What follows belongs to an exercise in optimizing a design on an open flow for small area; a production flow would make more cautious choices. RTL that was checked went through simulation tests only; none was proved equivalent to the original. The series may have gaps, and a smaller design here may also do less where the tests do not look. No functional check of the RTL was part of runs 2 to 4 and 13. No driver is modelled on the clock port, so clocking that relies on it looks cheaper here than on a real chip. Power figures rest on the tool's default switching activity, not on a simulated workload.

### design.v
module debounce (clk, rst, key, key_pulse);
  input  clk;
  input  rst;
  input  key;
  output key_pulse;
  reg key_1st_pre;
  reg key_1st_now;
  always @(posedge clk or posedge rst)
    if (rst) begin
      key_1st_pre <= 1'b1;
      key_1st_now <= 1'b1;
    end
    else begin
      key_1st_now <= key;
      key_1st_pre <= key_1st_now;
    end
  wire key_edge = key_1st_pre & (~key_1st_now);
  reg [5:0] cnt;
  always @(posedge clk or posedge rst)
    if (rst)           cnt <= 6'h0;
    else if (key_edge) cnt <= 6'h0;
    else               cnt <= {cnt[4:0], cnt[5] ^ cnt[4] ^ (cnt[4:0] == 5'd0)};
  reg key_2nd_pre;
  reg key_2nd_now;
  always @(posedge clk or posedge rst)
    if (rst)                     key_2nd_now <= 1'b1;
    else if (cnt == 6'b100000)   key_2nd_now <= key;
  always @(posedge clk or posedge rst)
    if (rst)  key_2nd_pre <= 1'b1;
    else      key_2nd_pre <= key_2nd_now;
  assign key_pulse = key_2nd_pre & (~key_2nd_now);
endmodule
module taxi (
  clk, rst, mile_v, onride, double, night, subtotal, waiting, stopped,
  seg_cat, seg_AX, speed_led, night_led, double_led, ride_led, clk_sound,
  lattice_row, lattice_Rcol, lattice_Gcol, lcd_en, lcd_rs, lcd_data
);
  input             clk;
  input             rst;
  input       [2:0] mile_v;
  input             onride;
  input             double;
  input             night;
  input             subtotal;
  input             waiting;
  input             stopped;
  output      [7:0] seg_cat;
  output reg  [7:0] seg_AX;
  output      [7:0] speed_led;
  output            night_led;
  output            double_led;
  output            ride_led;
  output            clk_sound;
  output      [7:0] lattice_row;
  output      [7:0] lattice_Rcol;
  output      [7:0] lattice_Gcol;
  output            lcd_en;
  output            lcd_rs;
  output      [7:0] lcd_data;
  assign double_led = double;
  assign night_led  = night;
  assign ride_led   = ~onride;
  reg  [14:0] gcnt;
  reg         lcd_go;                  
  always @(posedge clk or posedge rst)
    if (rst) gcnt <= 15'd0;
    else     gcnt <= gcnt + 15'd1;
  always @(posedge clk or posedge rst)
    if (rst)                     lcd_go <= 1'b0;
    else if (gcnt[5:0] == 6'd62) lcd_go <= 1'b1;
  wire tick = &gcnt[1:0];
  wire [2:0] lat_v  = gcnt[4:2];
  wire [3:0] lat_h  = gcnt[14:11];
  wire       lat_on = lcd_go | (|gcnt[5:2]);      
  assign lattice_row = lat_on ? ~(8'd1 << lat_v) : 8'hff;
  reg [14:0] pat;
  always @(*) begin
    case ({onride, lat_v})
      4'd0:  pat = 15'h0808;  4'd1:  pat = 15'h3E7F;
      4'd2:  pat = 15'h0455;  4'd3:  pat = 15'h0A22;
      4'd4:  pat = 15'h3F3E;  4'd5:  pat = 15'h0808;
      4'd6:  pat = 15'h7F08;  4'd7:  pat = 15'h087F;
      4'd8:  pat = 15'h1320;  4'd9:  pat = 15'h6A70;
      4'd10: pat = 15'h6B4F;  4'd11: pat = 15'h6A09;
      4'd12: pat = 15'h3A26;  4'd13: pat = 15'h2A26;
      4'd14: pat = 15'h0229;  default: pat = 15'h7D50;
    endcase
  end
  wire [14:0] rs1 = lat_h[3] ? {pat[6:0], 1'b0, pat[14:8]} : pat;
  wire [10:0] rs2 = lat_h[2] ? rs1[14:4] : rs1[10:0];
  wire [8:0]  rs3 = lat_h[1] ? rs2[10:2] : rs2[8:0];
  wire [7:0]  rs4 = lat_h[0] ? rs3[8:1]  : rs3[7:0];
  assign lattice_Rcol = onride ? 8'b0 : rs4;
  assign lattice_Gcol = onride ? rs4 : 8'b0;
  wire wait_dbs, stop_dbs, sub_dbs;
  debounce waitingKEY (clk, rst, waiting,  wait_dbs);
  debounce stoppedKEY (clk, rst, stopped,  stop_dbs);
  debounce subKEY     (clk, rst, subtotal, sub_dbs);
  reg       wait_st;                   
  reg       stop_c;                    
  reg [1:0] sub_c;                     
  always @(posedge clk or posedge rst)
    if (rst)                    wait_st <= 1'b0;
    else if (!onride || stop_c) wait_st <= 1'b0;
    else if (wait_dbs)          wait_st <= ~wait_st;
  always @(posedge clk or posedge rst)
    if (rst)           stop_c <= 1'b0;
    else if (!onride)  stop_c <= 1'b0;
    else if (stop_dbs) stop_c <= 1'b1;
  always @(posedge clk or posedge rst)
    if (rst)                                  sub_c <= 2'd0;
    else if (!onride)                         sub_c <= 2'd0;
    else if (double && sub_dbs && !sub_c[1])  sub_c <= sub_c + 2'd1;
  reg  [2:0] seg_cnt;                  
  reg        seg_on;                   
  reg  [6:0] mile_ms, wait_ms;         
  reg  [2:0] mile_spd;                 
  reg  [1:0] wait_m3;                  
  reg  [3:0] nc;                       
  reg  [3:0] d0, d1;                   
  reg  [2:0] d2;                       
  reg  [3:0] d3, d4, d5;               
  reg  [3:0] d6, d7;                   
  reg  [3:0] p1_0, p1_1, p2_0, p2_1;   
  reg  [2:0] p1_2, p2_2;
  reg  [3:0] snd;                      
  reg        snd_on;
  reg  [8:0] scnt;                     
  wire d3_9 = d3[3] & d3[0];
  wire d4_9 = d4[3] & d4[0];
  wire d1_9 = d1[3] & d1[0];
  wire d6_9 = d6[3] & d6[0];
  wire wsat = d5[3] & d5[0];           
  wire msat = d7[3] & d7[0] & d6_9;    
  wire w_ge5 = (d5 != 4'd0) | (d4 != 4'd0) | (d3 > 4'd4);
  wire km_gt2 = (d7 != 4'd0) | (d6 > 4'd2);
  wire fresh = (d7 == 4'd0) & (d6 == 4'd0) & (d5 == 4'd0) & (d4 == 4'd0) &
               (d3 == 4'd0) & d0[0];
  wire ride = onride & ~stop_c & (sub_c != 2'd1);
  wire pm   = double & (sub_c == 2'd0);    
  wire [1:0] fy = wait_st ? (pm ? 2'd0 : 2'd1) : (pm ? 2'd1 : 2'd2);
  wire [2:0] fj = wait_st ? (pm ? (night ? 3'd7 : 3'd6) : (night ? 3'd2 : 3'd0))
                          : (night ? 3'd4 : (pm ? 3'd2 : 3'd0));
  wire [4:0] ft   = {1'b0, nc} + {2'b0, fj};
  wire       nc5  = nc[3] | (nc[2] & (nc[1] | nc[0]));    
  wire       fr   = ((ft > 5'd4) & ~nc5) | ft[4];
  wire [3:0] nc_n = (ft > 5'd9) ? ft[3:0] - 4'd10 : ft[3:0];
  wire [3:0] fu   = d0 + {2'b0, fy} + {3'b0, fr};
  wire       fc   = fu > 4'd9;
  wire [3:0] d0_n = fc ? fu - 4'd10 : fu;
  wire wait_sec = wait_st & (wait_ms == 7'd99);
  wire mile_km  = ~wait_st & (mile_ms == 7'd99) & (mile_spd >= mile_v);
  wire fee = wait_sec ? (wait_m3 == 2'd2) & w_ge5 & ~wsat : mile_km & ~msat & km_gt2;
  wire music = ride ? (snd != 4'd15) : (snd != 4'd0);
  always @(posedge clk or posedge rst) begin
    if (rst) begin
      seg_cnt <= 3'd0;  seg_on <= 1'b0;
      mile_ms <= 7'd0;  wait_ms <= 7'd0;  mile_spd <= 3'd0;  wait_m3 <= 2'd0;
      nc <= 4'd0;
      d0 <= 4'd3;  d1 <= 4'd1;  d2 <= 3'd0;
      d3 <= 4'd0;  d4 <= 4'd0;  d5 <= 4'd9;  d6 <= 4'd9;  d7 <= 4'd9;
      p1_0 <= 4'd0; p1_1 <= 4'd0; p1_2 <= 3'd0;
      p2_0 <= 4'd0; p2_1 <= 4'd0; p2_2 <= 3'd0;
      snd <= 4'd0;  snd_on <= 1'b0;  scnt <= 9'd0;
    end
    else if (tick) begin
      if (onride) begin
        seg_cnt <= seg_cnt + 3'd1;
        seg_on  <= 1'b1;
      end
      if (onride && (ride || stop_c)) begin
        if (music) begin
          if (scnt == 9'd15) snd_on <= 1'b1;
          else if (scnt == 9'd511) begin
            snd    <= ride ? snd + 4'd1 : snd - 4'd1;
            snd_on <= 1'b0;
          end
          scnt <= scnt + 9'd1;
        end
        else snd_on <= 1'b0;
      end
      if (ride) begin
        p1_2 <= d2;  p1_1 <= d1;  p1_0 <= d0;
        if (sub_c == 2'd0) begin
          p2_2 <= d2;  p2_1 <= d1;  p2_0 <= d0;
        end
        if (fresh) begin
          if (double && night)  begin d0 <= 4'd0; nc <= 4'd6; end
          else if (night)       begin d0 <= 4'd6; nc <= 4'd6; end
          else if (double)      begin d1 <= 4'd0; d0 <= 4'd8; nc <= 4'd8; end
        end
        if (wait_st) begin
          if (wait_ms == 7'd99) begin
            wait_ms <= 7'd0;
            if (!wsat) begin
              if (d3_9) begin
                d3 <= 4'd0;
                if (d4_9) begin d4 <= 4'd0; d5 <= d5 + 4'd1; end
                else d4 <= d4 + 4'd1;
              end
              else d3 <= d3 + 4'd1;
            end
            wait_m3 <= wait_m3[1] ? 2'd0 : wait_m3 + 2'd1;
          end
          else wait_ms <= wait_ms + 7'd1;
        end
        else begin
          if (mile_ms == 7'd99) begin
            mile_ms <= 7'd0;
            if (mile_spd >= mile_v) begin
              mile_spd <= 3'd0;
              if (!msat) begin
                if (d6_9) begin d6 <= 4'd0; d7 <= d7 + 4'd1; end
                else d6 <= d6 + 4'd1;
              end
            end
            else mile_spd <= mile_spd + 3'd1;
          end
          else mile_ms <= mile_ms + 7'd1;
        end
        if (fee) begin
          d0 <= d0_n;
          nc <= nc_n;
          if (fc) begin
            if (d1_9) begin d1 <= 4'd0; d2 <= d2 + 3'd1; end
            else d1 <= d1 + 4'd1;
          end
        end
      end
      else if (!onride) begin
        mile_ms <= 7'd0;  mile_spd <= 3'd0;  wait_ms <= 7'd0;  wait_m3 <= 2'd0;
        nc <= 4'd0;  snd <= 4'd0;  snd_on <= 1'b0;
        seg_cnt <= 3'd0;  seg_on <= 1'b0;
        d0 <= 4'd3;  d1 <= 4'd1;  d2 <= 3'd0;  d3 <= 4'd0;
        d4 <= 4'd0;  d5 <= 4'd0;  d6 <= 4'd0;  d7 <= 4'd0;
      end
    end
  end
  assign seg_cat = seg_on ? ~(8'd1 << seg_cnt) : 8'hff;
  reg [3:0] dsel;
  always @(*) begin
    case (seg_cnt)
      3'd0: dsel = d0;          3'd1: dsel = d1;
      3'd2: dsel = {1'b0, d2};  3'd3: dsel = d3;
      3'd4: dsel = d4;          3'd5: dsel = d5;
      3'd6: dsel = d6;          default: dsel = d7;
    endcase
    seg_AX[0] = dsel[3] | dsel[1] | (dsel[2] & dsel[0]) | (~dsel[2] & ~dsel[0]);
    seg_AX[1] = ~dsel[2] | (dsel[1] & dsel[0]) | (~dsel[1] & ~dsel[0]);
    seg_AX[2] = dsel[2] | ~dsel[1] | dsel[0];
    seg_AX[3] = dsel[3] | (~dsel[2] & ~dsel[0]) | (dsel[1] & ~dsel[0]) |
                (~dsel[2] & dsel[1]) | (dsel[2] & ~dsel[1] & dsel[0]);
    seg_AX[4] = (~dsel[2] & ~dsel[0]) | (dsel[1] & ~dsel[0]);
    seg_AX[5] = dsel[3] | (~dsel[1] & ~dsel[0]) | (dsel[2] & ~dsel[1]) | (dsel[2] & ~dsel[0]);
    seg_AX[6] = dsel[3] | (dsel[2] & ~dsel[1]) | (~dsel[2] & dsel[1]) | (dsel[1] & ~dsel[0]);
    seg_AX[7] = 1'b0;
  end
  assign speed_led = onride ? ~(8'hfe << mile_spd) : 8'h00;
  reg [6:0] bs;
  reg       bph, bclk;
  reg [6:0] bst;
  always @(*) begin
    case (snd)
      4'd0, 4'd1, 4'd6, 4'd11, 4'd12, 4'd13: bst = 7'b0010011;    
      4'd2, 4'd5:                             bst = 7'b0110110;    
      4'd3, 4'd4:                             bst = 7'b0110111;    
      4'd8, 4'd9:                             bst = 7'b0011111;    
      default:                                bst = 7'b0011100;    
    endcase
  end
  wire bwrap = (bs == 7'd10);
  always @(posedge clk or posedge rst)
    if (rst)          begin bs <= 7'b0010011; bph <= 1'b0; bclk <= 1'b0; end
    else if (!snd_on) begin bs <= bst; bph <= 1'b0; bclk <= 1'b0; end
    else begin
      bs   <= bwrap ? bst : {bs[5:0], bs[6] ^ bs[5]};
      bph  <= bph ^ bwrap;
      bclk <= bph;
    end
  assign clk_sound = snd_on & bclk;
  reg       lcd_row;
  reg [4:0] lcd_p;
  reg [6:0] lcd_d;
  wire lcd_wr   = lcd_go & (gcnt[3:0] == 4'd14);
  wire lcd_last = (lcd_p == 5'd15);
  wire [4:0] np = lcd_last ? 5'd31 : lcd_p + 5'd1;
  wire       nrow = lcd_row ^ lcd_last;
  reg [6:0] ch;
  always @(*) begin
    if (np[4]) begin
      case (np[2:0])
        3'd2: ch = 7'h38;  3'd3: ch = 7'h08;  3'd4: ch = 7'h01;
        3'd5: ch = 7'h06;  3'd6: ch = 7'h0c;  3'd7: ch = nrow ? 7'h40 : 7'h00;
        default: ch = 7'h00;
      endcase
    end
    else if (!nrow) begin
      if (onride)
        case (np[3:0])
          4'd0:  ch = {3'h3, d7};   4'd1:  ch = {3'h3, d6};
          4'd2:  ch = "k";          4'd3:  ch = "m";
          4'd4:  ch = " ";          4'd5:  ch = {3'h3, d5};
          4'd6:  ch = {3'h3, d4};   4'd7:  ch = {3'h3, d3};
          4'd8:  ch = "s";          4'd9:  ch = " ";
          4'd10: ch = 7'h31 + mile_v;
          4'd11: ch = "s";          4'd12: ch = "/";
          4'd13: ch = "k";          4'd14: ch = "m";
          default: ch = " ";
        endcase
      else
        case (np[3:0])
          4'd0:  ch = " ";  4'd1:  ch = "T";  4'd2:  ch = "A";  4'd3:  ch = "X";
          4'd4:  ch = "I";  4'd5:  ch = " ";  4'd6:  ch = "-";  4'd7:  ch = " ";
          4'd8:  ch = "W";  4'd9:  ch = "E";  4'd10: ch = "L";  4'd11: ch = "C";
          4'd12: ch = "O";  4'd13: ch = "M";  4'd14: ch = "E";  default: ch = " ";
        endcase
    end
    else begin
      if (onride && double)
        case (np[3:0])
          4'd0:  ch = "R";  4'd1:  ch = "M";  4'd2:  ch = "B";  4'd3:  ch = " ";
          4'd4:  ch = "1";  4'd5:  ch = ":";
          4'd6:  ch = {4'h6, p1_2};  4'd7:  ch = {3'h3, p1_1};  4'd8:  ch = {3'h3, p1_0};
          4'd9:  ch = ",";  4'd10: ch = " ";  4'd11: ch = "2";  4'd12: ch = ":";
          4'd13: ch = {4'h6, p2_2};  4'd14: ch = {3'h3, p2_1};  default: ch = {3'h3, p2_0};
        endcase
      else if (onride)
        case (np[3:0])
          4'd0:  ch = "R";  4'd1:  ch = "M";  4'd2:  ch = "B";  4'd3:  ch = ":";
          4'd4:  ch = {4'h6, d2};  4'd5:  ch = {3'h3, d1};  4'd6:  ch = {3'h3, d0};
          default: ch = " ";
        endcase
      else
        case (np[3:0])
          4'd0:  ch = " ";  4'd1:  ch = "P";  4'd2:  ch = "o";  4'd3:  ch = "w";
          4'd4:  ch = "e";  4'd5:  ch = "r";  4'd6:  ch = "e";  4'd7:  ch = "d";
          4'd8:  ch = " ";  4'd9:  ch = "b";  4'd10: ch = "y";  4'd11: ch = " ";
          4'd12: ch = "L";  4'd13: ch = "Y";  4'd14: ch = "R";  default: ch = " ";
        endcase
    end
  end
  always @(posedge clk or posedge rst)
    if (rst) begin
      lcd_row <= 1'b0;  lcd_p <= 5'd25;  lcd_d <= 7'd0;
    end
    else if (lcd_wr) begin
      lcd_row <= nrow;  lcd_p <= np;  lcd_d <= ch;
    end
  assign lcd_en   = ~(lcd_go & (gcnt[3:0] >= 4'd7) & (gcnt[3:0] != 4'd15));
  assign lcd_rs   = ~lcd_p[4];
  assign lcd_data = {lcd_p[4] & lcd_p[2] & lcd_p[1] & lcd_p[0], lcd_d};
endmodule
### flow/run.sh
#!/bin/bash
# Own layout flow: the standard ORFS flow, with an area-oriented synthesis
# (no half/full-adder cell extraction, an area-recovering ABC script) and small
# port buffers / clock-tree buffers. Registers are those of the standard synthesis.
set -euo pipefail
W=$(pwd)
F=$W/flow
export MY_ABC_SCRIPT=$F/area.abc
cat > $W/own_synth.tcl <<EOT
proc abc {args} {
  set i [lsearch \$args -script]
  if {\$i >= 0} { lset args [expr {\$i+1}] \$::env(MY_ABC_SCRIPT) }
  yosys abc {*}\$args
}
proc extract_fa {args} {}
source $W/synth_recipe.tcl
EOT
bash standard.sh SYNTH_SCRIPT=$W/own_synth.tcl synth > $W/synth.log 2>&1
bash standard.sh "BUFFER_PORTS_ARGS=-buffer_cell sky130_fd_sc_hd__buf_1" \
  "CTS_ARGS=-sink_clustering_enable -repair_clock_nets -dont_use_dummy_load -buf_list sky130_fd_sc_hd__clkbuf_8" \
  finish > $W/layout.log 2>&1
### flow/area.abc
strash
&get -n
&st
&dch -f
&nf -R 1000
&put
mfs2 -a
strash
&get -n
&st
&dch -f
&nf -R 1000
&put
### standard.sh
#!/bin/bash
# synth_recipe.tcl (not shown) runs the flow's synth.tcl, then flattens the netlist and writes it again
# the make line also repeats each setting of config.mk as NAME=value (left out here)
make -C /OpenROAD-flow-scripts/flow DESIGN_CONFIG=/design/flow/config.mk WORK_HOME=/design/flow/orfs CLKGATE_MAP_FILE= SYNTH_SCRIPT=/design/flow/synth_recipe.tcl "${@:-finish}"
### config.mk
export PLATFORM = sky130hd
export DESIGN_NAME = taxi
export DESIGN_NICKNAME = taxi
export VERILOG_FILES = /design/flow/design.v
export SDC_FILE = /design/flow/constraint.sdc
export NUM_CORES = 4
export LEC_CHECK = 0
export ABC_AREA = 1
export CAP_MARGIN = 20
export CORE_MARGIN = 2
export CORE_UTILIZATION = 55
export SLEW_MARGIN = 20
### constraint.sdc
create_clock -name core_clock -period 10.0 [get_ports {clk}]
set_input_delay 2.0000 -clock core_clock [delete_from_list [all_inputs] [get_ports {clk}]]
set_output_delay 2.0000 -clock core_clock [all_outputs]
set_load 0.01 [all_outputs]
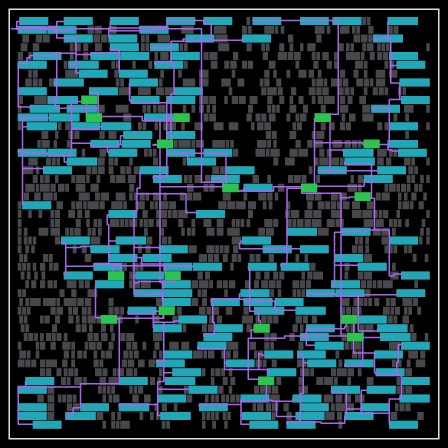
Figure 1: run 1, clock wires, drivers and flops.
- clock drivers: green (count 17)
- clock wires: purple (length 2,100 um)
- flip-flops: cyan (count 166)
- flops lie: spread over the die
- routed clock nets: 18
clk pwr: 0.372 mW
later-pin clock latency in the skew report: 0.48 ns

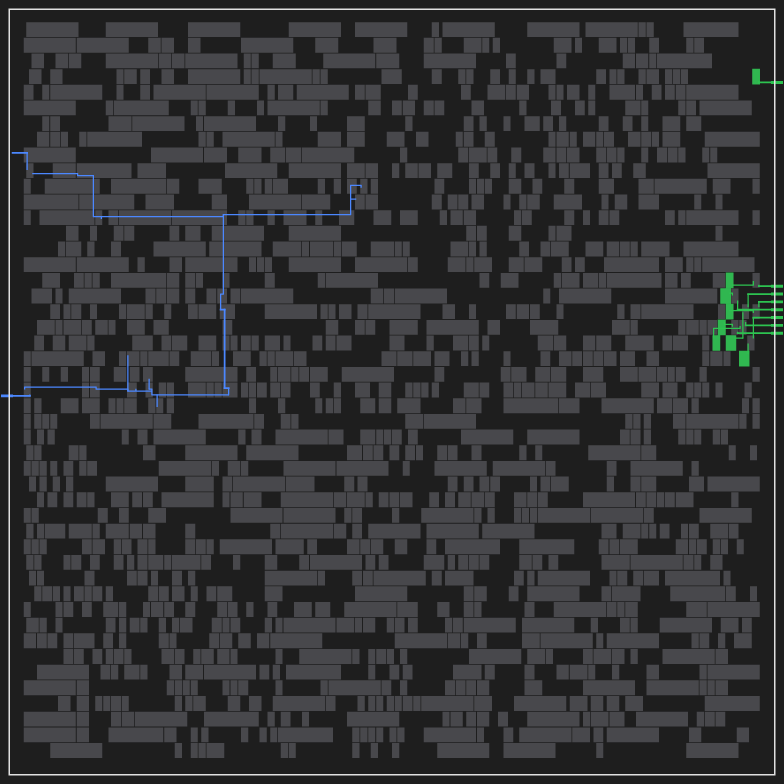
Figure 2: run 1, port wiring.
- seg_AX: green (bits 8; direction output; edge east; end cells 8; buffers 7; wire 64.0 um)
- double_led: blue (bits 1; direction output; edge west; end cells 0; buffers 2; wire 161 um)

==> results.json, run 1 <==
{
  "worstPathRequired_ns": 8.00,
  "diodes": 0,
  "relSlewSlack_pct": 28.7,
  "final.period_utilization_pct": 70.1,
  "clk_pin_slew_ns": 0.09,
  "fp.dieW_um": 133,
  "synth_nets": 1096,
  "top_regs": "gcnt: 15 flops, scnt: 9 flops",
  "grt-ovfl-total": 0,
  "synth_fa_ha_area_share_pct": 0.440,
  "yosysMostFrequentCell": "nor2_1",
  "dp.cells": 1381,
  "synth_cell_type_count": 57,
  "initial_core_util_pct": 55.6,
  "die_area_um2": 17600,
  "multi_input_gates": 893,
  "largest_reg_flops": 15,
  "fillCellCount": 1558,
  "yosys.area_share.simple_pct": 26.3,
  "combPwrFrac_pct": 21.5,
  "p_clk_share_pct": 22.6,
  "layout.cells.non_filler": 1398,
  "finalSetupViolCount": 0,
  "min_delay_worst_endpoint": "waitingKEY.key_1st_pre",
  "p_comb_mw": 0.354,
  "drtIter0Drc": 878,
  "synth_compound_area_share_pct": 20.6,
  "synth_top_family_by_area": "simple AND/OR/NAND/NOR gates",
  "cts_buffer_depth": 2,
  "multi_input_area_share_pct": 48.4,
  "worst_r2r_startpoint": "sub_c[1]",
  "htreeDepth": 4,
  "grt_max_degree": 98,
  "firstDrtPassIters": 5,
  "io_pins": 73,
  "rsz0062_at_grt": "false",
  "seq_area_um2": 4190,
  "largest_register": "gcnt",
  "inverters": 22,
  "grt_pass1_wl_um": 39400,
  "post-route-min-period_ns": 7.01,
  "maxCapViolCount": 0,
  "crit_path_end_kind": "output port",
  "synth.area.top_cells": "dfrtp_1 (38%), nor2_1 (8.1%), dfstp_2 (7.8%), a21oi_1 (7.4%), nand2_1 (5.2%)",
  "hold_violations": 0,
  "busiest_layer": "met1",
  "met2_length_um": 10600,
  "finalClockSkew_ns": 0.0461,
  "wl_met1_um": 11600,
  "multi_input_area_um2": 4800,
  "cts_made_buffers": 17,
  "use_met3_pct": 5.82,
  "worstReg2RegEnd": "d5[2]",
  "fin_ws_ns": 2.99,
  "tightest_slew_ns": 1.07,
  "crit_end": "lattice_Gcol[3]",
  "cts_resized": 0,
  "ys_warn_count": 2,
  "syn_inst": 1085,
  "routedWlPerCell_um": 17.4,
  "dp_slack_ns": 2.91,
  "clock_buffers": 17,
  "ys_seq_elements": 166,
  "seq-power_mw": 0.918,
  "status": "finished clean",
  "vias": 8379,
  "crit_path_max_fanout": 24,
  "slowest_stage": "clkinv_1",
  "fin_area_um2": 9920,
  "min_delay_path_depth": 0,
  "seqPwrFrac_pct": 55.9,
  "synthArstFlopShare_pct": 100,
  "antenna_found_initial": 0,
  "antenna_left": 0,
  "ff2ff_setup_slack_ns": 5.06,
  "p_per_area_nw_per_um2": 166,
  "met2_usage_pct": 41.6,
  "cts-root-buf": "clkbuf_8",
  "p_total_mw": 1.64,
  "cts_num_sinks": 166,
  "core_area_um2": 16300,
  "seq_area_share_pct": 42.2,
  "fin_hold_ws_ns": 0.368,
  "drc": 0,
  "layout.nonclk_buf_share_pct": 3.38,
  "synthesis.area_um2": 9090,
  "io_buffer_count": 71,
  "dominantRegCellSynth": "dfrtp_1",
  "dpl.hpwl_um": 17000,
  "yosysTopAreaCell": "dfrtp_1",
  "layout_commonest_cell": "nor2_1",
  "dieHeight_um": 133,
  "yosys-top-cells-count": "nor2_1 (196), dfrtp_1 (139), a21oi_1 (134)",
  "n_all_buffers": 80,
  "flops_and_latches": 166,
  "p_int_mw": 1.09,
  "power_switching_mw": 0.555,
  "use_met1_pct": 41.7,
  "yosysTopAreaCellShare_pct": 38.2
}
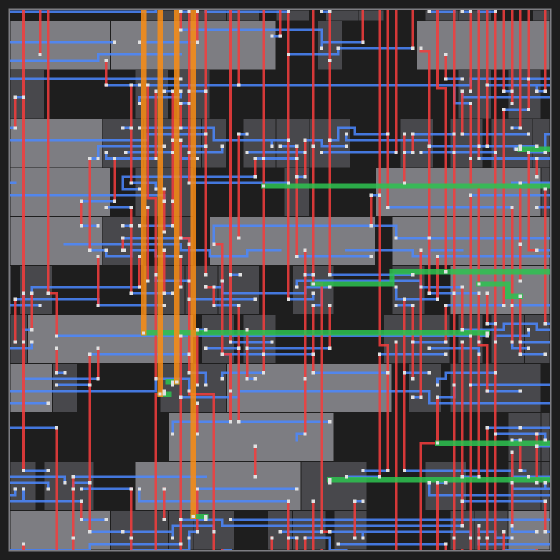
Figure 3: run 1, layout detail.
Region (51, 25) to (81, 55) um. Cells in grey, sequential cells in the stronger grey; small squares are vias.
- metal 1: blue
- metal 3: green
- metal 2: red
- metal 4: orange
- cells with their middle in the window: 65
- sequential cells in the window: 15
- netlist names of flops here include: wait_ms (7), d3 (2), gcnt (2)
- most frequent: a21oi_1 (14), dfrtp_1 (14)

## Run 2: what changed since run 1
--- a/design.v
+++ b/design.v
@@ -114,4 +114,7 @@
   reg  [2:0] seg_cnt;                  
   reg        seg_on;                   
+  localparam [6:0] MS_END = 7'b1001011;
+  localparam [8:0] SC_ON  = 9'b000110000;
+  localparam [8:0] SC_END = 9'b100000000;
   reg  [6:0] mile_ms, wait_ms;         
   reg  [2:0] mile_spd;                 
@@ -149,6 +152,6 @@
   wire       fc   = fu > 4'd9;
   wire [3:0] d0_n = fc ? fu - 4'd10 : fu;
-  wire wait_sec = wait_st & (wait_ms == 7'd99);
-  wire mile_km  = ~wait_st & (mile_ms == 7'd99) & (mile_spd >= mile_v);
+  wire wait_sec = wait_st & (wait_ms == MS_END);
+  wire mile_km  = ~wait_st & (mile_ms == MS_END) & (mile_spd >= mile_v);
   wire fee = wait_sec ? (wait_m3 == 2'd2) & w_ge5 & ~wsat : mile_km & ~msat & km_gt2;
   wire music = ride ? (snd != 4'd15) : (snd != 4'd0);
@@ -171,10 +174,10 @@
       if (onride && (ride || stop_c)) begin
         if (music) begin
-          if (scnt == 9'd15) snd_on <= 1'b1;
-          else if (scnt == 9'd511) begin
+          if (scnt == SC_ON) snd_on <= 1'b1;
+          else if (scnt == SC_END) begin
             snd    <= ride ? snd + 4'd1 : snd - 4'd1;
             snd_on <= 1'b0;
           end
-          scnt <= scnt + 9'd1;
+          scnt <= {scnt[7:0], scnt[8] ^ scnt[4] ^ (scnt[7:0] == 8'd0)};
         end
         else snd_on <= 1'b0;
@@ -191,5 +194,5 @@
         end
         if (wait_st) begin
-          if (wait_ms == 7'd99) begin
+          if (wait_ms == MS_END) begin
             wait_ms <= 7'd0;
             if (!wsat) begin
@@ -203,8 +206,8 @@
             wait_m3 <= wait_m3[1] ? 2'd0 : wait_m3 + 2'd1;
           end
-          else wait_ms <= wait_ms + 7'd1;
+          else wait_ms <= {wait_ms[5:0], ~(wait_ms[6] ^ wait_ms[5])};
         end
         else begin
-          if (mile_ms == 7'd99) begin
+          if (mile_ms == MS_END) begin
             mile_ms <= 7'd0;
             if (mile_spd >= mile_v) begin
@@ -217,5 +220,5 @@
             else mile_spd <= mile_spd + 3'd1;
           end
-          else mile_ms <= mile_ms + 7'd1;
+          else mile_ms <= {mile_ms[5:0], ~(mile_ms[6] ^ mile_ms[5])};
         end
         if (fee) begin
--- a/flow/run.sh
+++ b/flow/run.sh
@@ -18,4 +18,4 @@
 bash standard.sh SYNTH_SCRIPT=$W/own_synth.tcl synth > $W/synth.log 2>&1
 bash standard.sh "BUFFER_PORTS_ARGS=-buffer_cell sky130_fd_sc_hd__buf_1" \
-  "CTS_ARGS=-sink_clustering_enable -repair_clock_nets -dont_use_dummy_load -buf_list sky130_fd_sc_hd__clkbuf_8" \
+  "CTS_ARGS=-sink_clustering_enable -repair_clock_nets -dont_use_dummy_load -buf_list sky130_fd_sc_hd__clkbuf_8 -sink_clustering_size 20" \
   finish > $W/layout.log 2>&1
==> run 2 against run 1 <==
Via count shrank 1.4%. Non-clock buffer count grew 5. Core utilization grew 1.4 points. Sequential cell count is the same. Worst setup slack gained 0.83 ns. Critical endpoint is now lattice_Gcol[5]. Final cell count shrank 3.8%. Still clean on timing, DRC and antenna.
==> results.json, run 2 <==
{
  "core_area_um2": 16000,
  "layout_commonest_cell": "dfrtp_1",
  "synth_cell_type_count": 56,
  "n_all_buffers": 85,
  "min_delay_worst_endpoint": "stoppedKEY.key_1st_pre",
  "dominantRegCellSynth": "dfrtp_1",
  "grt-ovfl-total": 0,
  "seq_area_um2": 4190,
  "hold_violations": 0,
  "diodes": 0,
  "fin_hold_ws_ns": 0.370,
  "dp.cells": 1328,
  "busiest_layer": "met2",
  "synth_top_family_by_area": "simple AND/OR/NAND/NOR gates",
  "yosys-top-cells-count": "dfrtp_1 (139), nand2_1 (134), nor2_1 (132)",
  "finalSetupViolCount": 0,
  "htreeDepth": 4,
  "rsz0062_at_grt": "false",
  "multi_input_area_um2": 4780,
  "routedWlPerCell_um": 17.5,
  "drtIter0Drc": 883,
  "fin_area_um2": 9930,
  "status": "finished clean",
  "synth_fa_ha_area_share_pct": 0.110,
  "dieHeight_um": 132,
  "power_switching_mw": 0.603,
  "p_per_area_nw_per_um2": 177,
  "clk_pin_slew_ns": 0.10,
  "ys_warn_count": 2,
  "worstPathRequired_ns": 8.00,
  "yosysTopAreaCell": "dfrtp_1",
  "synthesis.area_um2": 9080,
  "fin_ws_ns": 3.82,
  "io_buffer_count": 71,
  "top_regs": "gcnt: 15 flops, scnt: 9 flops",
  "slowest_stage": "clkbuf_2",
  "p_total_mw": 1.75,
  "seq_area_share_pct": 42.2,
  "post-route-min-period_ns": 6.18,
  "cts_resized": 0,
  "use_met3_pct": 5.52,
  "synth_compound_area_share_pct": 21.6,
  "worst_r2r_startpoint": "wait_st",
  "largest_reg_flops": 15,
  "cts-root-buf": "clkbuf_8",
  "fp.dieW_um": 132,
  "combPwrFrac_pct": 24.3,
  "insertion_delay_ns": 0.46,
  "grt_max_degree": 100,
  "crit_path_max_fanout": 29,
  "ff2ff_setup_slack_ns": 5.45,
  "use_met1_pct": 40.5,
  "layout.cells.non_filler": 1345,
  "synth.area.top_cells": "dfrtp_1 (38%), dfstp_2 (7.8%), a21oi_1 (6.1%), nand2_1 (5.5%), nor2_1 (5.5%)",
  "initial_core_util_pct": 56.7,
  "min_delay_path_depth": 0,
  "layout.nonclk_buf_share_pct": 3.75,
  "crit_path_end_kind": "output port",
  "multi_input_gates": 838,
  "cts_num_sinks": 166,
  "flops_and_latches": 166,
  "relSlewSlack_pct": 38.7,
  "cts_made_buffers": 17,
  "seqPwrFrac_pct": 55.3,
  "grt_pass1_wl_um": 39200,
  "yosysMostFrequentCell": "dfrtp_1",
  "dpl.hpwl_um": 16600
}
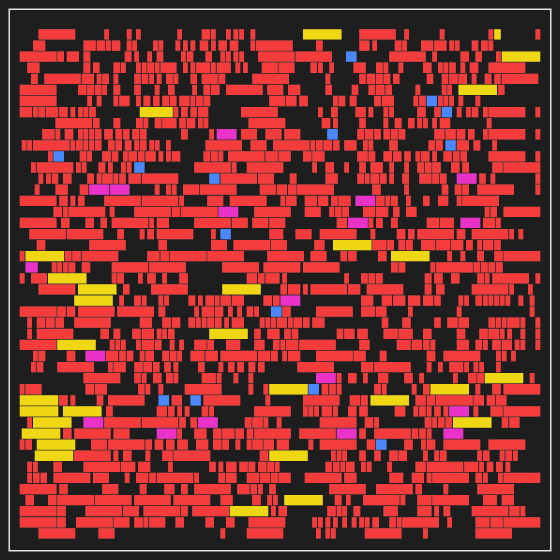
Figure 4: run 2, cells by drive strength.
- _0 and _1 cells: red (cells 1,068; most used dfrtp_1)
- _2 cells: yellow (cells 29; most used dfstp_2)
- _3 and _4 cells: blue (cells 14; most used buf_4)
- _6 and larger: magenta (cells 18; most used clkbuf_8)

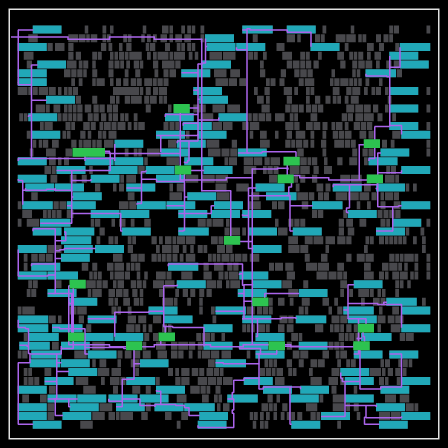
Figure 5: run 2, clock wires, drivers and flops.
- flip-flops: cyan (count 166)
- clock wires: purple (length 1,920 um)
- clock drivers: green (count 17)
- flops lie: spread over the die
clk pwr: 0.359 mW
skew final: 0.0356 ns
clock share of power: 20.4%

## Run 3: what changed since run 2
--- a/design.v
+++ b/design.v
@@ -62,15 +62,22 @@
   assign ride_led   = ~onride;
   reg  [14:0] gcnt;
-  reg         lcd_go;                  
+  wire        g_lo_end = &gcnt[4:0];
+  wire        g_mid_end = (gcnt[10:5] == 6'b100000);
   always @(posedge clk or posedge rst)
     if (rst) gcnt <= 15'd0;
-    else     gcnt <= gcnt + 15'd1;
-  always @(posedge clk or posedge rst)
-    if (rst)                     lcd_go <= 1'b0;
-    else if (gcnt[5:0] == 6'd62) lcd_go <= 1'b1;
+    else begin
+      gcnt[4:0] <= gcnt[4:0] + 5'd1;
+      if (g_lo_end)
+        gcnt[10:5] <= {gcnt[9:5], gcnt[10] ^ gcnt[9] ^ (gcnt[9:5] == 5'd0)};
+      if (g_lo_end & g_mid_end)
+        gcnt[14:11] <= gcnt[14:11] + 4'd1;
+    end
   wire tick = &gcnt[1:0];
+  reg       lcd_row;                   
+  reg [4:0] lcd_p;
+  wire       lcd_go =  ~(lcd_p[4] & ~lcd_p[2] & ~lcd_p[1] & ~lcd_p[0]);    
   wire [2:0] lat_v  = gcnt[4:2];
   wire [3:0] lat_h  = gcnt[14:11];
-  wire       lat_on = lcd_go | (|gcnt[5:2]);      
+  wire       lat_on = lcd_go | gcnt[5] | (|gcnt[4:2]);    
   assign lattice_row = lat_on ? ~(8'd1 << lat_v) : 8'hff;
   reg [14:0] pat;
@@ -282,6 +289,4 @@
     end
   assign clk_sound = snd_on & bclk;
-  reg       lcd_row;
-  reg [4:0] lcd_p;
   reg [6:0] lcd_d;
   wire lcd_wr   = lcd_go & (gcnt[3:0] == 4'd14);
@@ -345,5 +350,8 @@
   always @(posedge clk or posedge rst)
     if (rst) begin
-      lcd_row <= 1'b0;  lcd_p <= 5'd25;  lcd_d <= 7'd0;
+      lcd_row <= 1'b0;  lcd_p <= 5'd24;  lcd_d <= 7'd0;
+    end
+    else if (!lcd_go) begin
+      if (gcnt[4:0] == 5'd30 && gcnt[5]) lcd_p <= 5'd25;
     end
     else if (lcd_wr) begin
--- a/flow/run.sh
+++ b/flow/run.sh
@@ -18,4 +18,4 @@
 bash standard.sh SYNTH_SCRIPT=$W/own_synth.tcl synth > $W/synth.log 2>&1
 bash standard.sh "BUFFER_PORTS_ARGS=-buffer_cell sky130_fd_sc_hd__buf_1" \
-  "CTS_ARGS=-sink_clustering_enable -repair_clock_nets -dont_use_dummy_load -buf_list sky130_fd_sc_hd__clkbuf_8 -sink_clustering_size 20" \
+  "CTS_ARGS=-sink_clustering_enable -repair_clock_nets -dont_use_dummy_load -buf_list sky130_fd_sc_hd__clkbuf_8" \
   finish > $W/layout.log 2>&1
==> flow/area.abc (replaced) <==
strash
&get -n
&st
&dch -f
&nf -R 1000
&put
mfs2 -a
strash
&get -n
&st
&dch -f
&nf -R 1000
&put
mfs2 -a
strash
&get -n
&st
&dch -f
&nf -R 1000
&put
mfs2 -a
strash
&get -n
&st
&dch -f
&nf -R 1000
&put
mfs2 -a
strash
&get -n
&st
&dch -f
&nf -R 1000
&put
mfs2 -a
strash
&get -n
&st
&dch -f
&nf -R 1000
&put
mfs2 -a
strash
&get -n
&st
&dch -f
&nf -R 1000
&put
==> run 3 against run 2 <==
Worst setup slack lost 0.70 ns. Cell area decreased by 0.73%. Die area fell by 0.61%. Hold slack worse by 0.0035 ns. Register-to-register slack gained 0.09 ns. Clock skew fell by 0.0012 ns. Routed wire length decreased by 1.5%. Maximum frequency shrank 10%. Non-clock buffer count decreased by 2. Global-route usage increased by 0.16 points. Sequential cell count fell by 1. Sequential share of layout area hardly changed.
==> results.json, run 3 <==
{
  "rsz0062_at_grt": "false",
  "crit_path_max_fanout": 54,
  "fin_area_um2": 9860,
  "worstPathRequired_ns": 8.00,
  "fp.dieW_um": 132,
  "firstDrtPassIters": 9,
  "busiest_layer": "met2",
  "post-route-min-period_ns": 6.88,
  "use_met1_pct": 39.7,
  "ff2ff_setup_slack_ns": 5.54,
  "synthesis.area_um2": 9020,
  "n_all_buffers": 83,
  "seqPwrFrac_pct": 56.1,
  "finalClockSkew_ns": 0.0344,
  "cts_num_sinks": 165,
  "worst_r2r_startpoint": "sub_c[1]",
  "fin_ws_ns": 3.12,
  "clk_pin_slew_ns": 0.08,
  "use_met3_pct": 5.61,
  "p_total_mw": 1.68,
  "synth_top_family_by_area": "simple AND/OR/NAND/NOR gates",
  "dp_slack_ns": 3.16,
  "syn_inst": 1023,
  "synth_cell_type_count": 56,
  "initial_core_util_pct": 56.6,
  "min_delay_worst_endpoint": "subKEY.key_1st_pre",
  "htreeDepth": 4,
  "layout.nonclk_buf_share_pct": 3.63,
  "cts-root-buf": "clkbuf_8",
  "drtIter0Drc": 897,
  "dpl.hpwl_um": 16700,
  "core_area_um2": 15900,
  "ys_warn_count": 2,
  "min_delay_path_depth": 0,
  "insertion_delay_ns": 0.47,
  "ys_seq_area_share_pct": 46.1,
  "status": "finished clean",
  "yosys-top-cells-count": "dfrtp_1 (139), nor2_1 (139), nand2_1 (130)",
  "p_comb_mw": 0.383,
  "grt-ovfl-total": 0,
  "seq_area_um2": 4160,
  "grt_max_degree": 76,
  "cpLargestDelayFamily": "buffers and inverters",
  "largest_cell_class": "multi-input combinational cells",
  "dieHeight_um": 132,
  "place_area_um2": 9630,
  "grt_pass1_wl_um": 39000,
  "largest_reg_flops": 15,
  "fin_hold_ws_ns": 0.366,
  "p_clk_share_pct": 21.1,
  "power_switching_mw": 0.572,
  "cts_resized": 0,
  "hold_violations": 0,
  "cts_made_buffers": 17,
  "powerClk_mw": 0.356,
  "diodes": 0,
  "relSlewSlack_pct": 36.3,
  "combPwrFrac_pct": 22.8,
  "crit_path_end_kind": "output port",
  "io_buffer_count": 71,
  "synth_compound_area_share_pct": 20.1,
  "synth.area.top_cells": "dfrtp_1 (39%), dfstp_2 (7.6%), nor2_1 (5.8%), a21oi_1 (5.7%), nand2_1 (5.4%)",
  "multi_input_area_um2": 4760,
  "finalSetupViolCount": 0,
  "yosysTopAreaCell": "dfrtp_1",
  "p_per_area_nw_per_um2": 171,
  "multi_input_gates": 835
}
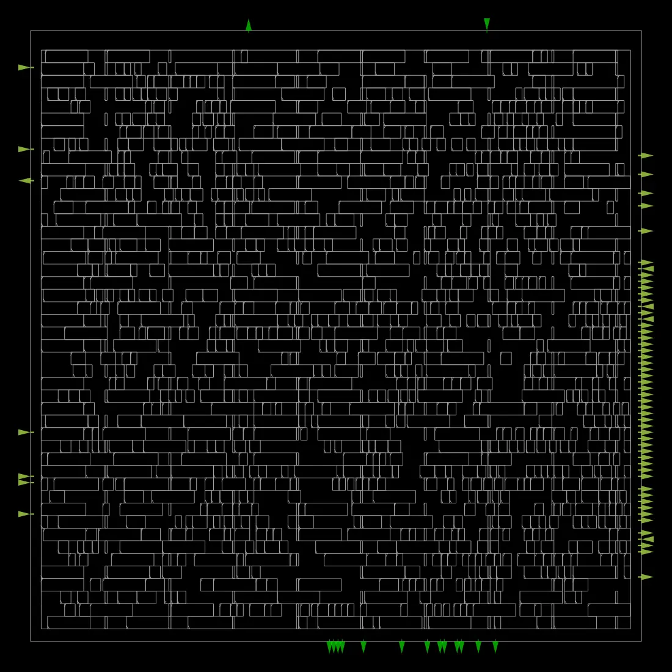
Figure 6: run 3, placement view.
fraction of area in registers: 42.2%
non-filler instance count after layout: 1,335
row count: 46

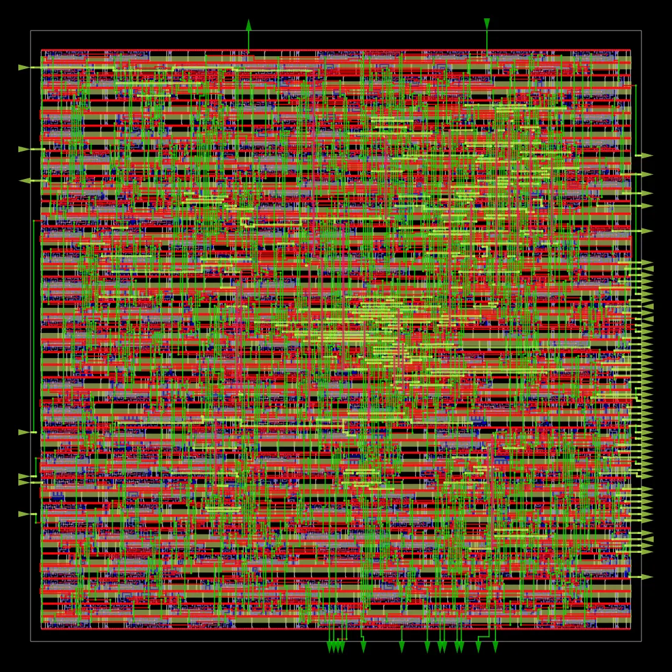
Figure 7: run 3, signal routing as the flow saved it.
drt wl/cell: 17.3 um
total vias in the final route: 8,142

## Run 4: what changed since run 3
--- a/config.mk
+++ b/config.mk
@@ -7,6 +7,7 @@
 export LEC_CHECK = 0
 export ABC_AREA = 1
-export CAP_MARGIN = 20
+export CAP_MARGIN = 0
 export CORE_MARGIN = 2
 export CORE_UTILIZATION = 55
-export SLEW_MARGIN = 20
+export GPL_TIMING_DRIVEN = 0
+export SLEW_MARGIN = 0
==> run 4 against run 3 <==
Sequential power about the same. Via count decreased by 1.4%. Sequential cell count unchanged. Final cell count decreased by 0.37%. Largest power group unchanged. Combinational power about the same.
==> results.json, run 4 <==
{
  "start_kind": "input port",
  "synthesis.area_um2": 9020,
  "dp_slack_ns": 2.39,
  "synth.area.top_cells": "dfrtp_1 (39%), dfstp_2 (7.6%), nor2_1 (5.8%), a21oi_1 (5.7%), nand2_1 (5.4%)",
  "p_per_area_nw_per_um2": 171,
  "fin_hold_ws_ns": 0.368,
  "synth_compound_area_share_pct": 20.1,
  "clk_share_pct": 2.37,
  "cts_num_sinks": 165,
  "crit_path_end_kind": "output port",
  "fin_ws_ns": 3.17,
  "largest_reg_flops": 15,
  "worstPathRequired_ns": 8.00,
  "finalClockSkew_ns": 0.0274,
  "cpLargestDelayFamily": "buffers and inverters",
  "seqPwrFrac_pct": 56.0,
  "insertion_delay_ns": 0.46,
  "rsz0062_at_grt": "false",
  "crit_path_max_fanout": 50,
  "cts_resized": 0,
  "ff2ff_setup_slack_ns": 5.05,
  "worst_r2r_startpoint": "stop_c",
  "layout.nonclk_buf_share_pct": 3.65,
  "yosysTopAreaCell": "dfrtp_1",
  "multi_input_gates": 835,
  "synth_cell_type_count": 56,
  "largest_cell_class": "multi-input combinational cells",
  "post-route-min-period_ns": 6.83,
  "p_comb_mw": 0.385,
  "min_delay_worst_endpoint": "waitingKEY.key_1st_pre",
  "clk_pin_slew_ns": 0.08,
  "p_total_mw": 1.68,
  "crit_path_max_incr_delay_ns": 0.61,
  "syn_inst": 1023,
  "ys_seq_area_share_pct": 46.1,
  "cts_made_buffers": 17,
  "min_delay_path_depth": 0,
  "dpl.hpwl_um": 16200,
  "use_met3_pct": 5.65,
  "htreeDepth": 4,
  "vias": 8027,
  "busiest_layer": "met2",
  "n_all_buffers": 78,
  "ys_warn_count": 2,
  "multi_input_area_um2": 4770,
  "io_buffer_count": 71,
  "fin_area_um2": 9870,
  "flops_and_latches": 165,
  "diodes": 0,
  "firstDrtPassIters": 6,
  "status": "finished clean",
  "finalSetupViolCount": 0,
  "avgViaCountPerCell": 6.04,
  "combPwrFrac_pct": 22.9,
  "use_met1_pct": 37.6,
  "p_clk_share_pct": 21.1,
  "cts-root-buf": "clkbuf_8",
  "initial_core_util_pct": 56.6,
  "area_delta_synth_final_pct": 9.39,
  "grt_pass1_wl_um": 37600,
  "drtIter0Drc": 760,
  "rows": 46,
  "routedWlPerCell_um": 17.0,
  "seq_area_um2": 4160,
  "hp-start": "waitingKEY.key_1st_now",
  "dieHeight_um": 132,
  "fp.dieW_um": 132
}
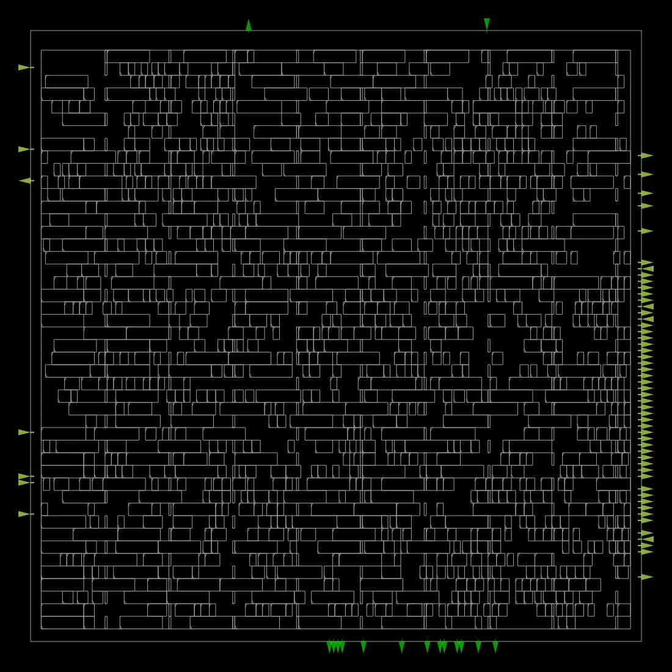
Figure 8: run 4, placement view.
fraction of area in registers: 42.2%
# fillers: 1,445
non-filler instance count after layout: 1,330
core region area: 15,900 um2

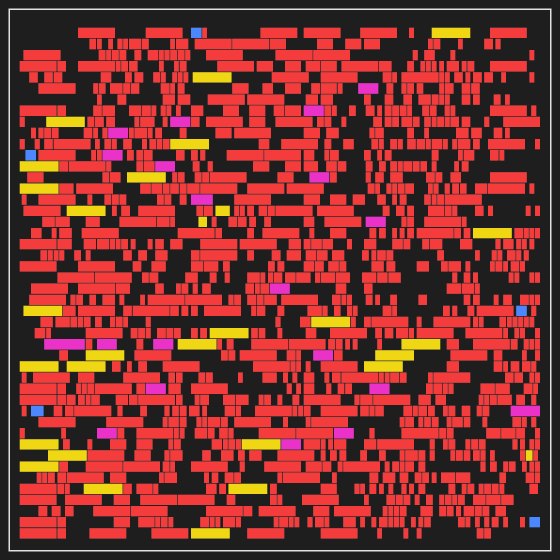
Figure 9: run 4, cells by drive strength.
- _0 and _1 cells: red (cells 1,060; most used dfrtp_1)
- _2 cells: yellow (cells 29; most used dfstp_2)
- _6 and larger: magenta (cells 20; most used clkbuf_8)
- _3 and _4 cells: blue (cells 5; most used buf_4)

## Run 5: what changed since run 4
--- a/design.v
+++ b/design.v
@@ -62,15 +62,7 @@
   assign ride_led   = ~onride;
   reg  [14:0] gcnt;
-  wire        g_lo_end = &gcnt[4:0];
-  wire        g_mid_end = (gcnt[10:5] == 6'b100000);
   always @(posedge clk or posedge rst)
     if (rst) gcnt <= 15'd0;
-    else begin
-      gcnt[4:0] <= gcnt[4:0] + 5'd1;
-      if (g_lo_end)
-        gcnt[10:5] <= {gcnt[9:5], gcnt[10] ^ gcnt[9] ^ (gcnt[9:5] == 5'd0)};
-      if (g_lo_end & g_mid_end)
-        gcnt[14:11] <= gcnt[14:11] + 4'd1;
-    end
+    else     gcnt <= gcnt + 15'd1;
   wire tick = &gcnt[1:0];
   reg       lcd_row;                   
@@ -79,5 +71,5 @@
   wire [2:0] lat_v  = gcnt[4:2];
   wire [3:0] lat_h  = gcnt[14:11];
-  wire       lat_on = lcd_go | gcnt[5] | (|gcnt[4:2]);    
+  wire       lat_on = lcd_go | (|gcnt[5:2]);      
   assign lattice_row = lat_on ? ~(8'd1 << lat_v) : 8'hff;
   reg [14:0] pat;
@@ -121,7 +113,7 @@
   reg  [2:0] seg_cnt;                  
   reg        seg_on;                   
-  localparam [6:0] MS_END = 7'b1001011;
-  localparam [8:0] SC_ON  = 9'b000110000;
-  localparam [8:0] SC_END = 9'b100000000;
+  localparam [6:0] MS_END = 7'd99;
+  localparam [8:0] SC_ON  = 9'd15;
+  localparam [8:0] SC_END = 9'd511;
   reg  [6:0] mile_ms, wait_ms;         
   reg  [2:0] mile_spd;                 
@@ -186,5 +178,5 @@
             snd_on <= 1'b0;
           end
-          scnt <= {scnt[7:0], scnt[8] ^ scnt[4] ^ (scnt[7:0] == 8'd0)};
+          scnt <= scnt + 9'd1;
         end
         else snd_on <= 1'b0;
@@ -213,5 +205,5 @@
             wait_m3 <= wait_m3[1] ? 2'd0 : wait_m3 + 2'd1;
           end
-          else wait_ms <= {wait_ms[5:0], ~(wait_ms[6] ^ wait_ms[5])};
+          else wait_ms <= wait_ms + 7'd1;
         end
         else begin
@@ -227,5 +219,5 @@
             else mile_spd <= mile_spd + 3'd1;
           end
-          else mile_ms <= {mile_ms[5:0], ~(mile_ms[6] ^ mile_ms[5])};
+          else mile_ms <= mile_ms + 7'd1;
         end
         if (fee) begin
@@ -353,5 +345,5 @@
     end
     else if (!lcd_go) begin
-      if (gcnt[4:0] == 5'd30 && gcnt[5]) lcd_p <= 5'd25;
+      if (gcnt[5:0] == 6'd62) lcd_p <= 5'd25;
     end
     else if (lcd_wr) begin
--- a/config.mk
+++ b/config.mk
@@ -7,7 +7,6 @@
 export LEC_CHECK = 0
 export ABC_AREA = 1
-export CAP_MARGIN = 0
+export CAP_MARGIN = 20
 export CORE_MARGIN = 2
-export CORE_UTILIZATION = 55
-export GPL_TIMING_DRIVEN = 0
-export SLEW_MARGIN = 0
+export CORE_UTILIZATION = 70
+export SLEW_MARGIN = 20
==> run 5 against run 4 <==
Global-route usage up 7.5 points. Final cell count down 2.1%. Clock skew up 0.012 ns. Cell area down 2.4%. Via count up 4.4%. Power up 2.7%. Combinational power up 8.6%. Critical path depth up 2. Area after synthesis down 1.6%. Sequential power up 1%. First-iteration DRC count up 25%. Largest cell class unchanged. Highest routed layer unchanged.
==> results.json, run 5 <==
{
  "grt_pass1_wl_um": 35900,
  "power_switching_mw": 0.595,
  "n_all_buffers": 79,
  "fin_hold_ws_ns": 0.347,
  "drv_slew": 0,
  "dp.cells": 1285,
  "status": "finished clean",
  "ys_seq_area_share_pct": 46.9,
  "multi_input_gates": 848,
  "synth_edf_count": 0,
  "vias": 8382,
  "largest_cell_class": "multi-input combinational cells",
  "maxCapViolCount": 0,
  "tightest_slew_ns": 1.03,
  "clock_buffers": 17,
  "ff2ff_setup_slack_ns": 5.18,
  "grt-ovfl-total": 0,
  "finalSetupViolCount": 0,
  "cts_resized": 0,
  "synth.area.top_cells": "dfrtp_1 (39%), dfstp_2 (7.7%), nand2_1 (6.6%), a21oi_1 (6.5%), nor2_1 (6.3%)",
  "worst_r2r_startpoint": "stop_c",
  "p_comb_mw": 0.418,
  "synth_cell_type_count": 51,
  "crit_path_max_incr_delay_ns": 0.77,
  "cts_num_sinks": 165,
  "crit_path_max_fanout": 55,
  "clk_pin_slew_ns": 0.09,
  "fp.dieW_um": 117,
  "yosysMostFrequentCell": "nand2_1",
  "p_per_area_nw_per_um2": 179,
  "use_met3_pct": 7.21,
  "cp.depth": 14,
  "insertion_delay_ns": 0.46,
  "layout.nonclk_buf_share_pct": 3.40,
  "yosysTopAreaCell": "dfrtp_1",
  "largest_reg_flops": 15,
  "wl_met1_um": 9450,
  "yosysTopAreaCellShare_pct": 39.2,
  "firstDrtPassIters": 7,
  "min_delay_worst_endpoint": "stoppedKEY.key_2nd_pre",
  "routedWlPerCell_um": 17.3,
  "fillCellCount": 950,
  "syn_inst": 1038,
  "p_clk_share_pct": 20.5,
  "swShare_pct": 34.4,
  "rsz0062_at_grt": "false",
  "combPwrFrac_pct": 24.2,
  "synth_compound_area_share_pct": 20.2,
  "use_met1_pct": 46.7,
  "hp-start": "stoppedKEY.key_2nd_now",
  "multi_input_area_um2": 4610,
  "worstPathRequired_ns": 8.00,
  "synthesis.area_um2": 8880,
  "htreeDepth": 4,
  "clk_share_pct": 2.43,
  "seqPwrFrac_pct": 55.4,
  "drtIter0Drc": 950,
  "start_kind": "input port",
  "min_delay_path_depth": 0,
  "worstSetupStartpoint": "onride",
  "cts_made_buffers": 17,
  "crit_path_end_kind": "output port",
  "initial_core_util_pct": 70.9,
  "diodes": 0,
  "finalClockSkew_ns": 0.0396,
  "layout_commonest_cell": "nand2_1",
  "busiest_layer": "met2",
  "fin_area_um2": 9630,
  "dpl.hpwl_um": 15900,
  "synth_fa_ha_area_share_pct": 0.338,
  "cts-root-buf": "clkbuf_8",
  "post-route-min-period_ns": 6.87,
  "dp_slack_ns": 3.13,
  "io_buffer_count": 71,
  "avgViaCountPerCell": 6.44,
  "fin_ws_ns": 3.13,
  "p_total_mw": 1.73,
  "dieHeight_um": 117,
  "area_delta_synth_final_pct": 8.47,
  "cpLargestDelayFamily": "buffers and inverters",
  "seq_area_um2": 4160,
  "ys_warn_count": 2
}
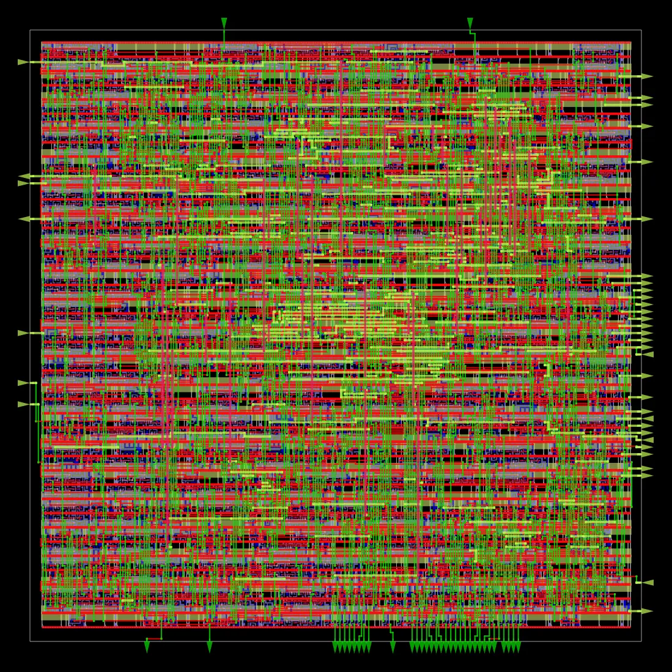
Figure 10: run 5, signal routing as the flow saved it.
Total Wirelength: 22,600 um
routed length on met2: 10,500 um

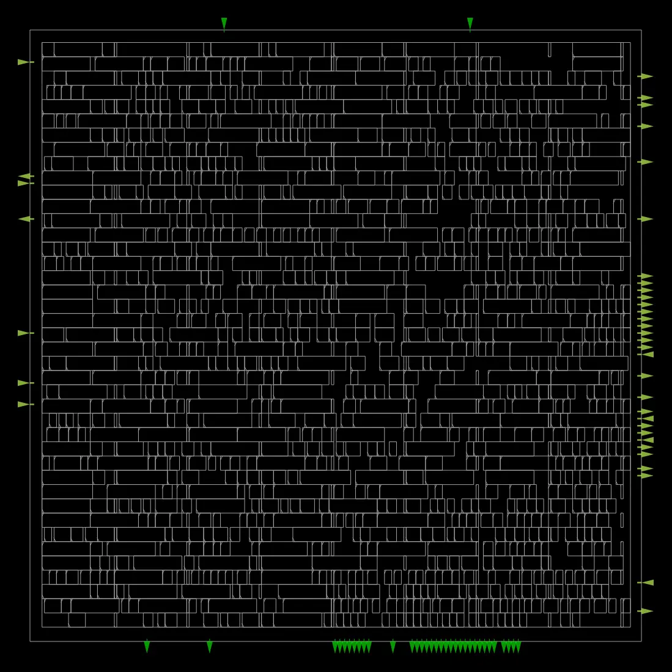
Figure 11: run 5, placement view.
non-filler instance count after layout: 1,302
fraction of area in registers: 43.2%
row count: 41
core region area: 12,500 um2
Seq cells: 165

## Run 6: what changed since run 5
--- a/flow/area.abc
+++ b/flow/area.abc
@@ -47,2 +47,51 @@
 &nf -R 1000
 &put
+mfs2 -a
+strash
+&get -n
+&st
+&dch -f
+&nf -R 1000
+&put
+mfs2 -a
+strash
+&get -n
+&st
+&dch -f
+&nf -R 1000
+&put
+mfs2 -a
+strash
+&get -n
+&st
+&dch -f
+&nf -R 1000
+&put
+mfs2 -a
+strash
+&get -n
+&st
+&dch -f
+&nf -R 1000
+&put
+mfs2 -a
+strash
+&get -n
+&st
+&dch -f
+&nf -R 1000
+&put
+mfs2 -a
+strash
+&get -n
+&st
+&dch -f
+&nf -R 1000
+&put
+mfs2 -a
+strash
+&get -n
+&st
+&dch -f
+&nf -R 1000
+&put
--- a/config.mk
+++ b/config.mk
@@ -9,4 +9,4 @@
 export CAP_MARGIN = 20
 export CORE_MARGIN = 2
-export CORE_UTILIZATION = 70
+export CORE_UTILIZATION = 55
 export SLEW_MARGIN = 20
==> run 6 against run 5 <==
Still clean on timing, DRC and antenna. Maximum frequency rose by 6.0%. Combinational power rose by 3%. Worst setup slack improved by 0.39 ns. First-iteration DRC count fell by 7.3%. Register-to-register slack improved by 0.20 ns. Via count fell by 4.3%. Global-route usage fell by 5.3 points. Largest cell class unchanged. Highest routed layer unchanged.
==> results.json, run 6 <==
{
  "worstPathRequired_ns": 8.00,
  "min_delay_worst_endpoint": "waitingKEY.key_1st_pre",
  "worstSetupStartpoint": "onride",
  "swShare_pct": 35.0,
  "hp-start": "waitingKEY.key_1st_now",
  "synthesis.area_um2": 8830,
  "htreeDepth": 4,
  "layout_commonest_cell": "nor2_1",
  "p_comb_mw": 0.432,
  "rsz0062_at_grt": "false",
  "synth_fa_ha_area_share_pct": 0.227,
  "seqPwrFrac_pct": 55.1,
  "dieHeight_um": 131,
  "combPwrFrac_pct": 24.6,
  "status": "finished clean",
  "start_kind": "input port",
  "dpl.hpwl_um": 16900,
  "ys_warn_count": 2,
  "rows": 46,
  "busiest_layer": "met2",
  "multi_input_gates": 838,
  "yosysTopAreaCell": "dfrtp_1",
  "largest_cell_class": "multi-input combinational cells",
  "syn_inst": 1025,
  "wl_met1_um": 11000,
  "met2_length_um": 10700,
  "fillCellCount": 1460,
  "vias": 8024,
  "clk_share_pct": 2.42,
  "cts-root-buf": "clkbuf_8",
  "fin_ws_ns": 3.52,
  "synth_cell_type_count": 53,
  "layout.cells.non_filler": 1338,
  "maxCapViolCount": 0,
  "grt-ovfl-total": 0,
  "worst_r2r_startpoint": "sub_c[1]",
  "ys_seq_area_share_pct": 47.1,
  "tightest_slew_ns": 0.977,
  "drv_slew": 0,
  "cts_made_buffers": 17,
  "cp.depth": 12,
  "use_met3_pct": 5.66,
  "clk_pin_slew_ns": 0.08,
  "flops_and_latches": 165,
  "drtIter0Drc": 881,
  "firstDrtPassIters": 5,
  "finalSetupViolCount": 0,
  "totalWireLength_um": 23700,
  "cpLargestDelayFamily": "compound AO/OA/AOI/OAI gates",
  "crit_path_max_incr_delay_ns": 0.47,
  "yosysMostFrequentCell": "nor2_1",
  "synth_compound_area_share_pct": 21.1,
  "dp_slack_ns": 3.27,
  "cts_resized": 0,
  "core_area_um2": 15800,
  "fp.dieW_um": 131,
  "p_per_area_nw_per_um2": 181,
  "synth_edf_count": 0,
  "multi_input_area_um2": 4580
}
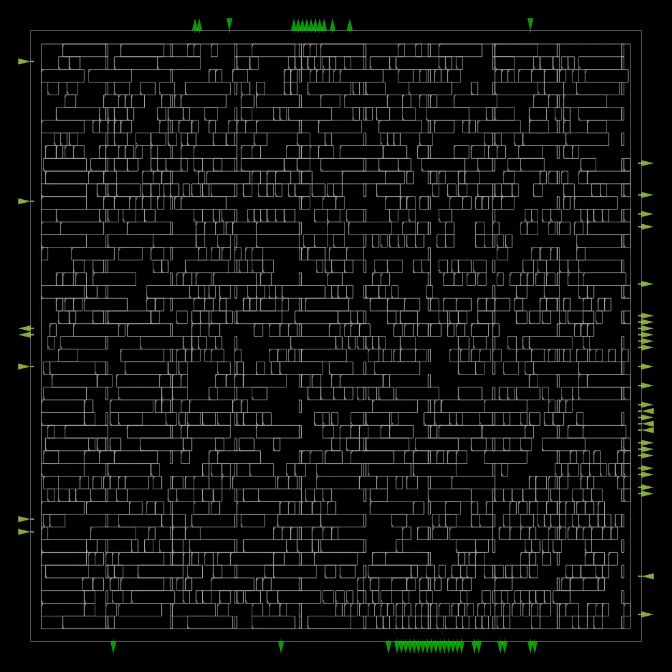
Figure 12: run 6, placement view.
fraction of area in registers: 43.0%
# Taps: 216

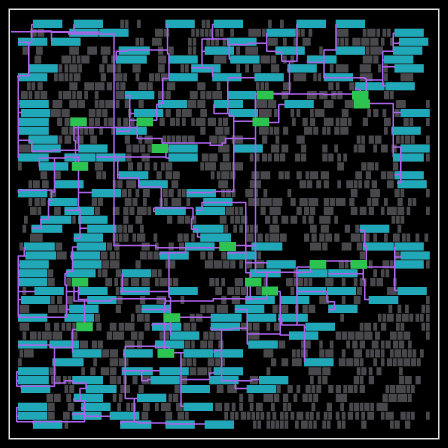
Figure 13: run 6, clock wires, drivers and flops.
- clock drivers: green (count 17)
- flip-flops: cyan (count 165)
- clock wires: purple (length 1,840 um)
- routed clock nets: 18
clk pwr: 0.356 mW
clock share of power: 20.3%
skew final: 0.0326 ns
later-pin clock latency in the skew report: 0.46 ns

## Run 7: what changed since run 6
==> flow/area.abc (replaced) <==
strash
&get -n
&st
&dch -f
&nf -R 1000
&put
mfs2 -a
strash
&get -n
&st
&dch -f
&nf -R 1000
&put
mfs2 -a
strash
&get -n
&st
&dch -f
&nf -R 1000
&put
mfs2 -a
strash
&get -n
&st
&dch -f
&nf -R 1000
&put
mfs2 -a
strash
&get -n
&st
&dch -f
&nf -R 1000
&put
mfs2 -a
strash
&get -n
&st
&dch -f
&nf -R 1000
&put
mfs2 -a
strash
&get -n
&st
&dch -f
&nf -R 1000
&put
==> run 7 against run 6 <==
Synthesized cell count increased by 1.3%. Combinational power decreased by 5.1%. Via count increased by 1.0%.
==> results.json, run 7 <==
{
  "status": "finished clean",
  "p_int_mw": 1.13,
  "ys_warn_count": 2,
  "layout.cells.non_filler": 1346,
  "cts_resized": 0,
  "multi_input_gates": 848,
  "crit_buf_inv": 4,
  "grt_pass1_wl_um": 37800,
  "busiest_layer": "met2",
  "drv_slew": 0,
  "tightest_slew_ns": 1.03,
  "inverters": 21,
  "dpl.hpwl_um": 16500,
  "multi_input_area_um2": 4620,
  "ys_seq_area_share_pct": 46.9,
  "cts_made_buffers": 17,
  "cp.depth": 14,
  "p_per_area_nw_per_um2": 178,
  "flops_and_latches": 165,
  "synth_cell_type_count": 51,
  "avgViaCountPerCell": 6.02,
  "final_util_pct": 61.2,
  "vias": 8104,
  "hp-start": "subKEY.key_1st_now",
  "wl_met1_um": 10800,
  "cts_num_sinks": 165,
  "maxCapViolCount": 0,
  "die_area_um2": 17200,
  "fp.dieW_um": 131,
  "grt_max_degree": 93,
  "drtIter0Drc": 613,
  "fillCellCount": 1499,
  "grt-ovfl-total": 0,
  "largest_cell_class": "multi-input combinational cells",
  "combPwrFrac_pct": 23.8,
  "use_met1_pct": 41.1,
  "htreeDepth": 4,
  "powerClk_mw": 0.356,
  "synthesis.area_um2": 8880,
  "final.period_utilization_pct": 65.9,
  "yosysMostFrequentCell": "nand2_1",
  "synthXorXnorAreaFrac_pct": 4.04,
  "cts-root-buf": "clkbuf_8",
  "yosysTopAreaCellShare_pct": 39.2,
  "p_comb_mw": 0.410,
  "area_delta_synth_final_pct": 9.16,
  "drc": 0,
  "synth_fa_ha_area_share_pct": 0.338,
  "antenna_found_initial": 0,
  "min_delay_worst_endpoint": "subKEY.key_1st_pre",
  "yosys-top-cells-count": "nand2_1 (155), nor2_1 (149), dfrtp_1 (139)",
  "syn_inst": 1038,
  "seq_area_share_pct": 42.9,
  "nNetsFinal": 1143,
  "dominantRegCellSynth": "dfrtp_1",
  "rsz0062_at_grt": "false",
  "dieHeight_um": 131,
  "initial_core_util_pct": 56.1,
  "hold_buffers": 0,
  "synth_edf_count": 0,
  "nWellTaps": 216,
  "crit_path_max_incr_delay_ns": 0.69,
  "seqPwrFrac_pct": 55.5,
  "cpLargestDelayFamily": "buffers and inverters",
  "io_pins": 73,
  "clk_pin_slew_ns": 0.07,
  "synth_compound_area_share_pct": 20.2,
  "totalWireLength_um": 23200,
  "syn_area_per_cell_um2": 8.55,
  "yosysTopAreaCell": "dfrtp_1",
  "min_delay_path_depth": 0,
  "worst_r2r_startpoint": "stop_c",
  "reg2regPathDepth": 15,
  "worstSetupStartpoint": "onride",
  "vdd_ir_drop_max_mv": 0.143,
  "rows": 46,
  "fin_hold_ws_ns": 0.365,
  "dp_slack_ns": 3.29,
  "use_met3_pct": 4.83,
  "clock.fmax_mhz": 152,
  "clk_share_pct": 2.41,
  "layout.nonclk_buf_share_pct": 3.38,
  "final_cell_mix": "nand2_1 (155), nor2_1 (149), dfrtp_1 (139)",
  "core_area_um2": 15800,
  "finalSetupViolCount": 0,
  "place_area_um2": 9460,
  "drive_above_1_share_pct": 4.78,
  "p_leak_nw": 4.11,
  "firstDrtPassIters": 5,
  "dp.cells": 1329,
  "fin_ws_ns": 3.41,
  "layout_commonest_cell": "nand2_1",
  "start_kind": "input port",
  "swShare_pct": 34.2,
  "worstPathRequired_ns": 8.00,
  "yosys.area_share.simple_pct": 25.2
}
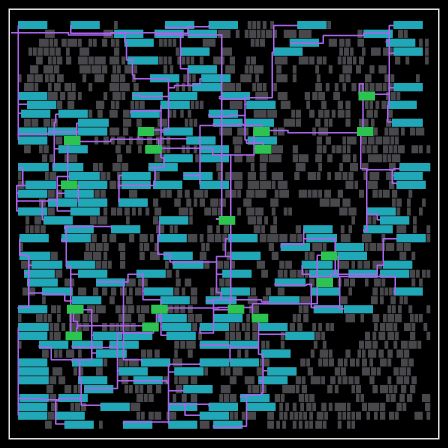
Figure 14: run 7, clock wires, drivers and flops.
- clock wires: purple (length 1,850 um)
- flip-flops: cyan (count 165)
- clock drivers: green (count 17)
- flops lie: spread over the die
clock share of power: 20.7%
later-pin clock latency in the skew report: 0.45 ns
skew final: 0.0398 ns

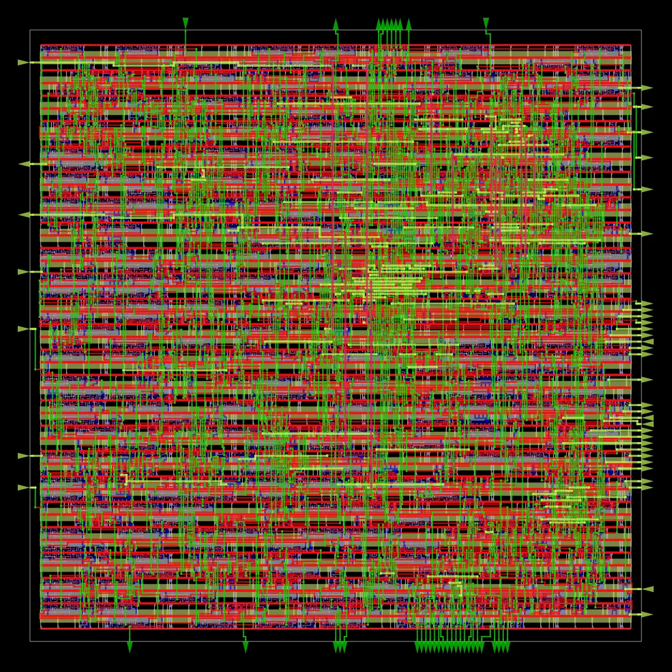
Figure 15: run 7, signal routing as the flow saved it.
DR top layer: met4
routed length on met2: 10,700 um
gr usage total: 28.2%

## Run 8: what changed since run 7
==> flow/run.sh (replaced) <==
#!/bin/bash
# Own layout flow: the standard ORFS flow, with
#  - an area-oriented synthesis (no half/full-adder cell extraction, an
#    iterated ABC area script); the registers are those of the standard synthesis
#  - small port buffers
#  - a two-level clock tree built after placement (clk port -> one root buffer
#    -> one leaf buffer per placement region), instead of TritonCTS's tree
# Each tool's output goes to its own log file in this folder.
set -euo pipefail
W=$(pwd)
F=$W/flow
export MY_ABC_SCRIPT=$F/area.abc
cat > $W/own_synth.tcl <<EOT
proc abc {args} {
  set i [lsearch \$args -script]
  if {\$i >= 0} { lset args [expr {\$i+1}] \$::env(MY_ABC_SCRIPT) }
  yosys abc {*}\$args
}
proc extract_fa {args} {}
source $W/synth_recipe.tcl
EOT
bash standard.sh SYNTH_SCRIPT=$W/own_synth.tcl synth > $W/synth.log 2>&1
bash standard.sh "BUFFER_PORTS_ARGS=-buffer_cell sky130_fd_sc_hd__buf_1" place > $W/place.log 2>&1
R=$W/orfs/results/$FLOW_PLATFORM/taxi/base
P=$FLOW_HOME/platforms/$FLOW_PLATFORM
cat > $W/clocktree_run.tcl <<EOT
read_liberty $P/lib/sky130_fd_sc_hd__tt_025C_1v80.lib
read_db $R/3_place.odb
read_sdc $R/3_place.sdc
source $P/setRC.tcl
source $F/clocktree.tcl
detailed_placement
size_leaves 0.115 sky130_fd_sc_hd__clkbuf_8
detailed_placement
check_placement
write_db $R/3_place.odb
EOT
CLKNET=clk SPLITS="0 1 0 1" ROOTBUF=sky130_fd_sc_hd__clkbuf_16 LEAFBUF=sky130_fd_sc_hd__clkbuf_4 \
  openroad -no_init -exit $W/clocktree_run.tcl > $W/clocktree.log 2>&1
bash standard.sh "BUFFER_PORTS_ARGS=-buffer_cell sky130_fd_sc_hd__buf_1" \
  "CTS_ARGS=-clk_nets clk -dont_use_dummy_load -buf_list sky130_fd_sc_hd__clkbuf_8" \
  finish > $W/layout.log 2>&1
==> flow/clocktree.tcl (new file) <==
# Manual clock tree: clk port -> one root buffer -> K leaf buffers, each driving
# the flip-flops of one placement region (split at the median x, then median y).
set block [ord::get_db_block]
set db [ord::get_db]
set clknet [$block findNet $::env(CLKNET)]
set sinks {}
foreach it [$clknet getITerms] { lappend sinks $it }
puts "clock sinks: [llength $sinks]"
proc loc {it} { set b [[$it getInst] getBBox]; return [list [expr {([$b xMin]+[$b xMax])/2}] [expr {([$b yMin]+[$b yMax])/2}]] }
proc median {l} { set s [lsort -integer $l]; return [lindex $s [expr {[llength $s]/2}]] }
proc split {group axis} {
  set vals {}
  foreach it $group { lappend vals [lindex [loc $it] $axis] }
  set m [median $vals]
  set a {}; set b {}
  foreach it $group { if {[lindex [loc $it] $axis] < $m} { lappend a $it } else { lappend b $it } }
  return [list $a $b]
}
set groups [list $sinks]
foreach axis $::env(SPLITS) {
  set ng {}
  foreach g $groups { foreach h [split $g $axis] { if {[llength $h]} { lappend ng $h } } }
  set groups $ng
}
set rootm [$db findMaster $::env(ROOTBUF)]
set leafm [$db findMaster $::env(LEAFBUF)]
set root [odb::dbInst_create $block $rootm "ctsroot"]
set rootnet [odb::dbNet_create $block "clknet_root"]
$rootnet setSigType CLOCK
# root near the centroid of all sinks
set sx 0; set sy 0
foreach it $sinks { set l [loc $it]; incr sx [lindex $l 0]; incr sy [lindex $l 1] }
$root setLocation [expr {$sx/[llength $sinks]}] [expr {$sy/[llength $sinks]}]
$root setPlacementStatus PLACED
foreach it $sinks { $it disconnect }
[$root findITerm A] connect $clknet
[$root findITerm X] connect $rootnet
set i 0
foreach g $groups {
  set leaf [odb::dbInst_create $block $leafm "ctsleaf_$i"]
  set net [odb::dbNet_create $block "clknet_leaf_$i"]
  $net setSigType CLOCK
  set gx 0; set gy 0
  foreach it $g { set l [loc $it]; incr gx [lindex $l 0]; incr gy [lindex $l 1]; $it connect $net }
  $leaf setLocation [expr {$gx/[llength $g]}] [expr {$gy/[llength $g]}]
  $leaf setPlacementStatus PLACED
  [$leaf findITerm A] connect $rootnet
  [$leaf findITerm X] connect $net
  puts "leaf $i: [llength $g] sinks"
  incr i
}

# Upsize the leaf buffers whose flip-flops see a slow clock edge (estimated from
# placement), so that every clock pin stays well inside the slew limit.
proc size_leaves {limit bigbuf} {
  set block [ord::get_db_block]
  set big [[ord::get_db] findMaster $bigbuf]
  set_propagated_clock [all_clocks]
  estimate_parasitics -placement
  set changed 0
  foreach inst [$block getInsts] {
    if {![string match "ctsleaf_*" [$inst getName]]} { continue }
    set net [[$inst findITerm X] getNet]
    set worst 0
    foreach pin [get_pins -of_objects [get_nets [$net getName]] -filter "direction == input"] {
      foreach e {rise fall} {
        set s [get_property $pin slew_max_$e]
        if {$s > $worst} { set worst $s }
      }
    }
    if {$worst > $limit} {
      puts "[$inst getName]: worst clock slew $worst, upsized to $bigbuf"
      $inst swapMaster $big
      incr changed
    }
  }
  return $changed
}
==> run 8 against run 7 <==
Die area is the same. Routed wire length shrank 0.16%. Sequential power is essentially flat. Maximum frequency grew 0.94%. Synthesized cell count is the same. First-iteration DRC count grew 1.8%. Sequential cell count is the same. Power shrank 2.1%. Global-route usage shrank 0.92 points. Critical endpoint unchanged. Largest power group unchanged. Highest routed layer unchanged.
==> results.json, run 8 <==
{
  "status": "finished clean",
  "cpLargestDelayFamily": "buffers and inverters",
  "ys_warn_count": 2,
  "p_total_mw": 1.69,
  "inverters": 21,
  "swShare_pct": 35.0,
  "finalSetupViolCount": 0,
  "avgViaCountPerCell": 5.97,
  "finalClockSkew_ns": 0.0401,
  "cts_resized": 0,
  "p_leak_nw": 4.08,
  "worstPathRequired_ns": 8.00,
  "vdd_ir_drop_max_mv": 0.135,
  "grt_pass1_wl_um": 37900,
  "fin_ws_ns": 3.48,
  "min_delay_worst_endpoint": "stoppedKEY.key_1st_pre",
  "layout_commonest_cell": "nand2_1",
  "p_clk_share_pct": 19.0,
  "synth_fa_ha_area_share_pct": 0.338,
  "grt_max_degree": 93,
  "yosys.area_share.simple_pct": 25.2,
  "yosys-top-cells-count": "nand2_1 (155), nor2_1 (149), dfrtp_1 (139)",
  "fp.dieW_um": 131,
  "drc": 0,
  "totalWireLength_um": 23100,
  "drive_above_1_share_pct": 4.78,
  "initial_core_util_pct": 56.1,
  "fin_hold_ws_ns": 0.367,
  "maxCapViolCount": 0,
  "combPwrFrac_pct": 24.3,
  "firstDrtPassIters": 7,
  "flops_and_latches": 165,
  "wl_met1_um": 10800,
  "use_met1_pct": 40.8,
  "met2_length_um": 10500,
  "yosysTopAreaCellShare_pct": 39.2,
  "multi_input_gates": 848,
  "synth_compound_area_share_pct": 20.2,
  "p_comb_mw": 0.410,
  "antenna_found_initial": 0,
  "worstSetupStartpoint": "onride",
  "synth_cell_type_count": 51,
  "clk_pin_slew_ns": 0.08,
  "dieHeight_um": 131,
  "synthesis.area_um2": 8880,
  "syn_inst": 1038,
  "p_int_mw": 1.10,
  "powerClk_mw": 0.321,
  "dominantRegCellSynth": "dfrtp_1",
  "nNetsFinal": 1143,
  "dpl.hpwl_um": 16500,
  "multi_input_area_um2": 4620,
  "ys_seq_area_share_pct": 46.9,
  "syn_area_per_cell_um2": 8.55,
  "crit_buf_inv": 4,
  "cp.depth": 14,
  "vias": 8034,
  "p_per_area_nw_per_um2": 175,
  "area_delta_synth_final_pct": 8.51,
  "grt-ovfl-total": 0,
  "synth_top_family_by_area": "simple AND/OR/NAND/NOR gates",
  "reg2regPathDepth": 15,
  "highest_layer": "met4",
  "drv_slew": 0,
  "drtIter0Drc": 624,
  "yosysMostFrequentCell": "nand2_1",
  "track_usage_pct": 27.3,
  "final.period_utilization_pct": 65.2,
  "yosysTopAreaCell": "dfrtp_1",
  "tightest_slew_ns": 1.04,
  "worst_r2r_startpoint": "stop_c",
  "final_cell_mix": "nand2_1 (155), nor2_1 (149), dfrtp_1 (139)",
  "dp.cells": 1329,
  "hp-start": "stoppedKEY.key_1st_now",
  "synthXorXnorAreaFrac_pct": 4.04,
  "insertion_delay_ns": 0.41
}
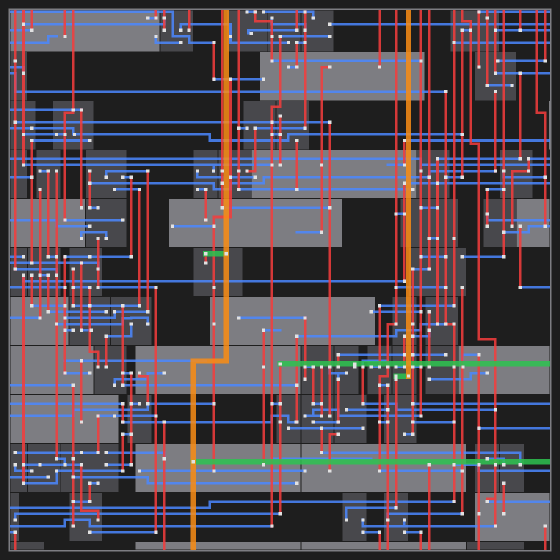
Figure 16: run 8, layout detail.
Region (51, 24) to (81, 54) um. Cells in grey, sequential cells in the stronger grey; small squares are vias.
- metal 3: green
- metal 1: blue
- metal 2: red
- metal 4: orange
- cells with their middle in the window: 60
- most frequent: a21oi_1 (14), dfrtp_1 (9), nor2_1 (7)
- netlist names of flops here include: d5 (4), mile_ms (4), seg_cnt (3)
- sequential cells in the window: 11

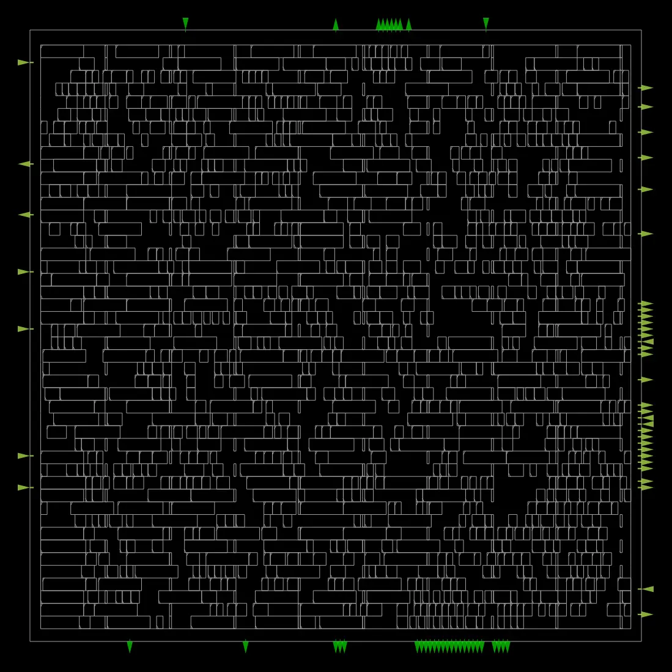
Figure 17: run 8, placement view.
# fillers: 1,502
row count: 46
core region area: 15,800 um2
final core area utilization: 60.9%
non-filler instance count after layout: 1,346

## Run 9: what changed since run 8
--- a/flow/run.sh
+++ b/flow/run.sh
@@ -1,6 +1,7 @@
 #!/bin/bash
 # Own layout flow: the standard ORFS flow, with
-#  - an area-oriented synthesis (no half/full-adder cell extraction, an
-#    iterated ABC area script); the registers are those of the standard synthesis
+#  - an area-oriented synthesis (no half/full-adder cell extraction; iterated
+#    ABC area scripts, keeping the smallest result); the registers are those of
+#    the standard synthesis
 #  - small port buffers
 #  - a two-level clock tree built after placement (clk port -> one root buffer
@@ -10,14 +11,32 @@
 W=$(pwd)
 F=$W/flow
-export MY_ABC_SCRIPT=$F/area.abc
-cat > $W/own_synth.tcl <<EOT
+# ABC runs once per script in flow/abc_*.script; the smallest netlist is kept
+export MY_ABC_SCRIPTS="$(ls $F/abc_*.script | tr '\n' ' ')"
+cat > $W/own_synth.tcl <<'EOT'
 proc abc {args} {
-  set i [lsearch \$args -script]
-  if {\$i >= 0} { lset args [expr {\$i+1}] \$::env(MY_ABC_SCRIPT) }
-  yosys abc {*}\$args
+  set lib [lindex $args [expr {[lsearch $args -liberty] + 1}]]
+  set si [expr {[lsearch $args -script] + 1}]
+  design -save pre_abc
+  set best 1e30
+  set bi -1
+  set i 0
+  foreach sc $::env(MY_ABC_SCRIPTS) {
+    design -load pre_abc
+    set a $args
+    lset a $si $sc
+    yosys abc {*}$a
+    set st [tee -q -s result.string stat {*}[list -liberty $lib]]
+    regexp {Chip area for module [^:]*: ([0-9.]+)} $st -> area
+    puts "ABC script $sc: area $area"
+    if {$area < $best} { set best $area; set bi $i }
+    design -save abc_$i
+    incr i
+  }
+  puts "ABC best: [lindex $::env(MY_ABC_SCRIPTS) $bi] ($best)"
+  design -load abc_$bi
 }
 proc extract_fa {args} {}
-source $W/synth_recipe.tcl
 EOT
+echo "source $W/synth_recipe.tcl" >> $W/own_synth.tcl
 bash standard.sh SYNTH_SCRIPT=$W/own_synth.tcl synth > $W/synth.log 2>&1
 bash standard.sh "BUFFER_PORTS_ARGS=-buffer_cell sky130_fd_sc_hd__buf_1" place > $W/place.log 2>&1
==> flow/abc_it14.script (new file) <==
strash
&get -n
&st
&dch -f
&nf -R 1000
&put
mfs2 -a
strash
&get -n
&st
&dch -f
&nf -R 1000
&put
mfs2 -a
strash
&get -n
&st
&dch -f
&nf -R 1000
&put
mfs2 -a
strash
&get -n
&st
&dch -f
&nf -R 1000
&put
mfs2 -a
strash
&get -n
&st
&dch -f
&nf -R 1000
&put
mfs2 -a
strash
&get -n
&st
&dch -f
&nf -R 1000
&put
mfs2 -a
strash
&get -n
&st
&dch -f
&nf -R 1000
&put
mfs2 -a
strash
&get -n
&st
&dch -f
&nf -R 1000
&put
mfs2 -a
strash
&get -n
&st
&dch -f
&nf -R 1000
&put
mfs2 -a
strash
&get -n
&st
&dch -f
&nf -R 1000
&put
mfs2 -a
strash
&get -n
&st
&dch -f
&nf -R 1000
&put
mfs2 -a
strash
&get -n
&st
&dch -f
&nf -R 1000
&put
mfs2 -a
strash
&get -n
&st
&dch -f
&nf -R 1000
&put
mfs2 -a
strash
&get -n
&st
&dch -f
&nf -R 1000
&put
==> flow/abc_it18.script (new file) <==
strash
&get -n
&st
&dch -f
&nf -R 1000
&put
mfs2 -a
strash
&get -n
&st
&dch -f
&nf -R 1000
&put
mfs2 -a
strash
&get -n
&st
&dch -f
&nf -R 1000
&put
mfs2 -a
strash
&get -n
&st
&dch -f
&nf -R 1000
&put
mfs2 -a
strash
&get -n
&st
&dch -f
&nf -R 1000
&put
mfs2 -a
strash
&get -n
&st
&dch -f
&nf -R 1000
&put
mfs2 -a
strash
&get -n
&st
&dch -f
&nf -R 1000
&put
mfs2 -a
strash
&get -n
&st
&dch -f
&nf -R 1000
&put
mfs2 -a
strash
&get -n
&st
&dch -f
&nf -R 1000
&put
mfs2 -a
strash
&get -n
&st
&dch -f
&nf -R 1000
&put
mfs2 -a
strash
&get -n
&st
&dch -f
&nf -R 1000
&put
mfs2 -a
strash
&get -n
&st
&dch -f
&nf -R 1000
&put
mfs2 -a
strash
&get -n
&st
&dch -f
&nf -R 1000
&put
mfs2 -a
strash
&get -n
&st
&dch -f
&nf -R 1000
&put
mfs2 -a
strash
&get -n
&st
&dch -f
&nf -R 1000
&put
mfs2 -a
strash
&get -n
&st
&dch -f
&nf -R 1000
&put
mfs2 -a
strash
&get -n
&st
&dch -f
&nf -R 1000
&put
mfs2 -a
strash
&get -n
&st
&dch -f
&nf -R 1000
&put
==> flow/abc_it9.script (new file) <==
strash
&get -n
&st
&dch -f
&nf -R 1000
&put
mfs2 -a
strash
&get -n
&st
&dch -f
&nf -R 1000
&put
mfs2 -a
strash
&get -n
&st
&dch -f
&nf -R 1000
&put
mfs2 -a
strash
&get -n
&st
&dch -f
&nf -R 1000
&put
mfs2 -a
strash
&get -n
&st
&dch -f
&nf -R 1000
&put
mfs2 -a
strash
&get -n
&st
&dch -f
&nf -R 1000
&put
mfs2 -a
strash
&get -n
&st
&dch -f
&nf -R 1000
&put
mfs2 -a
strash
&get -n
&st
&dch -f
&nf -R 1000
&put
mfs2 -a
strash
&get -n
&st
&dch -f
&nf -R 1000
&put
==> flow/abc_nf2k12.script (new file) <==
strash
&get -n
&st
&dch -f
&nf -R 2000
&put
mfs2 -a
strash
&get -n
&st
&dch -f
&nf -R 2000
&put
mfs2 -a
strash
&get -n
&st
&dch -f
&nf -R 2000
&put
mfs2 -a
strash
&get -n
&st
&dch -f
&nf -R 2000
&put
mfs2 -a
strash
&get -n
&st
&dch -f
&nf -R 2000
&put
mfs2 -a
strash
&get -n
&st
&dch -f
&nf -R 2000
&put
mfs2 -a
strash
&get -n
&st
&dch -f
&nf -R 2000
&put
mfs2 -a
strash
&get -n
&st
&dch -f
&nf -R 2000
&put
mfs2 -a
strash
&get -n
&st
&dch -f
&nf -R 2000
&put
mfs2 -a
strash
&get -n
&st
&dch -f
&nf -R 2000
&put
mfs2 -a
strash
&get -n
&st
&dch -f
&nf -R 2000
&put
mfs2 -a
strash
&get -n
&st
&dch -f
&nf -R 2000
&put
--- a/config.mk
+++ b/config.mk
@@ -9,4 +9,4 @@
 export CAP_MARGIN = 20
 export CORE_MARGIN = 2
-export CORE_UTILIZATION = 55
+export CORE_UTILIZATION = 65
 export SLEW_MARGIN = 20
removed: flow/area.abc
==> run 9 against run 8 <==
Still clean on timing, DRC and antenna. Area after synthesis down 0.54%. Core utilization grew 11 points. First-iteration DRC count rose by 43%. Hold slack better by 0.00088 ns. Sequential power is 1% higher. Sequential share of layout area up 0.38 points. Global-route usage rose by 4.5 points. Critical path type is now in2reg. Highest routed layer unchanged.
==> results.json, run 9 <==
{
  "p_comb_mw": 0.431,
  "combPwrFrac_pct": 25.3,
  "cts_resized": 0,
  "highest_layer": "met4",
  "drtIter0Drc": 891,
  "tightest_slew_ns": 0.991,
  "hold_class": "reg2reg",
  "synth_cell_type_count": 53,
  "inverters": 18,
  "antenna_found_initial": 0,
  "dieHeight_um": 121,
  "vias": 8300,
  "largest_register": "gcnt",
  "synthXorXnorAreaFrac_pct": 3.87,
  "ys_seq_area_share_pct": 47.1,
  "vdd_ir_drop_max_mv": 0.141,
  "worst_r2r_startpoint": "sub_c[1]",
  "multi_input_gates": 838,
  "nNetsFinal": 1134,
  "area_delta_synth_final_pct": 8.13,
  "totalWireLength_um": 23000,
  "finalSetupViolCount": 0,
  "min_delay_worst_endpoint": "subKEY.key_1st_pre",
  "dominantRegCellSynth": "dfrtp_1",
  "cp.depth": 15,
  "track_usage_pct": 31.8,
  "worstSetupStartpoint": "onride",
  "post-route-min-period_ns": 6.42,
  "yosysTopAreaCellShare_pct": 39.4,
  "avgViaCountPerCell": 6.40,
  "synth_top_family_by_area": "simple AND/OR/NAND/NOR gates",
  "powerClk_mw": 0.308,
  "wl_met1_um": 9980,
  "seq_area_um2": 4160,
  "fillCellCount": 1075,
  "use_met1_pct": 46.3,
  "swShare_pct": 35.8,
  "fin_ws_ns": 3.58,
  "finalClockSkew_ns": 0.0400,
  "yosys-top-cells-count": "nor2_1 (150), dfrtp_1 (139), nand2_1 (138)",
  "power_switching_mw": 0.610,
  "crit_buf_inv": 2,
  "final_cell_mix": "nor2_1 (150), dfrtp_1 (139), nand2_1 (138)",
  "drc": 0,
  "initial_core_util_pct": 66.7,
  "multi_input_area_um2": 4570,
  "final_util_pct": 72.1,
  "yosys.area_share.simple_pct": 24.4,
  "dp.cells": 1279,
  "layout_commonest_cell": "nor2_1",
  "fp.dieW_um": 121,
  "cpLargestDelayFamily": "simple AND/OR/NAND/NOR gates",
  "reg2regPathDepth": 15,
  "hp-start": "subKEY.key_1st_now",
  "seq-power_mw": 0.966,
  "grt-ovfl-total": 0,
  "ys_warn_count": 2,
  "insertion_delay_ns": 0.41,
  "fin_hold_ws_ns": 0.367,
  "flops_and_latches": 165,
  "synthesis.area_um2": 8830,
  "p_leak_nw": 4.05,
  "syn_inst": 1025,
  "syn_area_per_cell_um2": 8.62,
  "p_per_area_nw_per_um2": 179,
  "maxCapViolCount": 0,
  "grt_max_degree": 94,
  "nWellTaps": 176,
  "firstDrtPassIters": 7,
  "met2_length_um": 10700,
  "p_clk_share_pct": 18.1,
  "dpl.hpwl_um": 16400,
  "worstPathRequired_ns": 10.35,
  "grt_pass1_wl_um": 37800,
  "final.period_utilization_pct": 64.2,
  "yosysTopAreaCell": "dfrtp_1",
  "drv_slew": 0,
  "synth_fa_ha_area_share_pct": 0.227,
  "antenna_left": 0,
  "clk_pin_slew_ns": 0.12,
  "status": "finished clean"
}
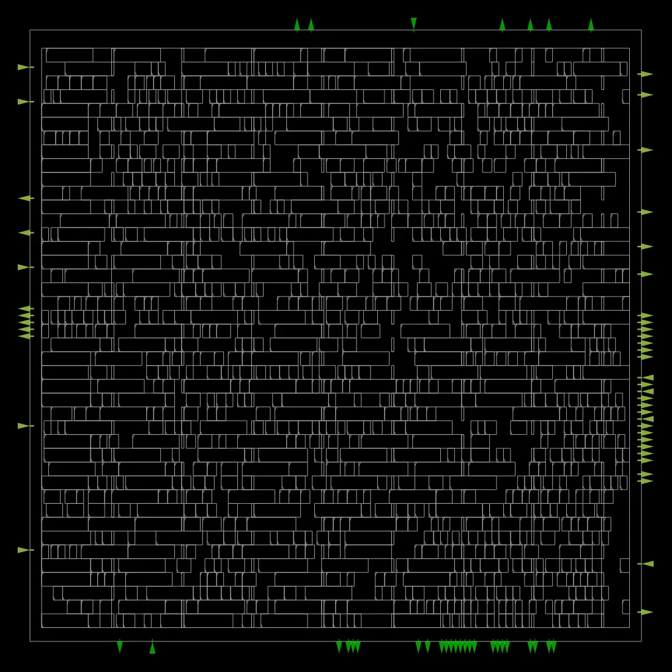
Figure 18: run 9, placement view.
row count: 42
non-filler instance count after layout: 1,297
core region area: 13,200 um2

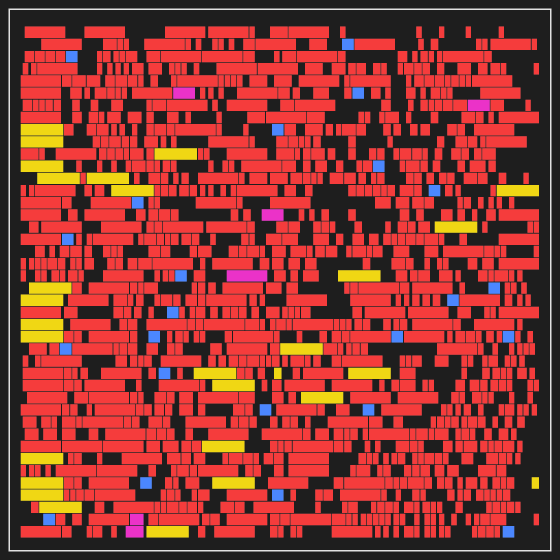
Figure 19: run 9, cells by drive strength.
- _6 and larger: magenta (cells 6; most used clkbuf_8)
- _3 and _4 cells: blue (cells 23; most used clkbuf_4)
- _2 cells: yellow (cells 28; most used dfstp_2)
- _0 and _1 cells: red (cells 1,064; most used nor2_1)

## Run 10: what changed since run 9
--- a/config.mk
+++ b/config.mk
@@ -9,4 +9,4 @@
 export CAP_MARGIN = 20
 export CORE_MARGIN = 2
-export CORE_UTILIZATION = 65
+export CORE_UTILIZATION = 55
 export SLEW_MARGIN = 20
==> run 10 against run 9 <==
Still clean. First-iteration DRC count decreased by 4.8%. Largest power group unchanged. Highest routed layer unchanged. Sequential cell count did not move. Critical path depth shrank 3. Final cell count rose by 3.2%. Global-route usage decreased by 4.0 points. Area after synthesis stayed put. Worst setup slack lost 0.050 ns. Critical path type is now in2out. Core utilization down 11 points.
==> results.json, run 10 <==
{
  "fp.dieW_um": 131,
  "final.period_utilization_pct": 64.7,
  "yosys-top-cells-count": "nor2_1 (150), dfrtp_1 (139), nand2_1 (138)",
  "tightest_slew_ns": 0.981,
  "maxCapViolCount": 0,
  "final_cell_mix": "nor2_1 (149), dfrtp_1 (139), nand2_1 (138)",
  "totalWireLength_um": 23800,
  "cpLargestDelayFamily": "compound AO/OA/AOI/OAI gates",
  "yosysTopAreaCell": "dfrtp_1",
  "vdd_ir_drop_max_mv": 0.136,
  "highest_layer": "met4",
  "syn_inst": 1025,
  "p_leak_nw": 4.06,
  "synth_top_family_by_area": "simple AND/OR/NAND/NOR gates",
  "avgViaCountPerCell": 6.02,
  "area_delta_synth_final_pct": 9.00,
  "drv_slew": 0,
  "status": "finished clean",
  "dp.cells": 1321,
  "syn_area_per_cell_um2": 8.62,
  "drc": 0,
  "finalSetupViolCount": 0,
  "dieHeight_um": 131,
  "largest_register": "gcnt",
  "grt-ovfl-total": 0,
  "wl_met1_um": 11000,
  "post-route-min-period_ns": 6.47,
  "vias": 8058,
  "p_comb_mw": 0.433,
  "seq-power_mw": 0.966,
  "synthXorXnorAreaFrac_pct": 3.87,
  "yosysTopAreaCellShare_pct": 39.4,
  "power_switching_mw": 0.617,
  "ys_warn_count": 2,
  "dpl.hpwl_um": 16900,
  "dominantRegCellSynth": "dfrtp_1",
  "inverters": 18,
  "core_area_um2": 15800,
  "antenna_left": 0,
  "worstPathRequired_ns": 8.00,
  "reg2regPathDepth": 15,
  "track_usage_pct": 27.8,
  "insertion_delay_ns": 0.42,
  "synth_cell_type_count": 53
}
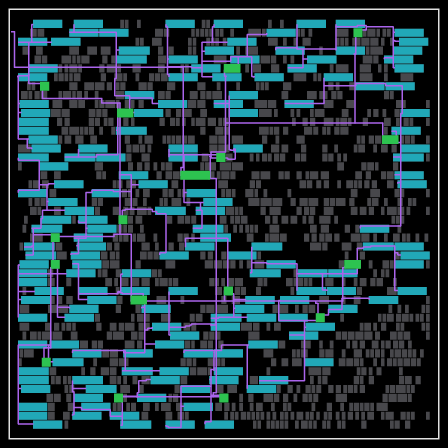
Figure 20: run 10, clock wires, drivers and flops.
- clock wires: purple (length 1,890 um)
- clock drivers: green (count 17)
- flip-flops: cyan (count 165)
- routed clock nets: 18
- flops lie: spread over the die

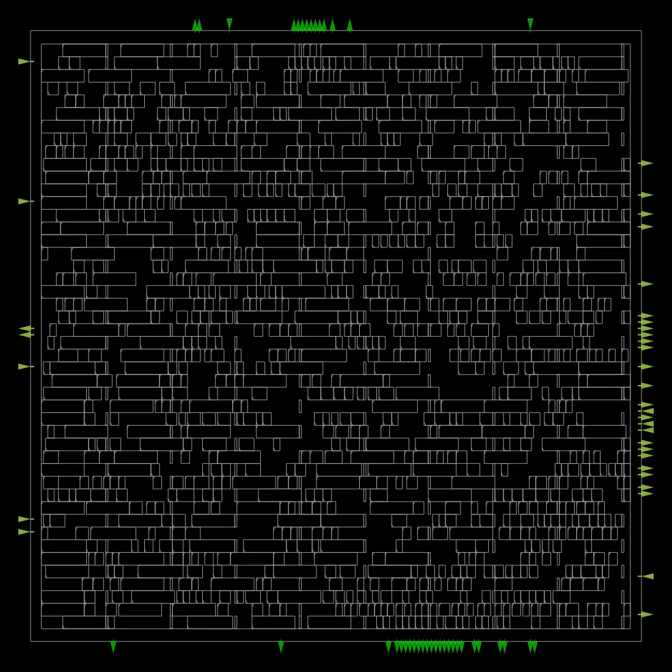
Figure 21: run 10, placement view.
non-filler instance count after layout: 1,338
# fillers: 1,468
row count: 46

## Run 11: what changed since run 10
--- a/design.v
+++ b/design.v
@@ -7,12 +7,8 @@
   reg key_1st_now;
   always @(posedge clk or posedge rst)
-    if (rst) begin
-      key_1st_pre <= 1'b1;
-      key_1st_now <= 1'b1;
-    end
-    else begin
-      key_1st_now <= key;
-      key_1st_pre <= key_1st_now;
-    end
+    if (rst) key_1st_now <= 1'b1;
+    else     key_1st_now <= key;
+  always @(posedge clk)
+    key_1st_pre <= key_1st_now;
   wire key_edge = key_1st_pre & (~key_1st_now);
   reg [5:0] cnt;
@@ -26,7 +22,6 @@
     if (rst)                     key_2nd_now <= 1'b1;
     else if (cnt == 6'b100000)   key_2nd_now <= key;
-  always @(posedge clk or posedge rst)
-    if (rst)  key_2nd_pre <= 1'b1;
-    else      key_2nd_pre <= key_2nd_now;
+  always @(posedge clk)
+    key_2nd_pre <= key_2nd_now;
   assign key_pulse = key_2nd_pre & (~key_2nd_now);
 endmodule
@@ -158,6 +153,5 @@
     if (rst) begin
       seg_cnt <= 3'd0;  seg_on <= 1'b0;
-      mile_ms <= 7'd0;  wait_ms <= 7'd0;  mile_spd <= 3'd0;  wait_m3 <= 2'd0;
-      nc <= 4'd0;
+      mile_ms <= 7'd0;  mile_spd <= 3'd0;
       d0 <= 4'd3;  d1 <= 4'd1;  d2 <= 3'd0;
       d3 <= 4'd0;  d4 <= 4'd0;  d5 <= 4'd9;  d6 <= 4'd9;  d7 <= 4'd9;
@@ -188,11 +182,10 @@
         end
         if (fresh) begin
-          if (double && night)  begin d0 <= 4'd0; nc <= 4'd6; end
-          else if (night)       begin d0 <= 4'd6; nc <= 4'd6; end
-          else if (double)      begin d1 <= 4'd0; d0 <= 4'd8; nc <= 4'd8; end
+          if (double && night)  d0 <= 4'd0;
+          else if (night)       d0 <= 4'd6;
+          else if (double)      begin d1 <= 4'd0; d0 <= 4'd8; end
         end
         if (wait_st) begin
           if (wait_ms == MS_END) begin
-            wait_ms <= 7'd0;
             if (!wsat) begin
               if (d3_9) begin
@@ -203,7 +196,5 @@
               else d3 <= d3 + 4'd1;
             end
-            wait_m3 <= wait_m3[1] ? 2'd0 : wait_m3 + 2'd1;
           end
-          else wait_ms <= wait_ms + 7'd1;
         end
         else begin
@@ -223,5 +214,4 @@
         if (fee) begin
           d0 <= d0_n;
-          nc <= nc_n;
           if (fc) begin
             if (d1_9) begin d1 <= 4'd0; d2 <= d2 + 3'd1; end
@@ -231,6 +221,6 @@
       end
       else if (!onride) begin
-        mile_ms <= 7'd0;  mile_spd <= 3'd0;  wait_ms <= 7'd0;  wait_m3 <= 2'd0;
-        nc <= 4'd0;  snd <= 4'd0;  snd_on <= 1'b0;
+        mile_ms <= 7'd0;  mile_spd <= 3'd0;
+        snd <= 4'd0;  snd_on <= 1'b0;
         seg_cnt <= 3'd0;  seg_on <= 1'b0;
         d0 <= 4'd3;  d1 <= 4'd1;  d2 <= 3'd0;  d3 <= 4'd0;
@@ -239,4 +229,25 @@
     end
   end
+  always @(posedge clk) begin
+    if (tick) begin
+      if (ride) begin
+        if (fresh) begin
+          if (night)       nc <= 4'd6;
+          else if (double) nc <= 4'd8;
+        end
+        if (wait_st) begin
+          if (wait_ms == MS_END) begin
+            wait_ms <= 7'd0;
+            wait_m3 <= wait_m3[1] ? 2'd0 : wait_m3 + 2'd1;
+          end
+          else wait_ms <= wait_ms + 7'd1;
+        end
+        if (fee) nc <= nc_n;
+      end
+      else if (!onride) begin
+        wait_ms <= 7'd0;  wait_m3 <= 2'd0;  nc <= 4'd0;
+      end
+    end
+  end
   assign seg_cat = seg_on ? ~(8'd1 << seg_cnt) : 8'hff;
   reg [3:0] dsel;
@@ -272,7 +283,6 @@
   end
   wire bwrap = (bs == 7'd10);
-  always @(posedge clk or posedge rst)
-    if (rst)          begin bs <= 7'b0010011; bph <= 1'b0; bclk <= 1'b0; end
-    else if (!snd_on) begin bs <= bst; bph <= 1'b0; bclk <= 1'b0; end
+  always @(posedge clk)
+    if (!snd_on) begin bs <= bst; bph <= 1'b0; bclk <= 1'b0; end
     else begin
       bs   <= bwrap ? bst : {bs[5:0], bs[6] ^ bs[5]};
==> flow/abc_it16.script (new file) <==
strash
&get -n
&st
&dch -f
&nf -R 1000
&put
mfs2 -a
strash
&get -n
&st
&dch -f
&nf -R 1000
&put
mfs2 -a
strash
&get -n
&st
&dch -f
&nf -R 1000
&put
mfs2 -a
strash
&get -n
&st
&dch -f
&nf -R 1000
&put
mfs2 -a
strash
&get -n
&st
&dch -f
&nf -R 1000
&put
mfs2 -a
strash
&get -n
&st
&dch -f
&nf -R 1000
&put
mfs2 -a
strash
&get -n
&st
&dch -f
&nf -R 1000
&put
mfs2 -a
strash
&get -n
&st
&dch -f
&nf -R 1000
&put
mfs2 -a
strash
&get -n
&st
&dch -f
&nf -R 1000
&put
mfs2 -a
strash
&get -n
&st
&dch -f
&nf -R 1000
&put
mfs2 -a
strash
&get -n
&st
&dch -f
&nf -R 1000
&put
mfs2 -a
strash
&get -n
&st
&dch -f
&nf -R 1000
&put
mfs2 -a
strash
&get -n
&st
&dch -f
&nf -R 1000
&put
mfs2 -a
strash
&get -n
&st
&dch -f
&nf -R 1000
&put
mfs2 -a
strash
&get -n
&st
&dch -f
&nf -R 1000
&put
mfs2 -a
strash
&get -n
&st
&dch -f
&nf -R 1000
&put
--- a/config.mk
+++ b/config.mk
@@ -10,3 +10,4 @@
 export CORE_MARGIN = 2
 export CORE_UTILIZATION = 55
+export GPL_TIMING_DRIVEN = 0
 export SLEW_MARGIN = 20
==> run 11 against run 10 <==
Sequential share of layout area about the same. Critical path depth unchanged. Synthesized cell count about the same. First-iteration DRC count decreased by 11%. Still clean. Via count decreased by 1.5%.
==> results.json, run 11 <==
{
  "synthXorXnorAreaFrac_pct": 4.09,
  "antenna_left": 0,
  "area_delta_synth_final_pct": 9.06,
  "critPathKind": "in2out",
  "yosysTopAreaCellShare_pct": 34.2,
  "post-route-min-period_ns": 6.64,
  "dp.cells": 1316,
  "grt-ovfl-total": 0,
  "insertion_delay_ns": 0.41,
  "yosysTopAreaCell": "dfrtp_1",
  "largest_reg_flops": 15,
  "inverters": 21,
  "vias": 7934,
  "drc": 0,
  "syn_inst": 1026,
  "dieHeight_um": 130,
  "reg2regPathDepth": 16,
  "fillCellCount": 1488,
  "cpLargestDelayFamily": "buffers and inverters",
  "yosys-top-cells-count": "nor2_1 (154), nand2_1 (147), dfrtp_1 (120)",
  "use_met3_pct": 2.32,
  "track_usage_pct": 26.2,
  "power_switching_mw": 0.546,
  "rows": 46,
  "syn_area_per_cell_um2": 8.56,
  "wl_met1_um": 10900,
  "min_delay_path_depth": 0,
  "final_cell_mix": "nor2_1 (153), nand2_1 (147), dfrtp_1 (120)",
  "synth_top_family_by_area": "simple AND/OR/NAND/NOR gates",
  "status": "finished clean",
  "worstPathRequired_ns": 8.00,
  "totalWireLength_um": 22700,
  "seq-power_mw": 0.902,
  "min_delay_worst_endpoint": "subKEY.key_1st_pre",
  "vdd_ir_drop_max_mv": 0.111,
  "initial_core_util_pct": 55.7,
  "dpl.hpwl_um": 16500,
  "fp.dieW_um": 130,
  "synth_cell_type_count": 55,
  "maxCapViolCount": 0,
  "core_area_um2": 15800,
  "worstSetupStartpoint": "onride",
  "p_comb_mw": 0.369,
  "avgViaCountPerCell": 5.95,
  "layout.cells.non_filler": 1334
}
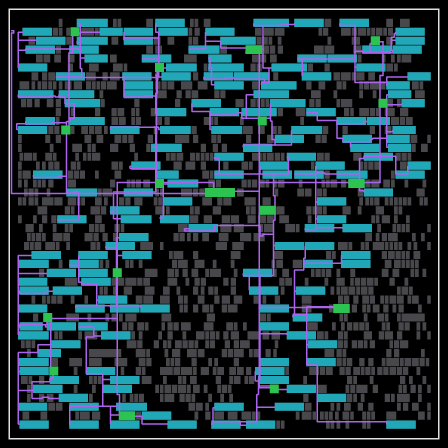
Figure 22: run 11, clock wires, drivers and flops.
- clock drivers: green (count 17)
- flip-flops: cyan (count 165)
- clock wires: purple (length 1,940 um)
- routed clock nets: 18
- flops lie: spread over the die

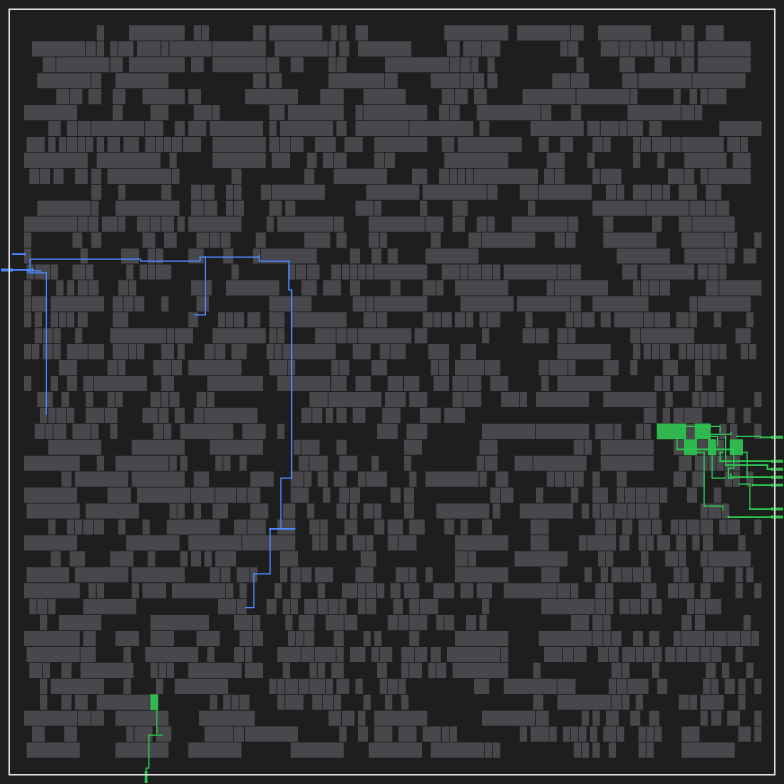
Figure 23: run 11, port wiring.
- double_led: blue (bits 1; direction output; edge west; end cells 0; buffers 3; wire 166 um)
- seg_AX: green (bits 8; direction output; edge 7 east, 1 south; end cells 8; buffers 8; wire 136 um)
I/O pin total: 73
port bufs: 71

## Run 12: what changed since run 11
--- a/config.mk
+++ b/config.mk
@@ -10,4 +10,3 @@
 export CORE_MARGIN = 2
 export CORE_UTILIZATION = 55
-export GPL_TIMING_DRIVEN = 0
 export SLEW_MARGIN = 20
removed: flow/abc_it16.script
==> run 12 against run 11 <==
Routed wire length down 0.95%. Critical endpoint is now lattice_Gcol[1]. Largest cell class unchanged. Core utilization down 0.095 points. Hold slack better by 0.0035 ns. Highest routed layer unchanged. Still clean.
==> results.json, run 12 <==
{
  "status": "finished clean",
  "worstReg2RegEnd": "d2[2]",
  "vdd_ir_drop_max_mv": 0.107,
  "fin_hold_ws_ns": 0.407,
  "synth.area.top_cells": "dfrtp_1 (34%), nor2_1 (6.4%), a21oi_1 (6.1%), nand2_1 (5.7%), dfstp_2 (5.1%)",
  "fillCellCount": 1449,
  "inverters": 22,
  "highest_layer": "met4",
  "hp-start": "waitingKEY.key_1st_now",
  "antenna_found_initial": 0,
  "min_delay_path_depth": 0,
  "slowest_stage": "clkinv_1",
  "p_int_mw": 1.04,
  "synth_nets": 1031,
  "dp.cells": 1315,
  "initial_core_util_pct": 55.8,
  "crit_path_end_kind": "output port",
  "grt_max_degree": 75,
  "use_met1_pct": 38.7,
  "dominantRegCellSynth": "dfrtp_1",
  "timing.critical_path.cells": "clkbuf_2 -> clkinv_1 -> nor2_1 -> a21oi_1 -> clkinv_1 -> o22ai_1 -> nor2_1 -> a21oi_1 -> nand2_1 -> o21ai_0 -> mux2i_1 -> nand2_1 -> o21ai_0 -> and2_0 -> buf_1",
  "clk_pin_slew_ns": 0.08,
  "ff2ff_setup_slack_ns": 5.61,
  "antenna_left": 0,
  "grt-ovfl-total": 0,
  "synth_compound_area_share_pct": 19.4,
  "worstPathRequired_ns": 8.00,
  "gp_congestion": 0.928,
  "route.met3.wl_um": 1450,
  "rsz0062_at_grt": "false",
  "cp.depth": 15,
  "seq_area_um2": 4140,
  "finalClockSkew_ns": 0.0336,
  "power_switching_mw": 0.539,
  "fp.dieW_um": 130,
  "post_cts_buffers": 0,
  "cts_resized": 0,
  "vias": 7970,
  "largest_register": "gcnt",
  "busiest_layer": "met2",
  "drc": 0,
  "drv_slew": 0,
  "io_pins": 73,
  "top_regs": "gcnt: 15 flops, scnt: 9 flops",
  "dieHeight_um": 130,
  "synthXorXnorAreaFrac_pct": 4.18,
  "grt_pass1_wl_um": 36800,
  "min_delay_worst_endpoint": "waitingKEY.key_1st_pre",
  "seq-power_mw": 0.913,
  "synth_fa_ha_area_share_pct": 0.114,
  "rows": 46,
  "finalSetupViolCount": 0,
  "muxShareOfSynthArea_pct": 2.36,
  "routedWlPerCell_um": 16.9,
  "p_leak_nw": 3.92,
  "track_usage_pct": 26.6,
  "hold_violations": 0,
  "p_clk_share_pct": 19.8,
  "reg2regPathDepth": 20,
  "drtIter0Drc": 628,
  "wl_met1_um": 10300,
  "post-route-min-period_ns": 6.29,
  "synth_top_family_by_area": "simple AND/OR/NAND/NOR gates",
  "yosys-top-cells-count": "nor2_1 (149), nand2_1 (134), dfrtp_1 (120)",
  "drive_above_1_share_pct": 4.39,
  "clock.fmax_mhz": 159,
  "avgViaCountPerCell": 5.98,
  "crit_buf_inv": 4,
  "layout.cells.non_filler": 1332,
  "crit_path_max_incr_delay_ns": 0.57,
  "seqPwrFrac_pct": 57.8,
  "syn_inst": 1020,
  "top_power_group": "sequential cells",
  "layout_commonest_cell": "nor2_1",
  "insertion_delay_ns": 0.41,
  "largest_reg_flops": 15,
  "largest_cell_class": "multi-input combinational cells",
  "start_kind": "input port",
  "diodes": 0,
  "p_comb_mw": 0.354,
  "dp_slack_ns": 3.68,
  "totalWireLength_um": 22500,
  "multi_input_gates": 829,
  "worstSetupStartpoint": "onride",
  "place_area_um2": 9400,
  "p_total_mw": 1.58,
  "syn_area_per_cell_um2": 8.62,
  "yosysTopAreaCell": "dfrtp_1",
  "ys_warn_count": 2,
  "critPathKind": "in2out",
  "met2_length_um": 10100,
  "hold_buffers": 0,
  "finalSetupTns_ns": 0,
  "final_cell_mix": "nor2_1 (149), nand2_1 (134), dfrtp_1 (120)",
  "dpl.hpwl_um": 16100,
  "relSlewSlack_pct": 32.9,
  "crit_path_max_fanout": 22,
  "maxCapViolCount": 0,
  "powerClk_mw": 0.312,
  "use_met3_pct": 2.48,
  "nWellTaps": 216,
  "synthesis.area_um2": 8790,
  "yosysTopAreaCellShare_pct": 34.1,
  "cpLargestDelayFamily": "buffers and inverters",
  "die_area_um2": 17000,
  "synth_cell_type_count": 55,
  "multi_input_area_um2": 4550,
  "flops_and_latches": 165,
  "io_buffer_count": 71,
  "crit_end": "lattice_Gcol[1]"
}
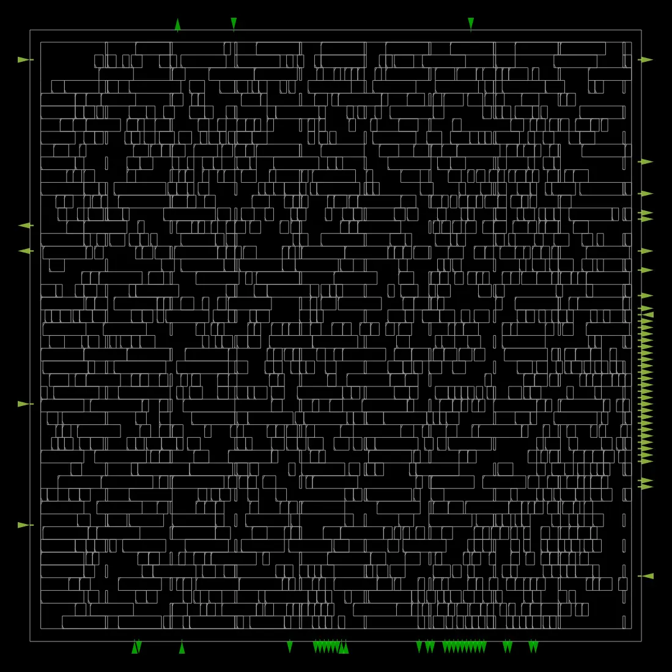
Figure 24: run 12, placement view.
fraction of area in registers: 43.3%
core region area: 15,800 um2
final core area utilization: 60.7%

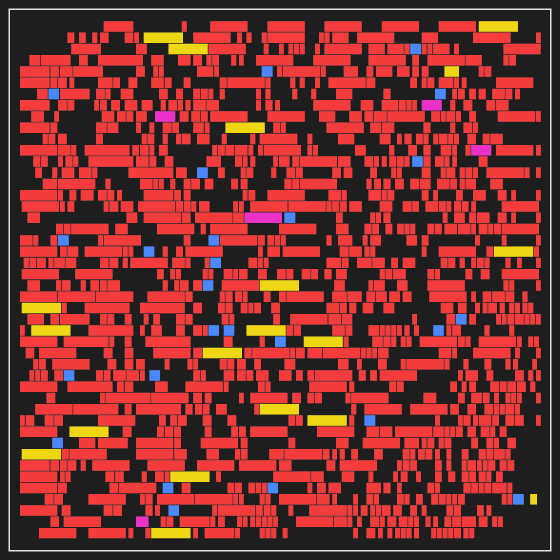
Figure 25: run 12, cells by drive strength.
- _3 and _4 cells: blue (cells 25; most used clkbuf_4)
- _2 cells: yellow (cells 19; most used dfstp_2)
- _6 and larger: magenta (cells 5; most used clkbuf_8)
- _0 and _1 cells: red (cells 1,067; most used nor2_1)
Final WS setup: 3.71 ns
Final Cell Area: 9570 um2
Layout area overhead: 8.78%

## Run 13: large edit since run 12, in outline
design.v: 365 -> 351 lines; modules unchanged: 0
  debounce: edited, 27 -> 37 lines
  taxi: edited, 338 -> 314 lines
==> module debounce as of run 13 <==
module debounce (clk, rst, key, key_pulse);
  input clk;           
  input rst;           
  input key;           
  output key_pulse;    
  reg key_1st_pre;     
  reg key_1st_now;     
  wire key_edge;       
  always@(posedge clk or posedge rst)begin
      if (rst) begin
          key_1st_pre <= 1'b1;         
          key_1st_now <= 1'b1;
      end
      else begin
          key_1st_now <= key;          
          key_1st_pre <= key_1st_now;  
      end
  end
  assign key_edge = key_1st_pre & (~key_1st_now);
  reg [5:0] cnt;                       
  always@(posedge clk or posedge rst) begin
      if (rst)			cnt <= 6'h0;
      else if (key_edge)	cnt <= 6'h0;    
      else				cnt <= cnt + 1'h1;       
  end
  reg key_2nd_pre;                     
  reg key_2nd_now;
  always@(posedge clk or posedge rst)begin
      if (rst)                  key_2nd_now <= 1'b1;
      else if (cnt == 6'h3f)  key_2nd_now <= key;
  end
  always@(posedge clk or posedge rst)begin
      if (rst)  key_2nd_pre <= 1'b1;
      else    key_2nd_pre <= key_2nd_now;
  end
  assign key_pulse = key_2nd_pre & (~key_2nd_now);
endmodule
==> run.sh (new file) <==
#!/bin/bash
# synth_recipe.tcl (not shown) runs the flow's synth.tcl, then flattens the netlist and writes it again
# the make line also repeats each setting of config.mk as NAME=value (left out here)
make -C /OpenROAD-flow-scripts/flow DESIGN_CONFIG=/design/flow/config.mk WORK_HOME=/design/flow/orfs CLKGATE_MAP_FILE= SYNTH_SCRIPT=/design/flow/synth_recipe.tcl finish
--- a/config.mk
+++ b/config.mk
@@ -9,4 +9,4 @@
 export CAP_MARGIN = 20
 export CORE_MARGIN = 2
-export CORE_UTILIZATION = 55
+export CORE_UTILIZATION = 40
 export SLEW_MARGIN = 20
removed: flow/run.sh
removed: flow/abc_it14.script
removed: flow/abc_it18.script
removed: flow/abc_it9.script
removed: flow/abc_nf2k12.script
removed: flow/clocktree.tcl
removed: standard.sh
==> run 13 against run 12 <==
Still clean. Sequential share of layout area shrank 12 points. Sequential cell count is 2 higher. Cell area rose by 42%. Maximum frequency grew 2.2%. Clock skew shrank 0.017 ns.
==> results.json, run 13 <==
{
  "drv_slew": 0,
  "worstSetupStartpoint": "onride",
  "post_cts_buffers": 0,
  "fin_hold_ws_ns": 0.367,
  "largest_cell_class": "multi-input combinational cells",
  "multi_input_gates": 1241,
  "relSlewSlack_pct": 35.7,
  "dieHeight_um": 177,
  "slowest_stage": "clkdlybuf4s50_1",
  "yosys-top-cells-count": "nand2_1 (397), inv_1 (197), o21ai_0 (159)",
  "diodes": 0,
  "multi_input_area_um2": 6700,
  "hold_buffers": 0,
  "largest_register": "gcnt",
  "clock.fmax_mhz": 162,
  "track_usage_pct": 22.2,
  "p_leak_nw": 6.44,
  "inverters": 215,
  "synth.area.top_cells": "dfrtp_1 (30%), nand2_1 (12%), ha_1 (7.9%), o21ai_0 (6.7%), inv_1 (6.2%)",
  "ys_warn_count": 2,
  "status": "finished clean",
  "largest_reg_flops": 15,
  "ff2ff_setup_slack_ns": 5.74,
  "power_switching_mw": 0.638,
  "crit_path_max_fanout": 29,
  "antenna_found_initial": 0,
  "vias": 11200,
  "synth_compound_area_share_pct": 15.5,
  "syn_inst": 1668,
  "synth_fa_ha_area_share_pct": 8.54,
  "crit_buf_inv": 5,
  "top_power_group": "sequential cells",
  "seq_area_um2": 4210,
  "powerClk_mw": 0.728,
  "crit_path_max_incr_delay_ns": 0.55,
  "layout_commonest_cell": "nand2_1",
  "synth_top_family_by_area": "simple AND/OR/NAND/NOR gates",
  "seq-power_mw": 0.829,
  "yosysTopAreaCellShare_pct": 30.0,
  "p_clk_share_pct": 37.7,
  "drive_above_1_share_pct": 7.39,
  "crit_path_end_kind": "output port"
}
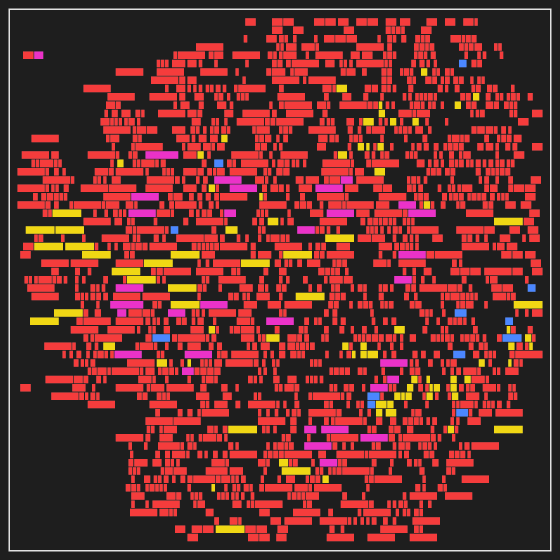
Figure 26: run 13, cells by drive strength.
- _6 and larger: magenta (cells 32; most used clkbuf_16)
- _0 and _1 cells: red (cells 1,603; most used nand2_1)
- _3 and _4 cells: blue (cells 12; most used buf_4)
- _2 cells: yellow (cells 84; most used dfstp_2)
Final Cell Area: 13,600 um2
Non-clock buffers: 76
Layout area overhead: 14.1%
Final WS setup: 3.84 ns

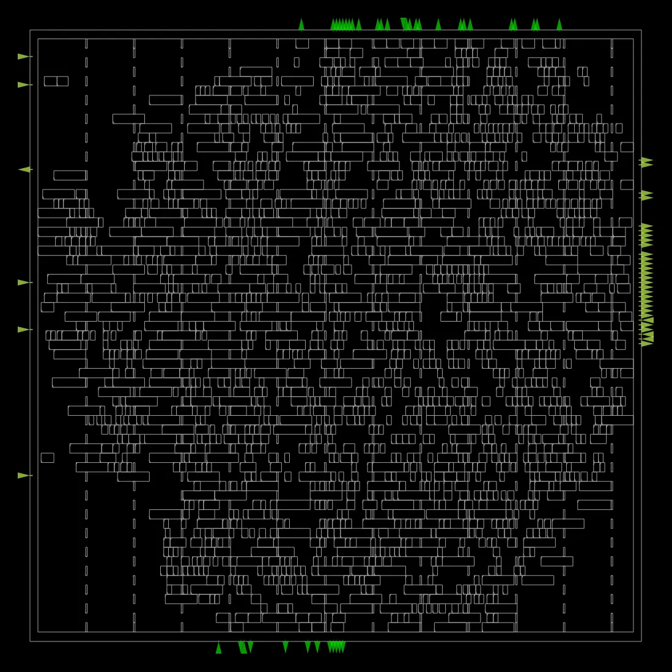
Figure 27: run 13, placement view.
# Taps: 390
final core area utilization: 46.2%
Seq cells: 167


==> layout pictures side by side <==
Cells by drive strength.
image #1
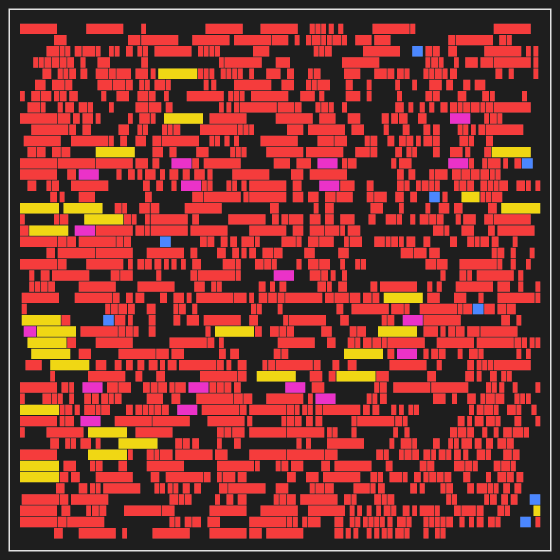
image #2
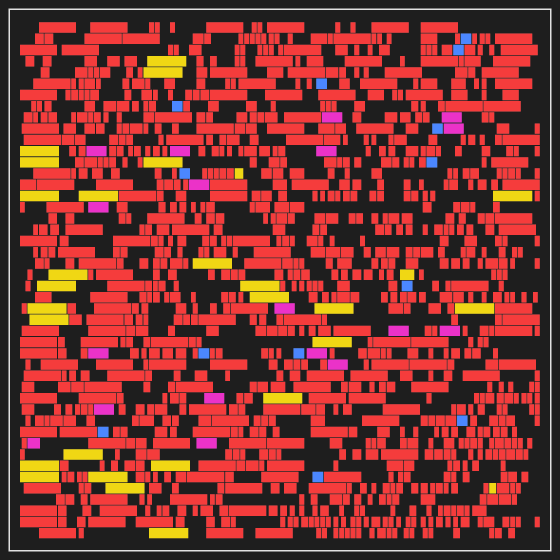
image #3
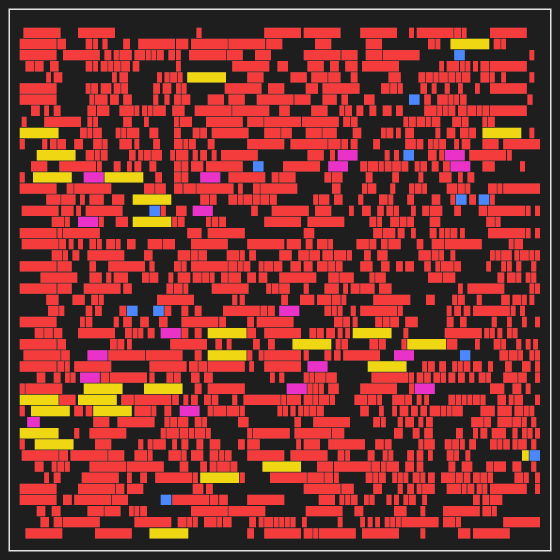
image #4
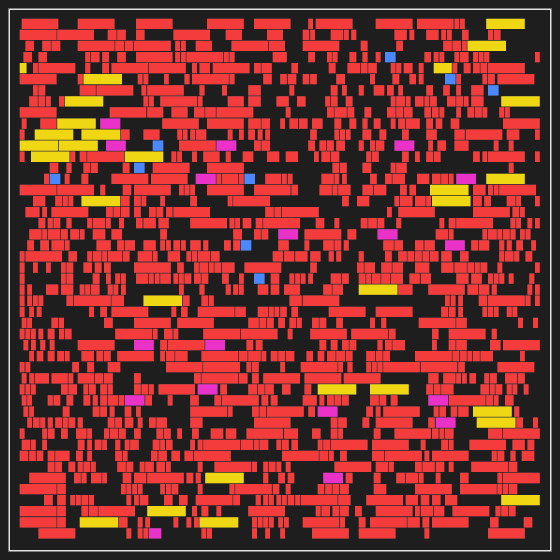
image #5
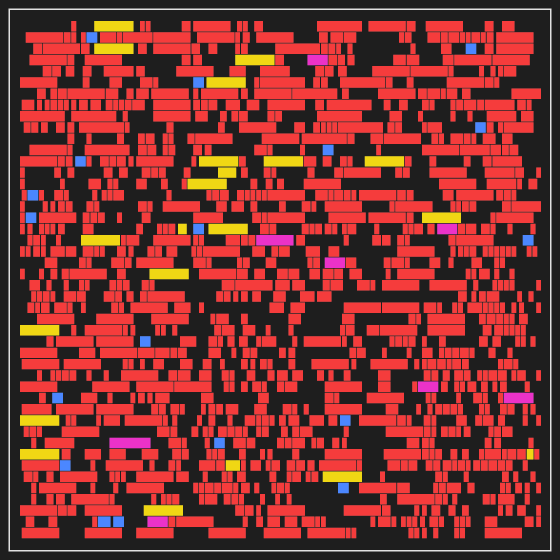
image #6
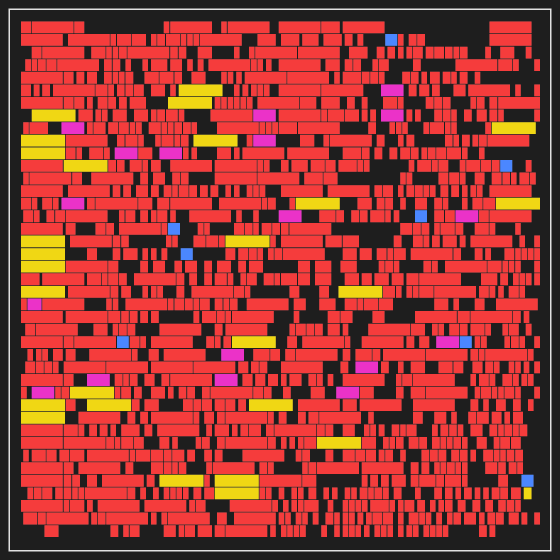
For run 5, see image #6.
For run 6, see image #2.
For run 3, see image #3.
For run 7, see image #1.
For run 1, see image #4.
For run 11, see image #5.

==> what the ideal ports hide <==
Ports are ideal in the flow. The routed layouts listed here were re-timed in OpenROAD.
Step 1, drivers: a clkbuf_16 drives clk and a buf_2 each remaining input, both assumed.
Step 2 also shifts input and output timing later by t, the mid clock arrival at the registers, as if the neighbouring blocks saw the same clock.
Slacks: ideal ports / drivers / drivers and shift; pairs: ideal ports / drivers.
| run | t (ns) | setup WS [ns] | worst slew at a driven data input, ns | cell pins on the clock port's net |
|---|---|---|---|---|
| run 1 | 0.497 | 2.987 / 2.966 / 2.830 | 0.04 | 1 |
| run 2 | 0.487 | 3.817 / 3.794 / 3.721 | 0.04 | 1 |
| run 3 | 0.490 | 3.121 / 3.096 / 3.096 | 0.05 | 1 |
| run 4 | 0.483 | 3.169 / 3.146 / 3.085 | 0.04 | 1 |
| run 5 | 0.479 | 3.133 / 3.109 / 2.991 | 0.04 | 1 |
| run 6 | 0.486 | 3.521 / 3.488 / 3.488 | 0.06 | 1 |
| run 7 | 0.475 | 3.414 / 3.391 / 3.320 | 0.03 | 1 |
| run 8 | 0.433 | 3.476 / 3.453 / 3.269 | 0.03 | 1 |
| run 9 | 0.436 | 3.577 / 3.571 / 3.160 | 0.03 | 1 |
| run 10 | 0.438 | 3.527 / 3.493 / 3.493 | 0.06 | 1 |
| run 11 | 0.435 | 3.364 / 3.342 / 3.271 | 0.03 | 1 |
| run 12 | 0.426 | 3.709 / 3.686 / 3.686 | 0.04 | 1 |
| run 13 | 0.489 | 3.844 / 3.813 / 3.761 | 0.06 | 1 |
After both steps every run listed still meets setup and hold. For run 9, which loses most, drivers alone change the setup slack by -0.006 ns; drivers and shift together by -0.417 ns.
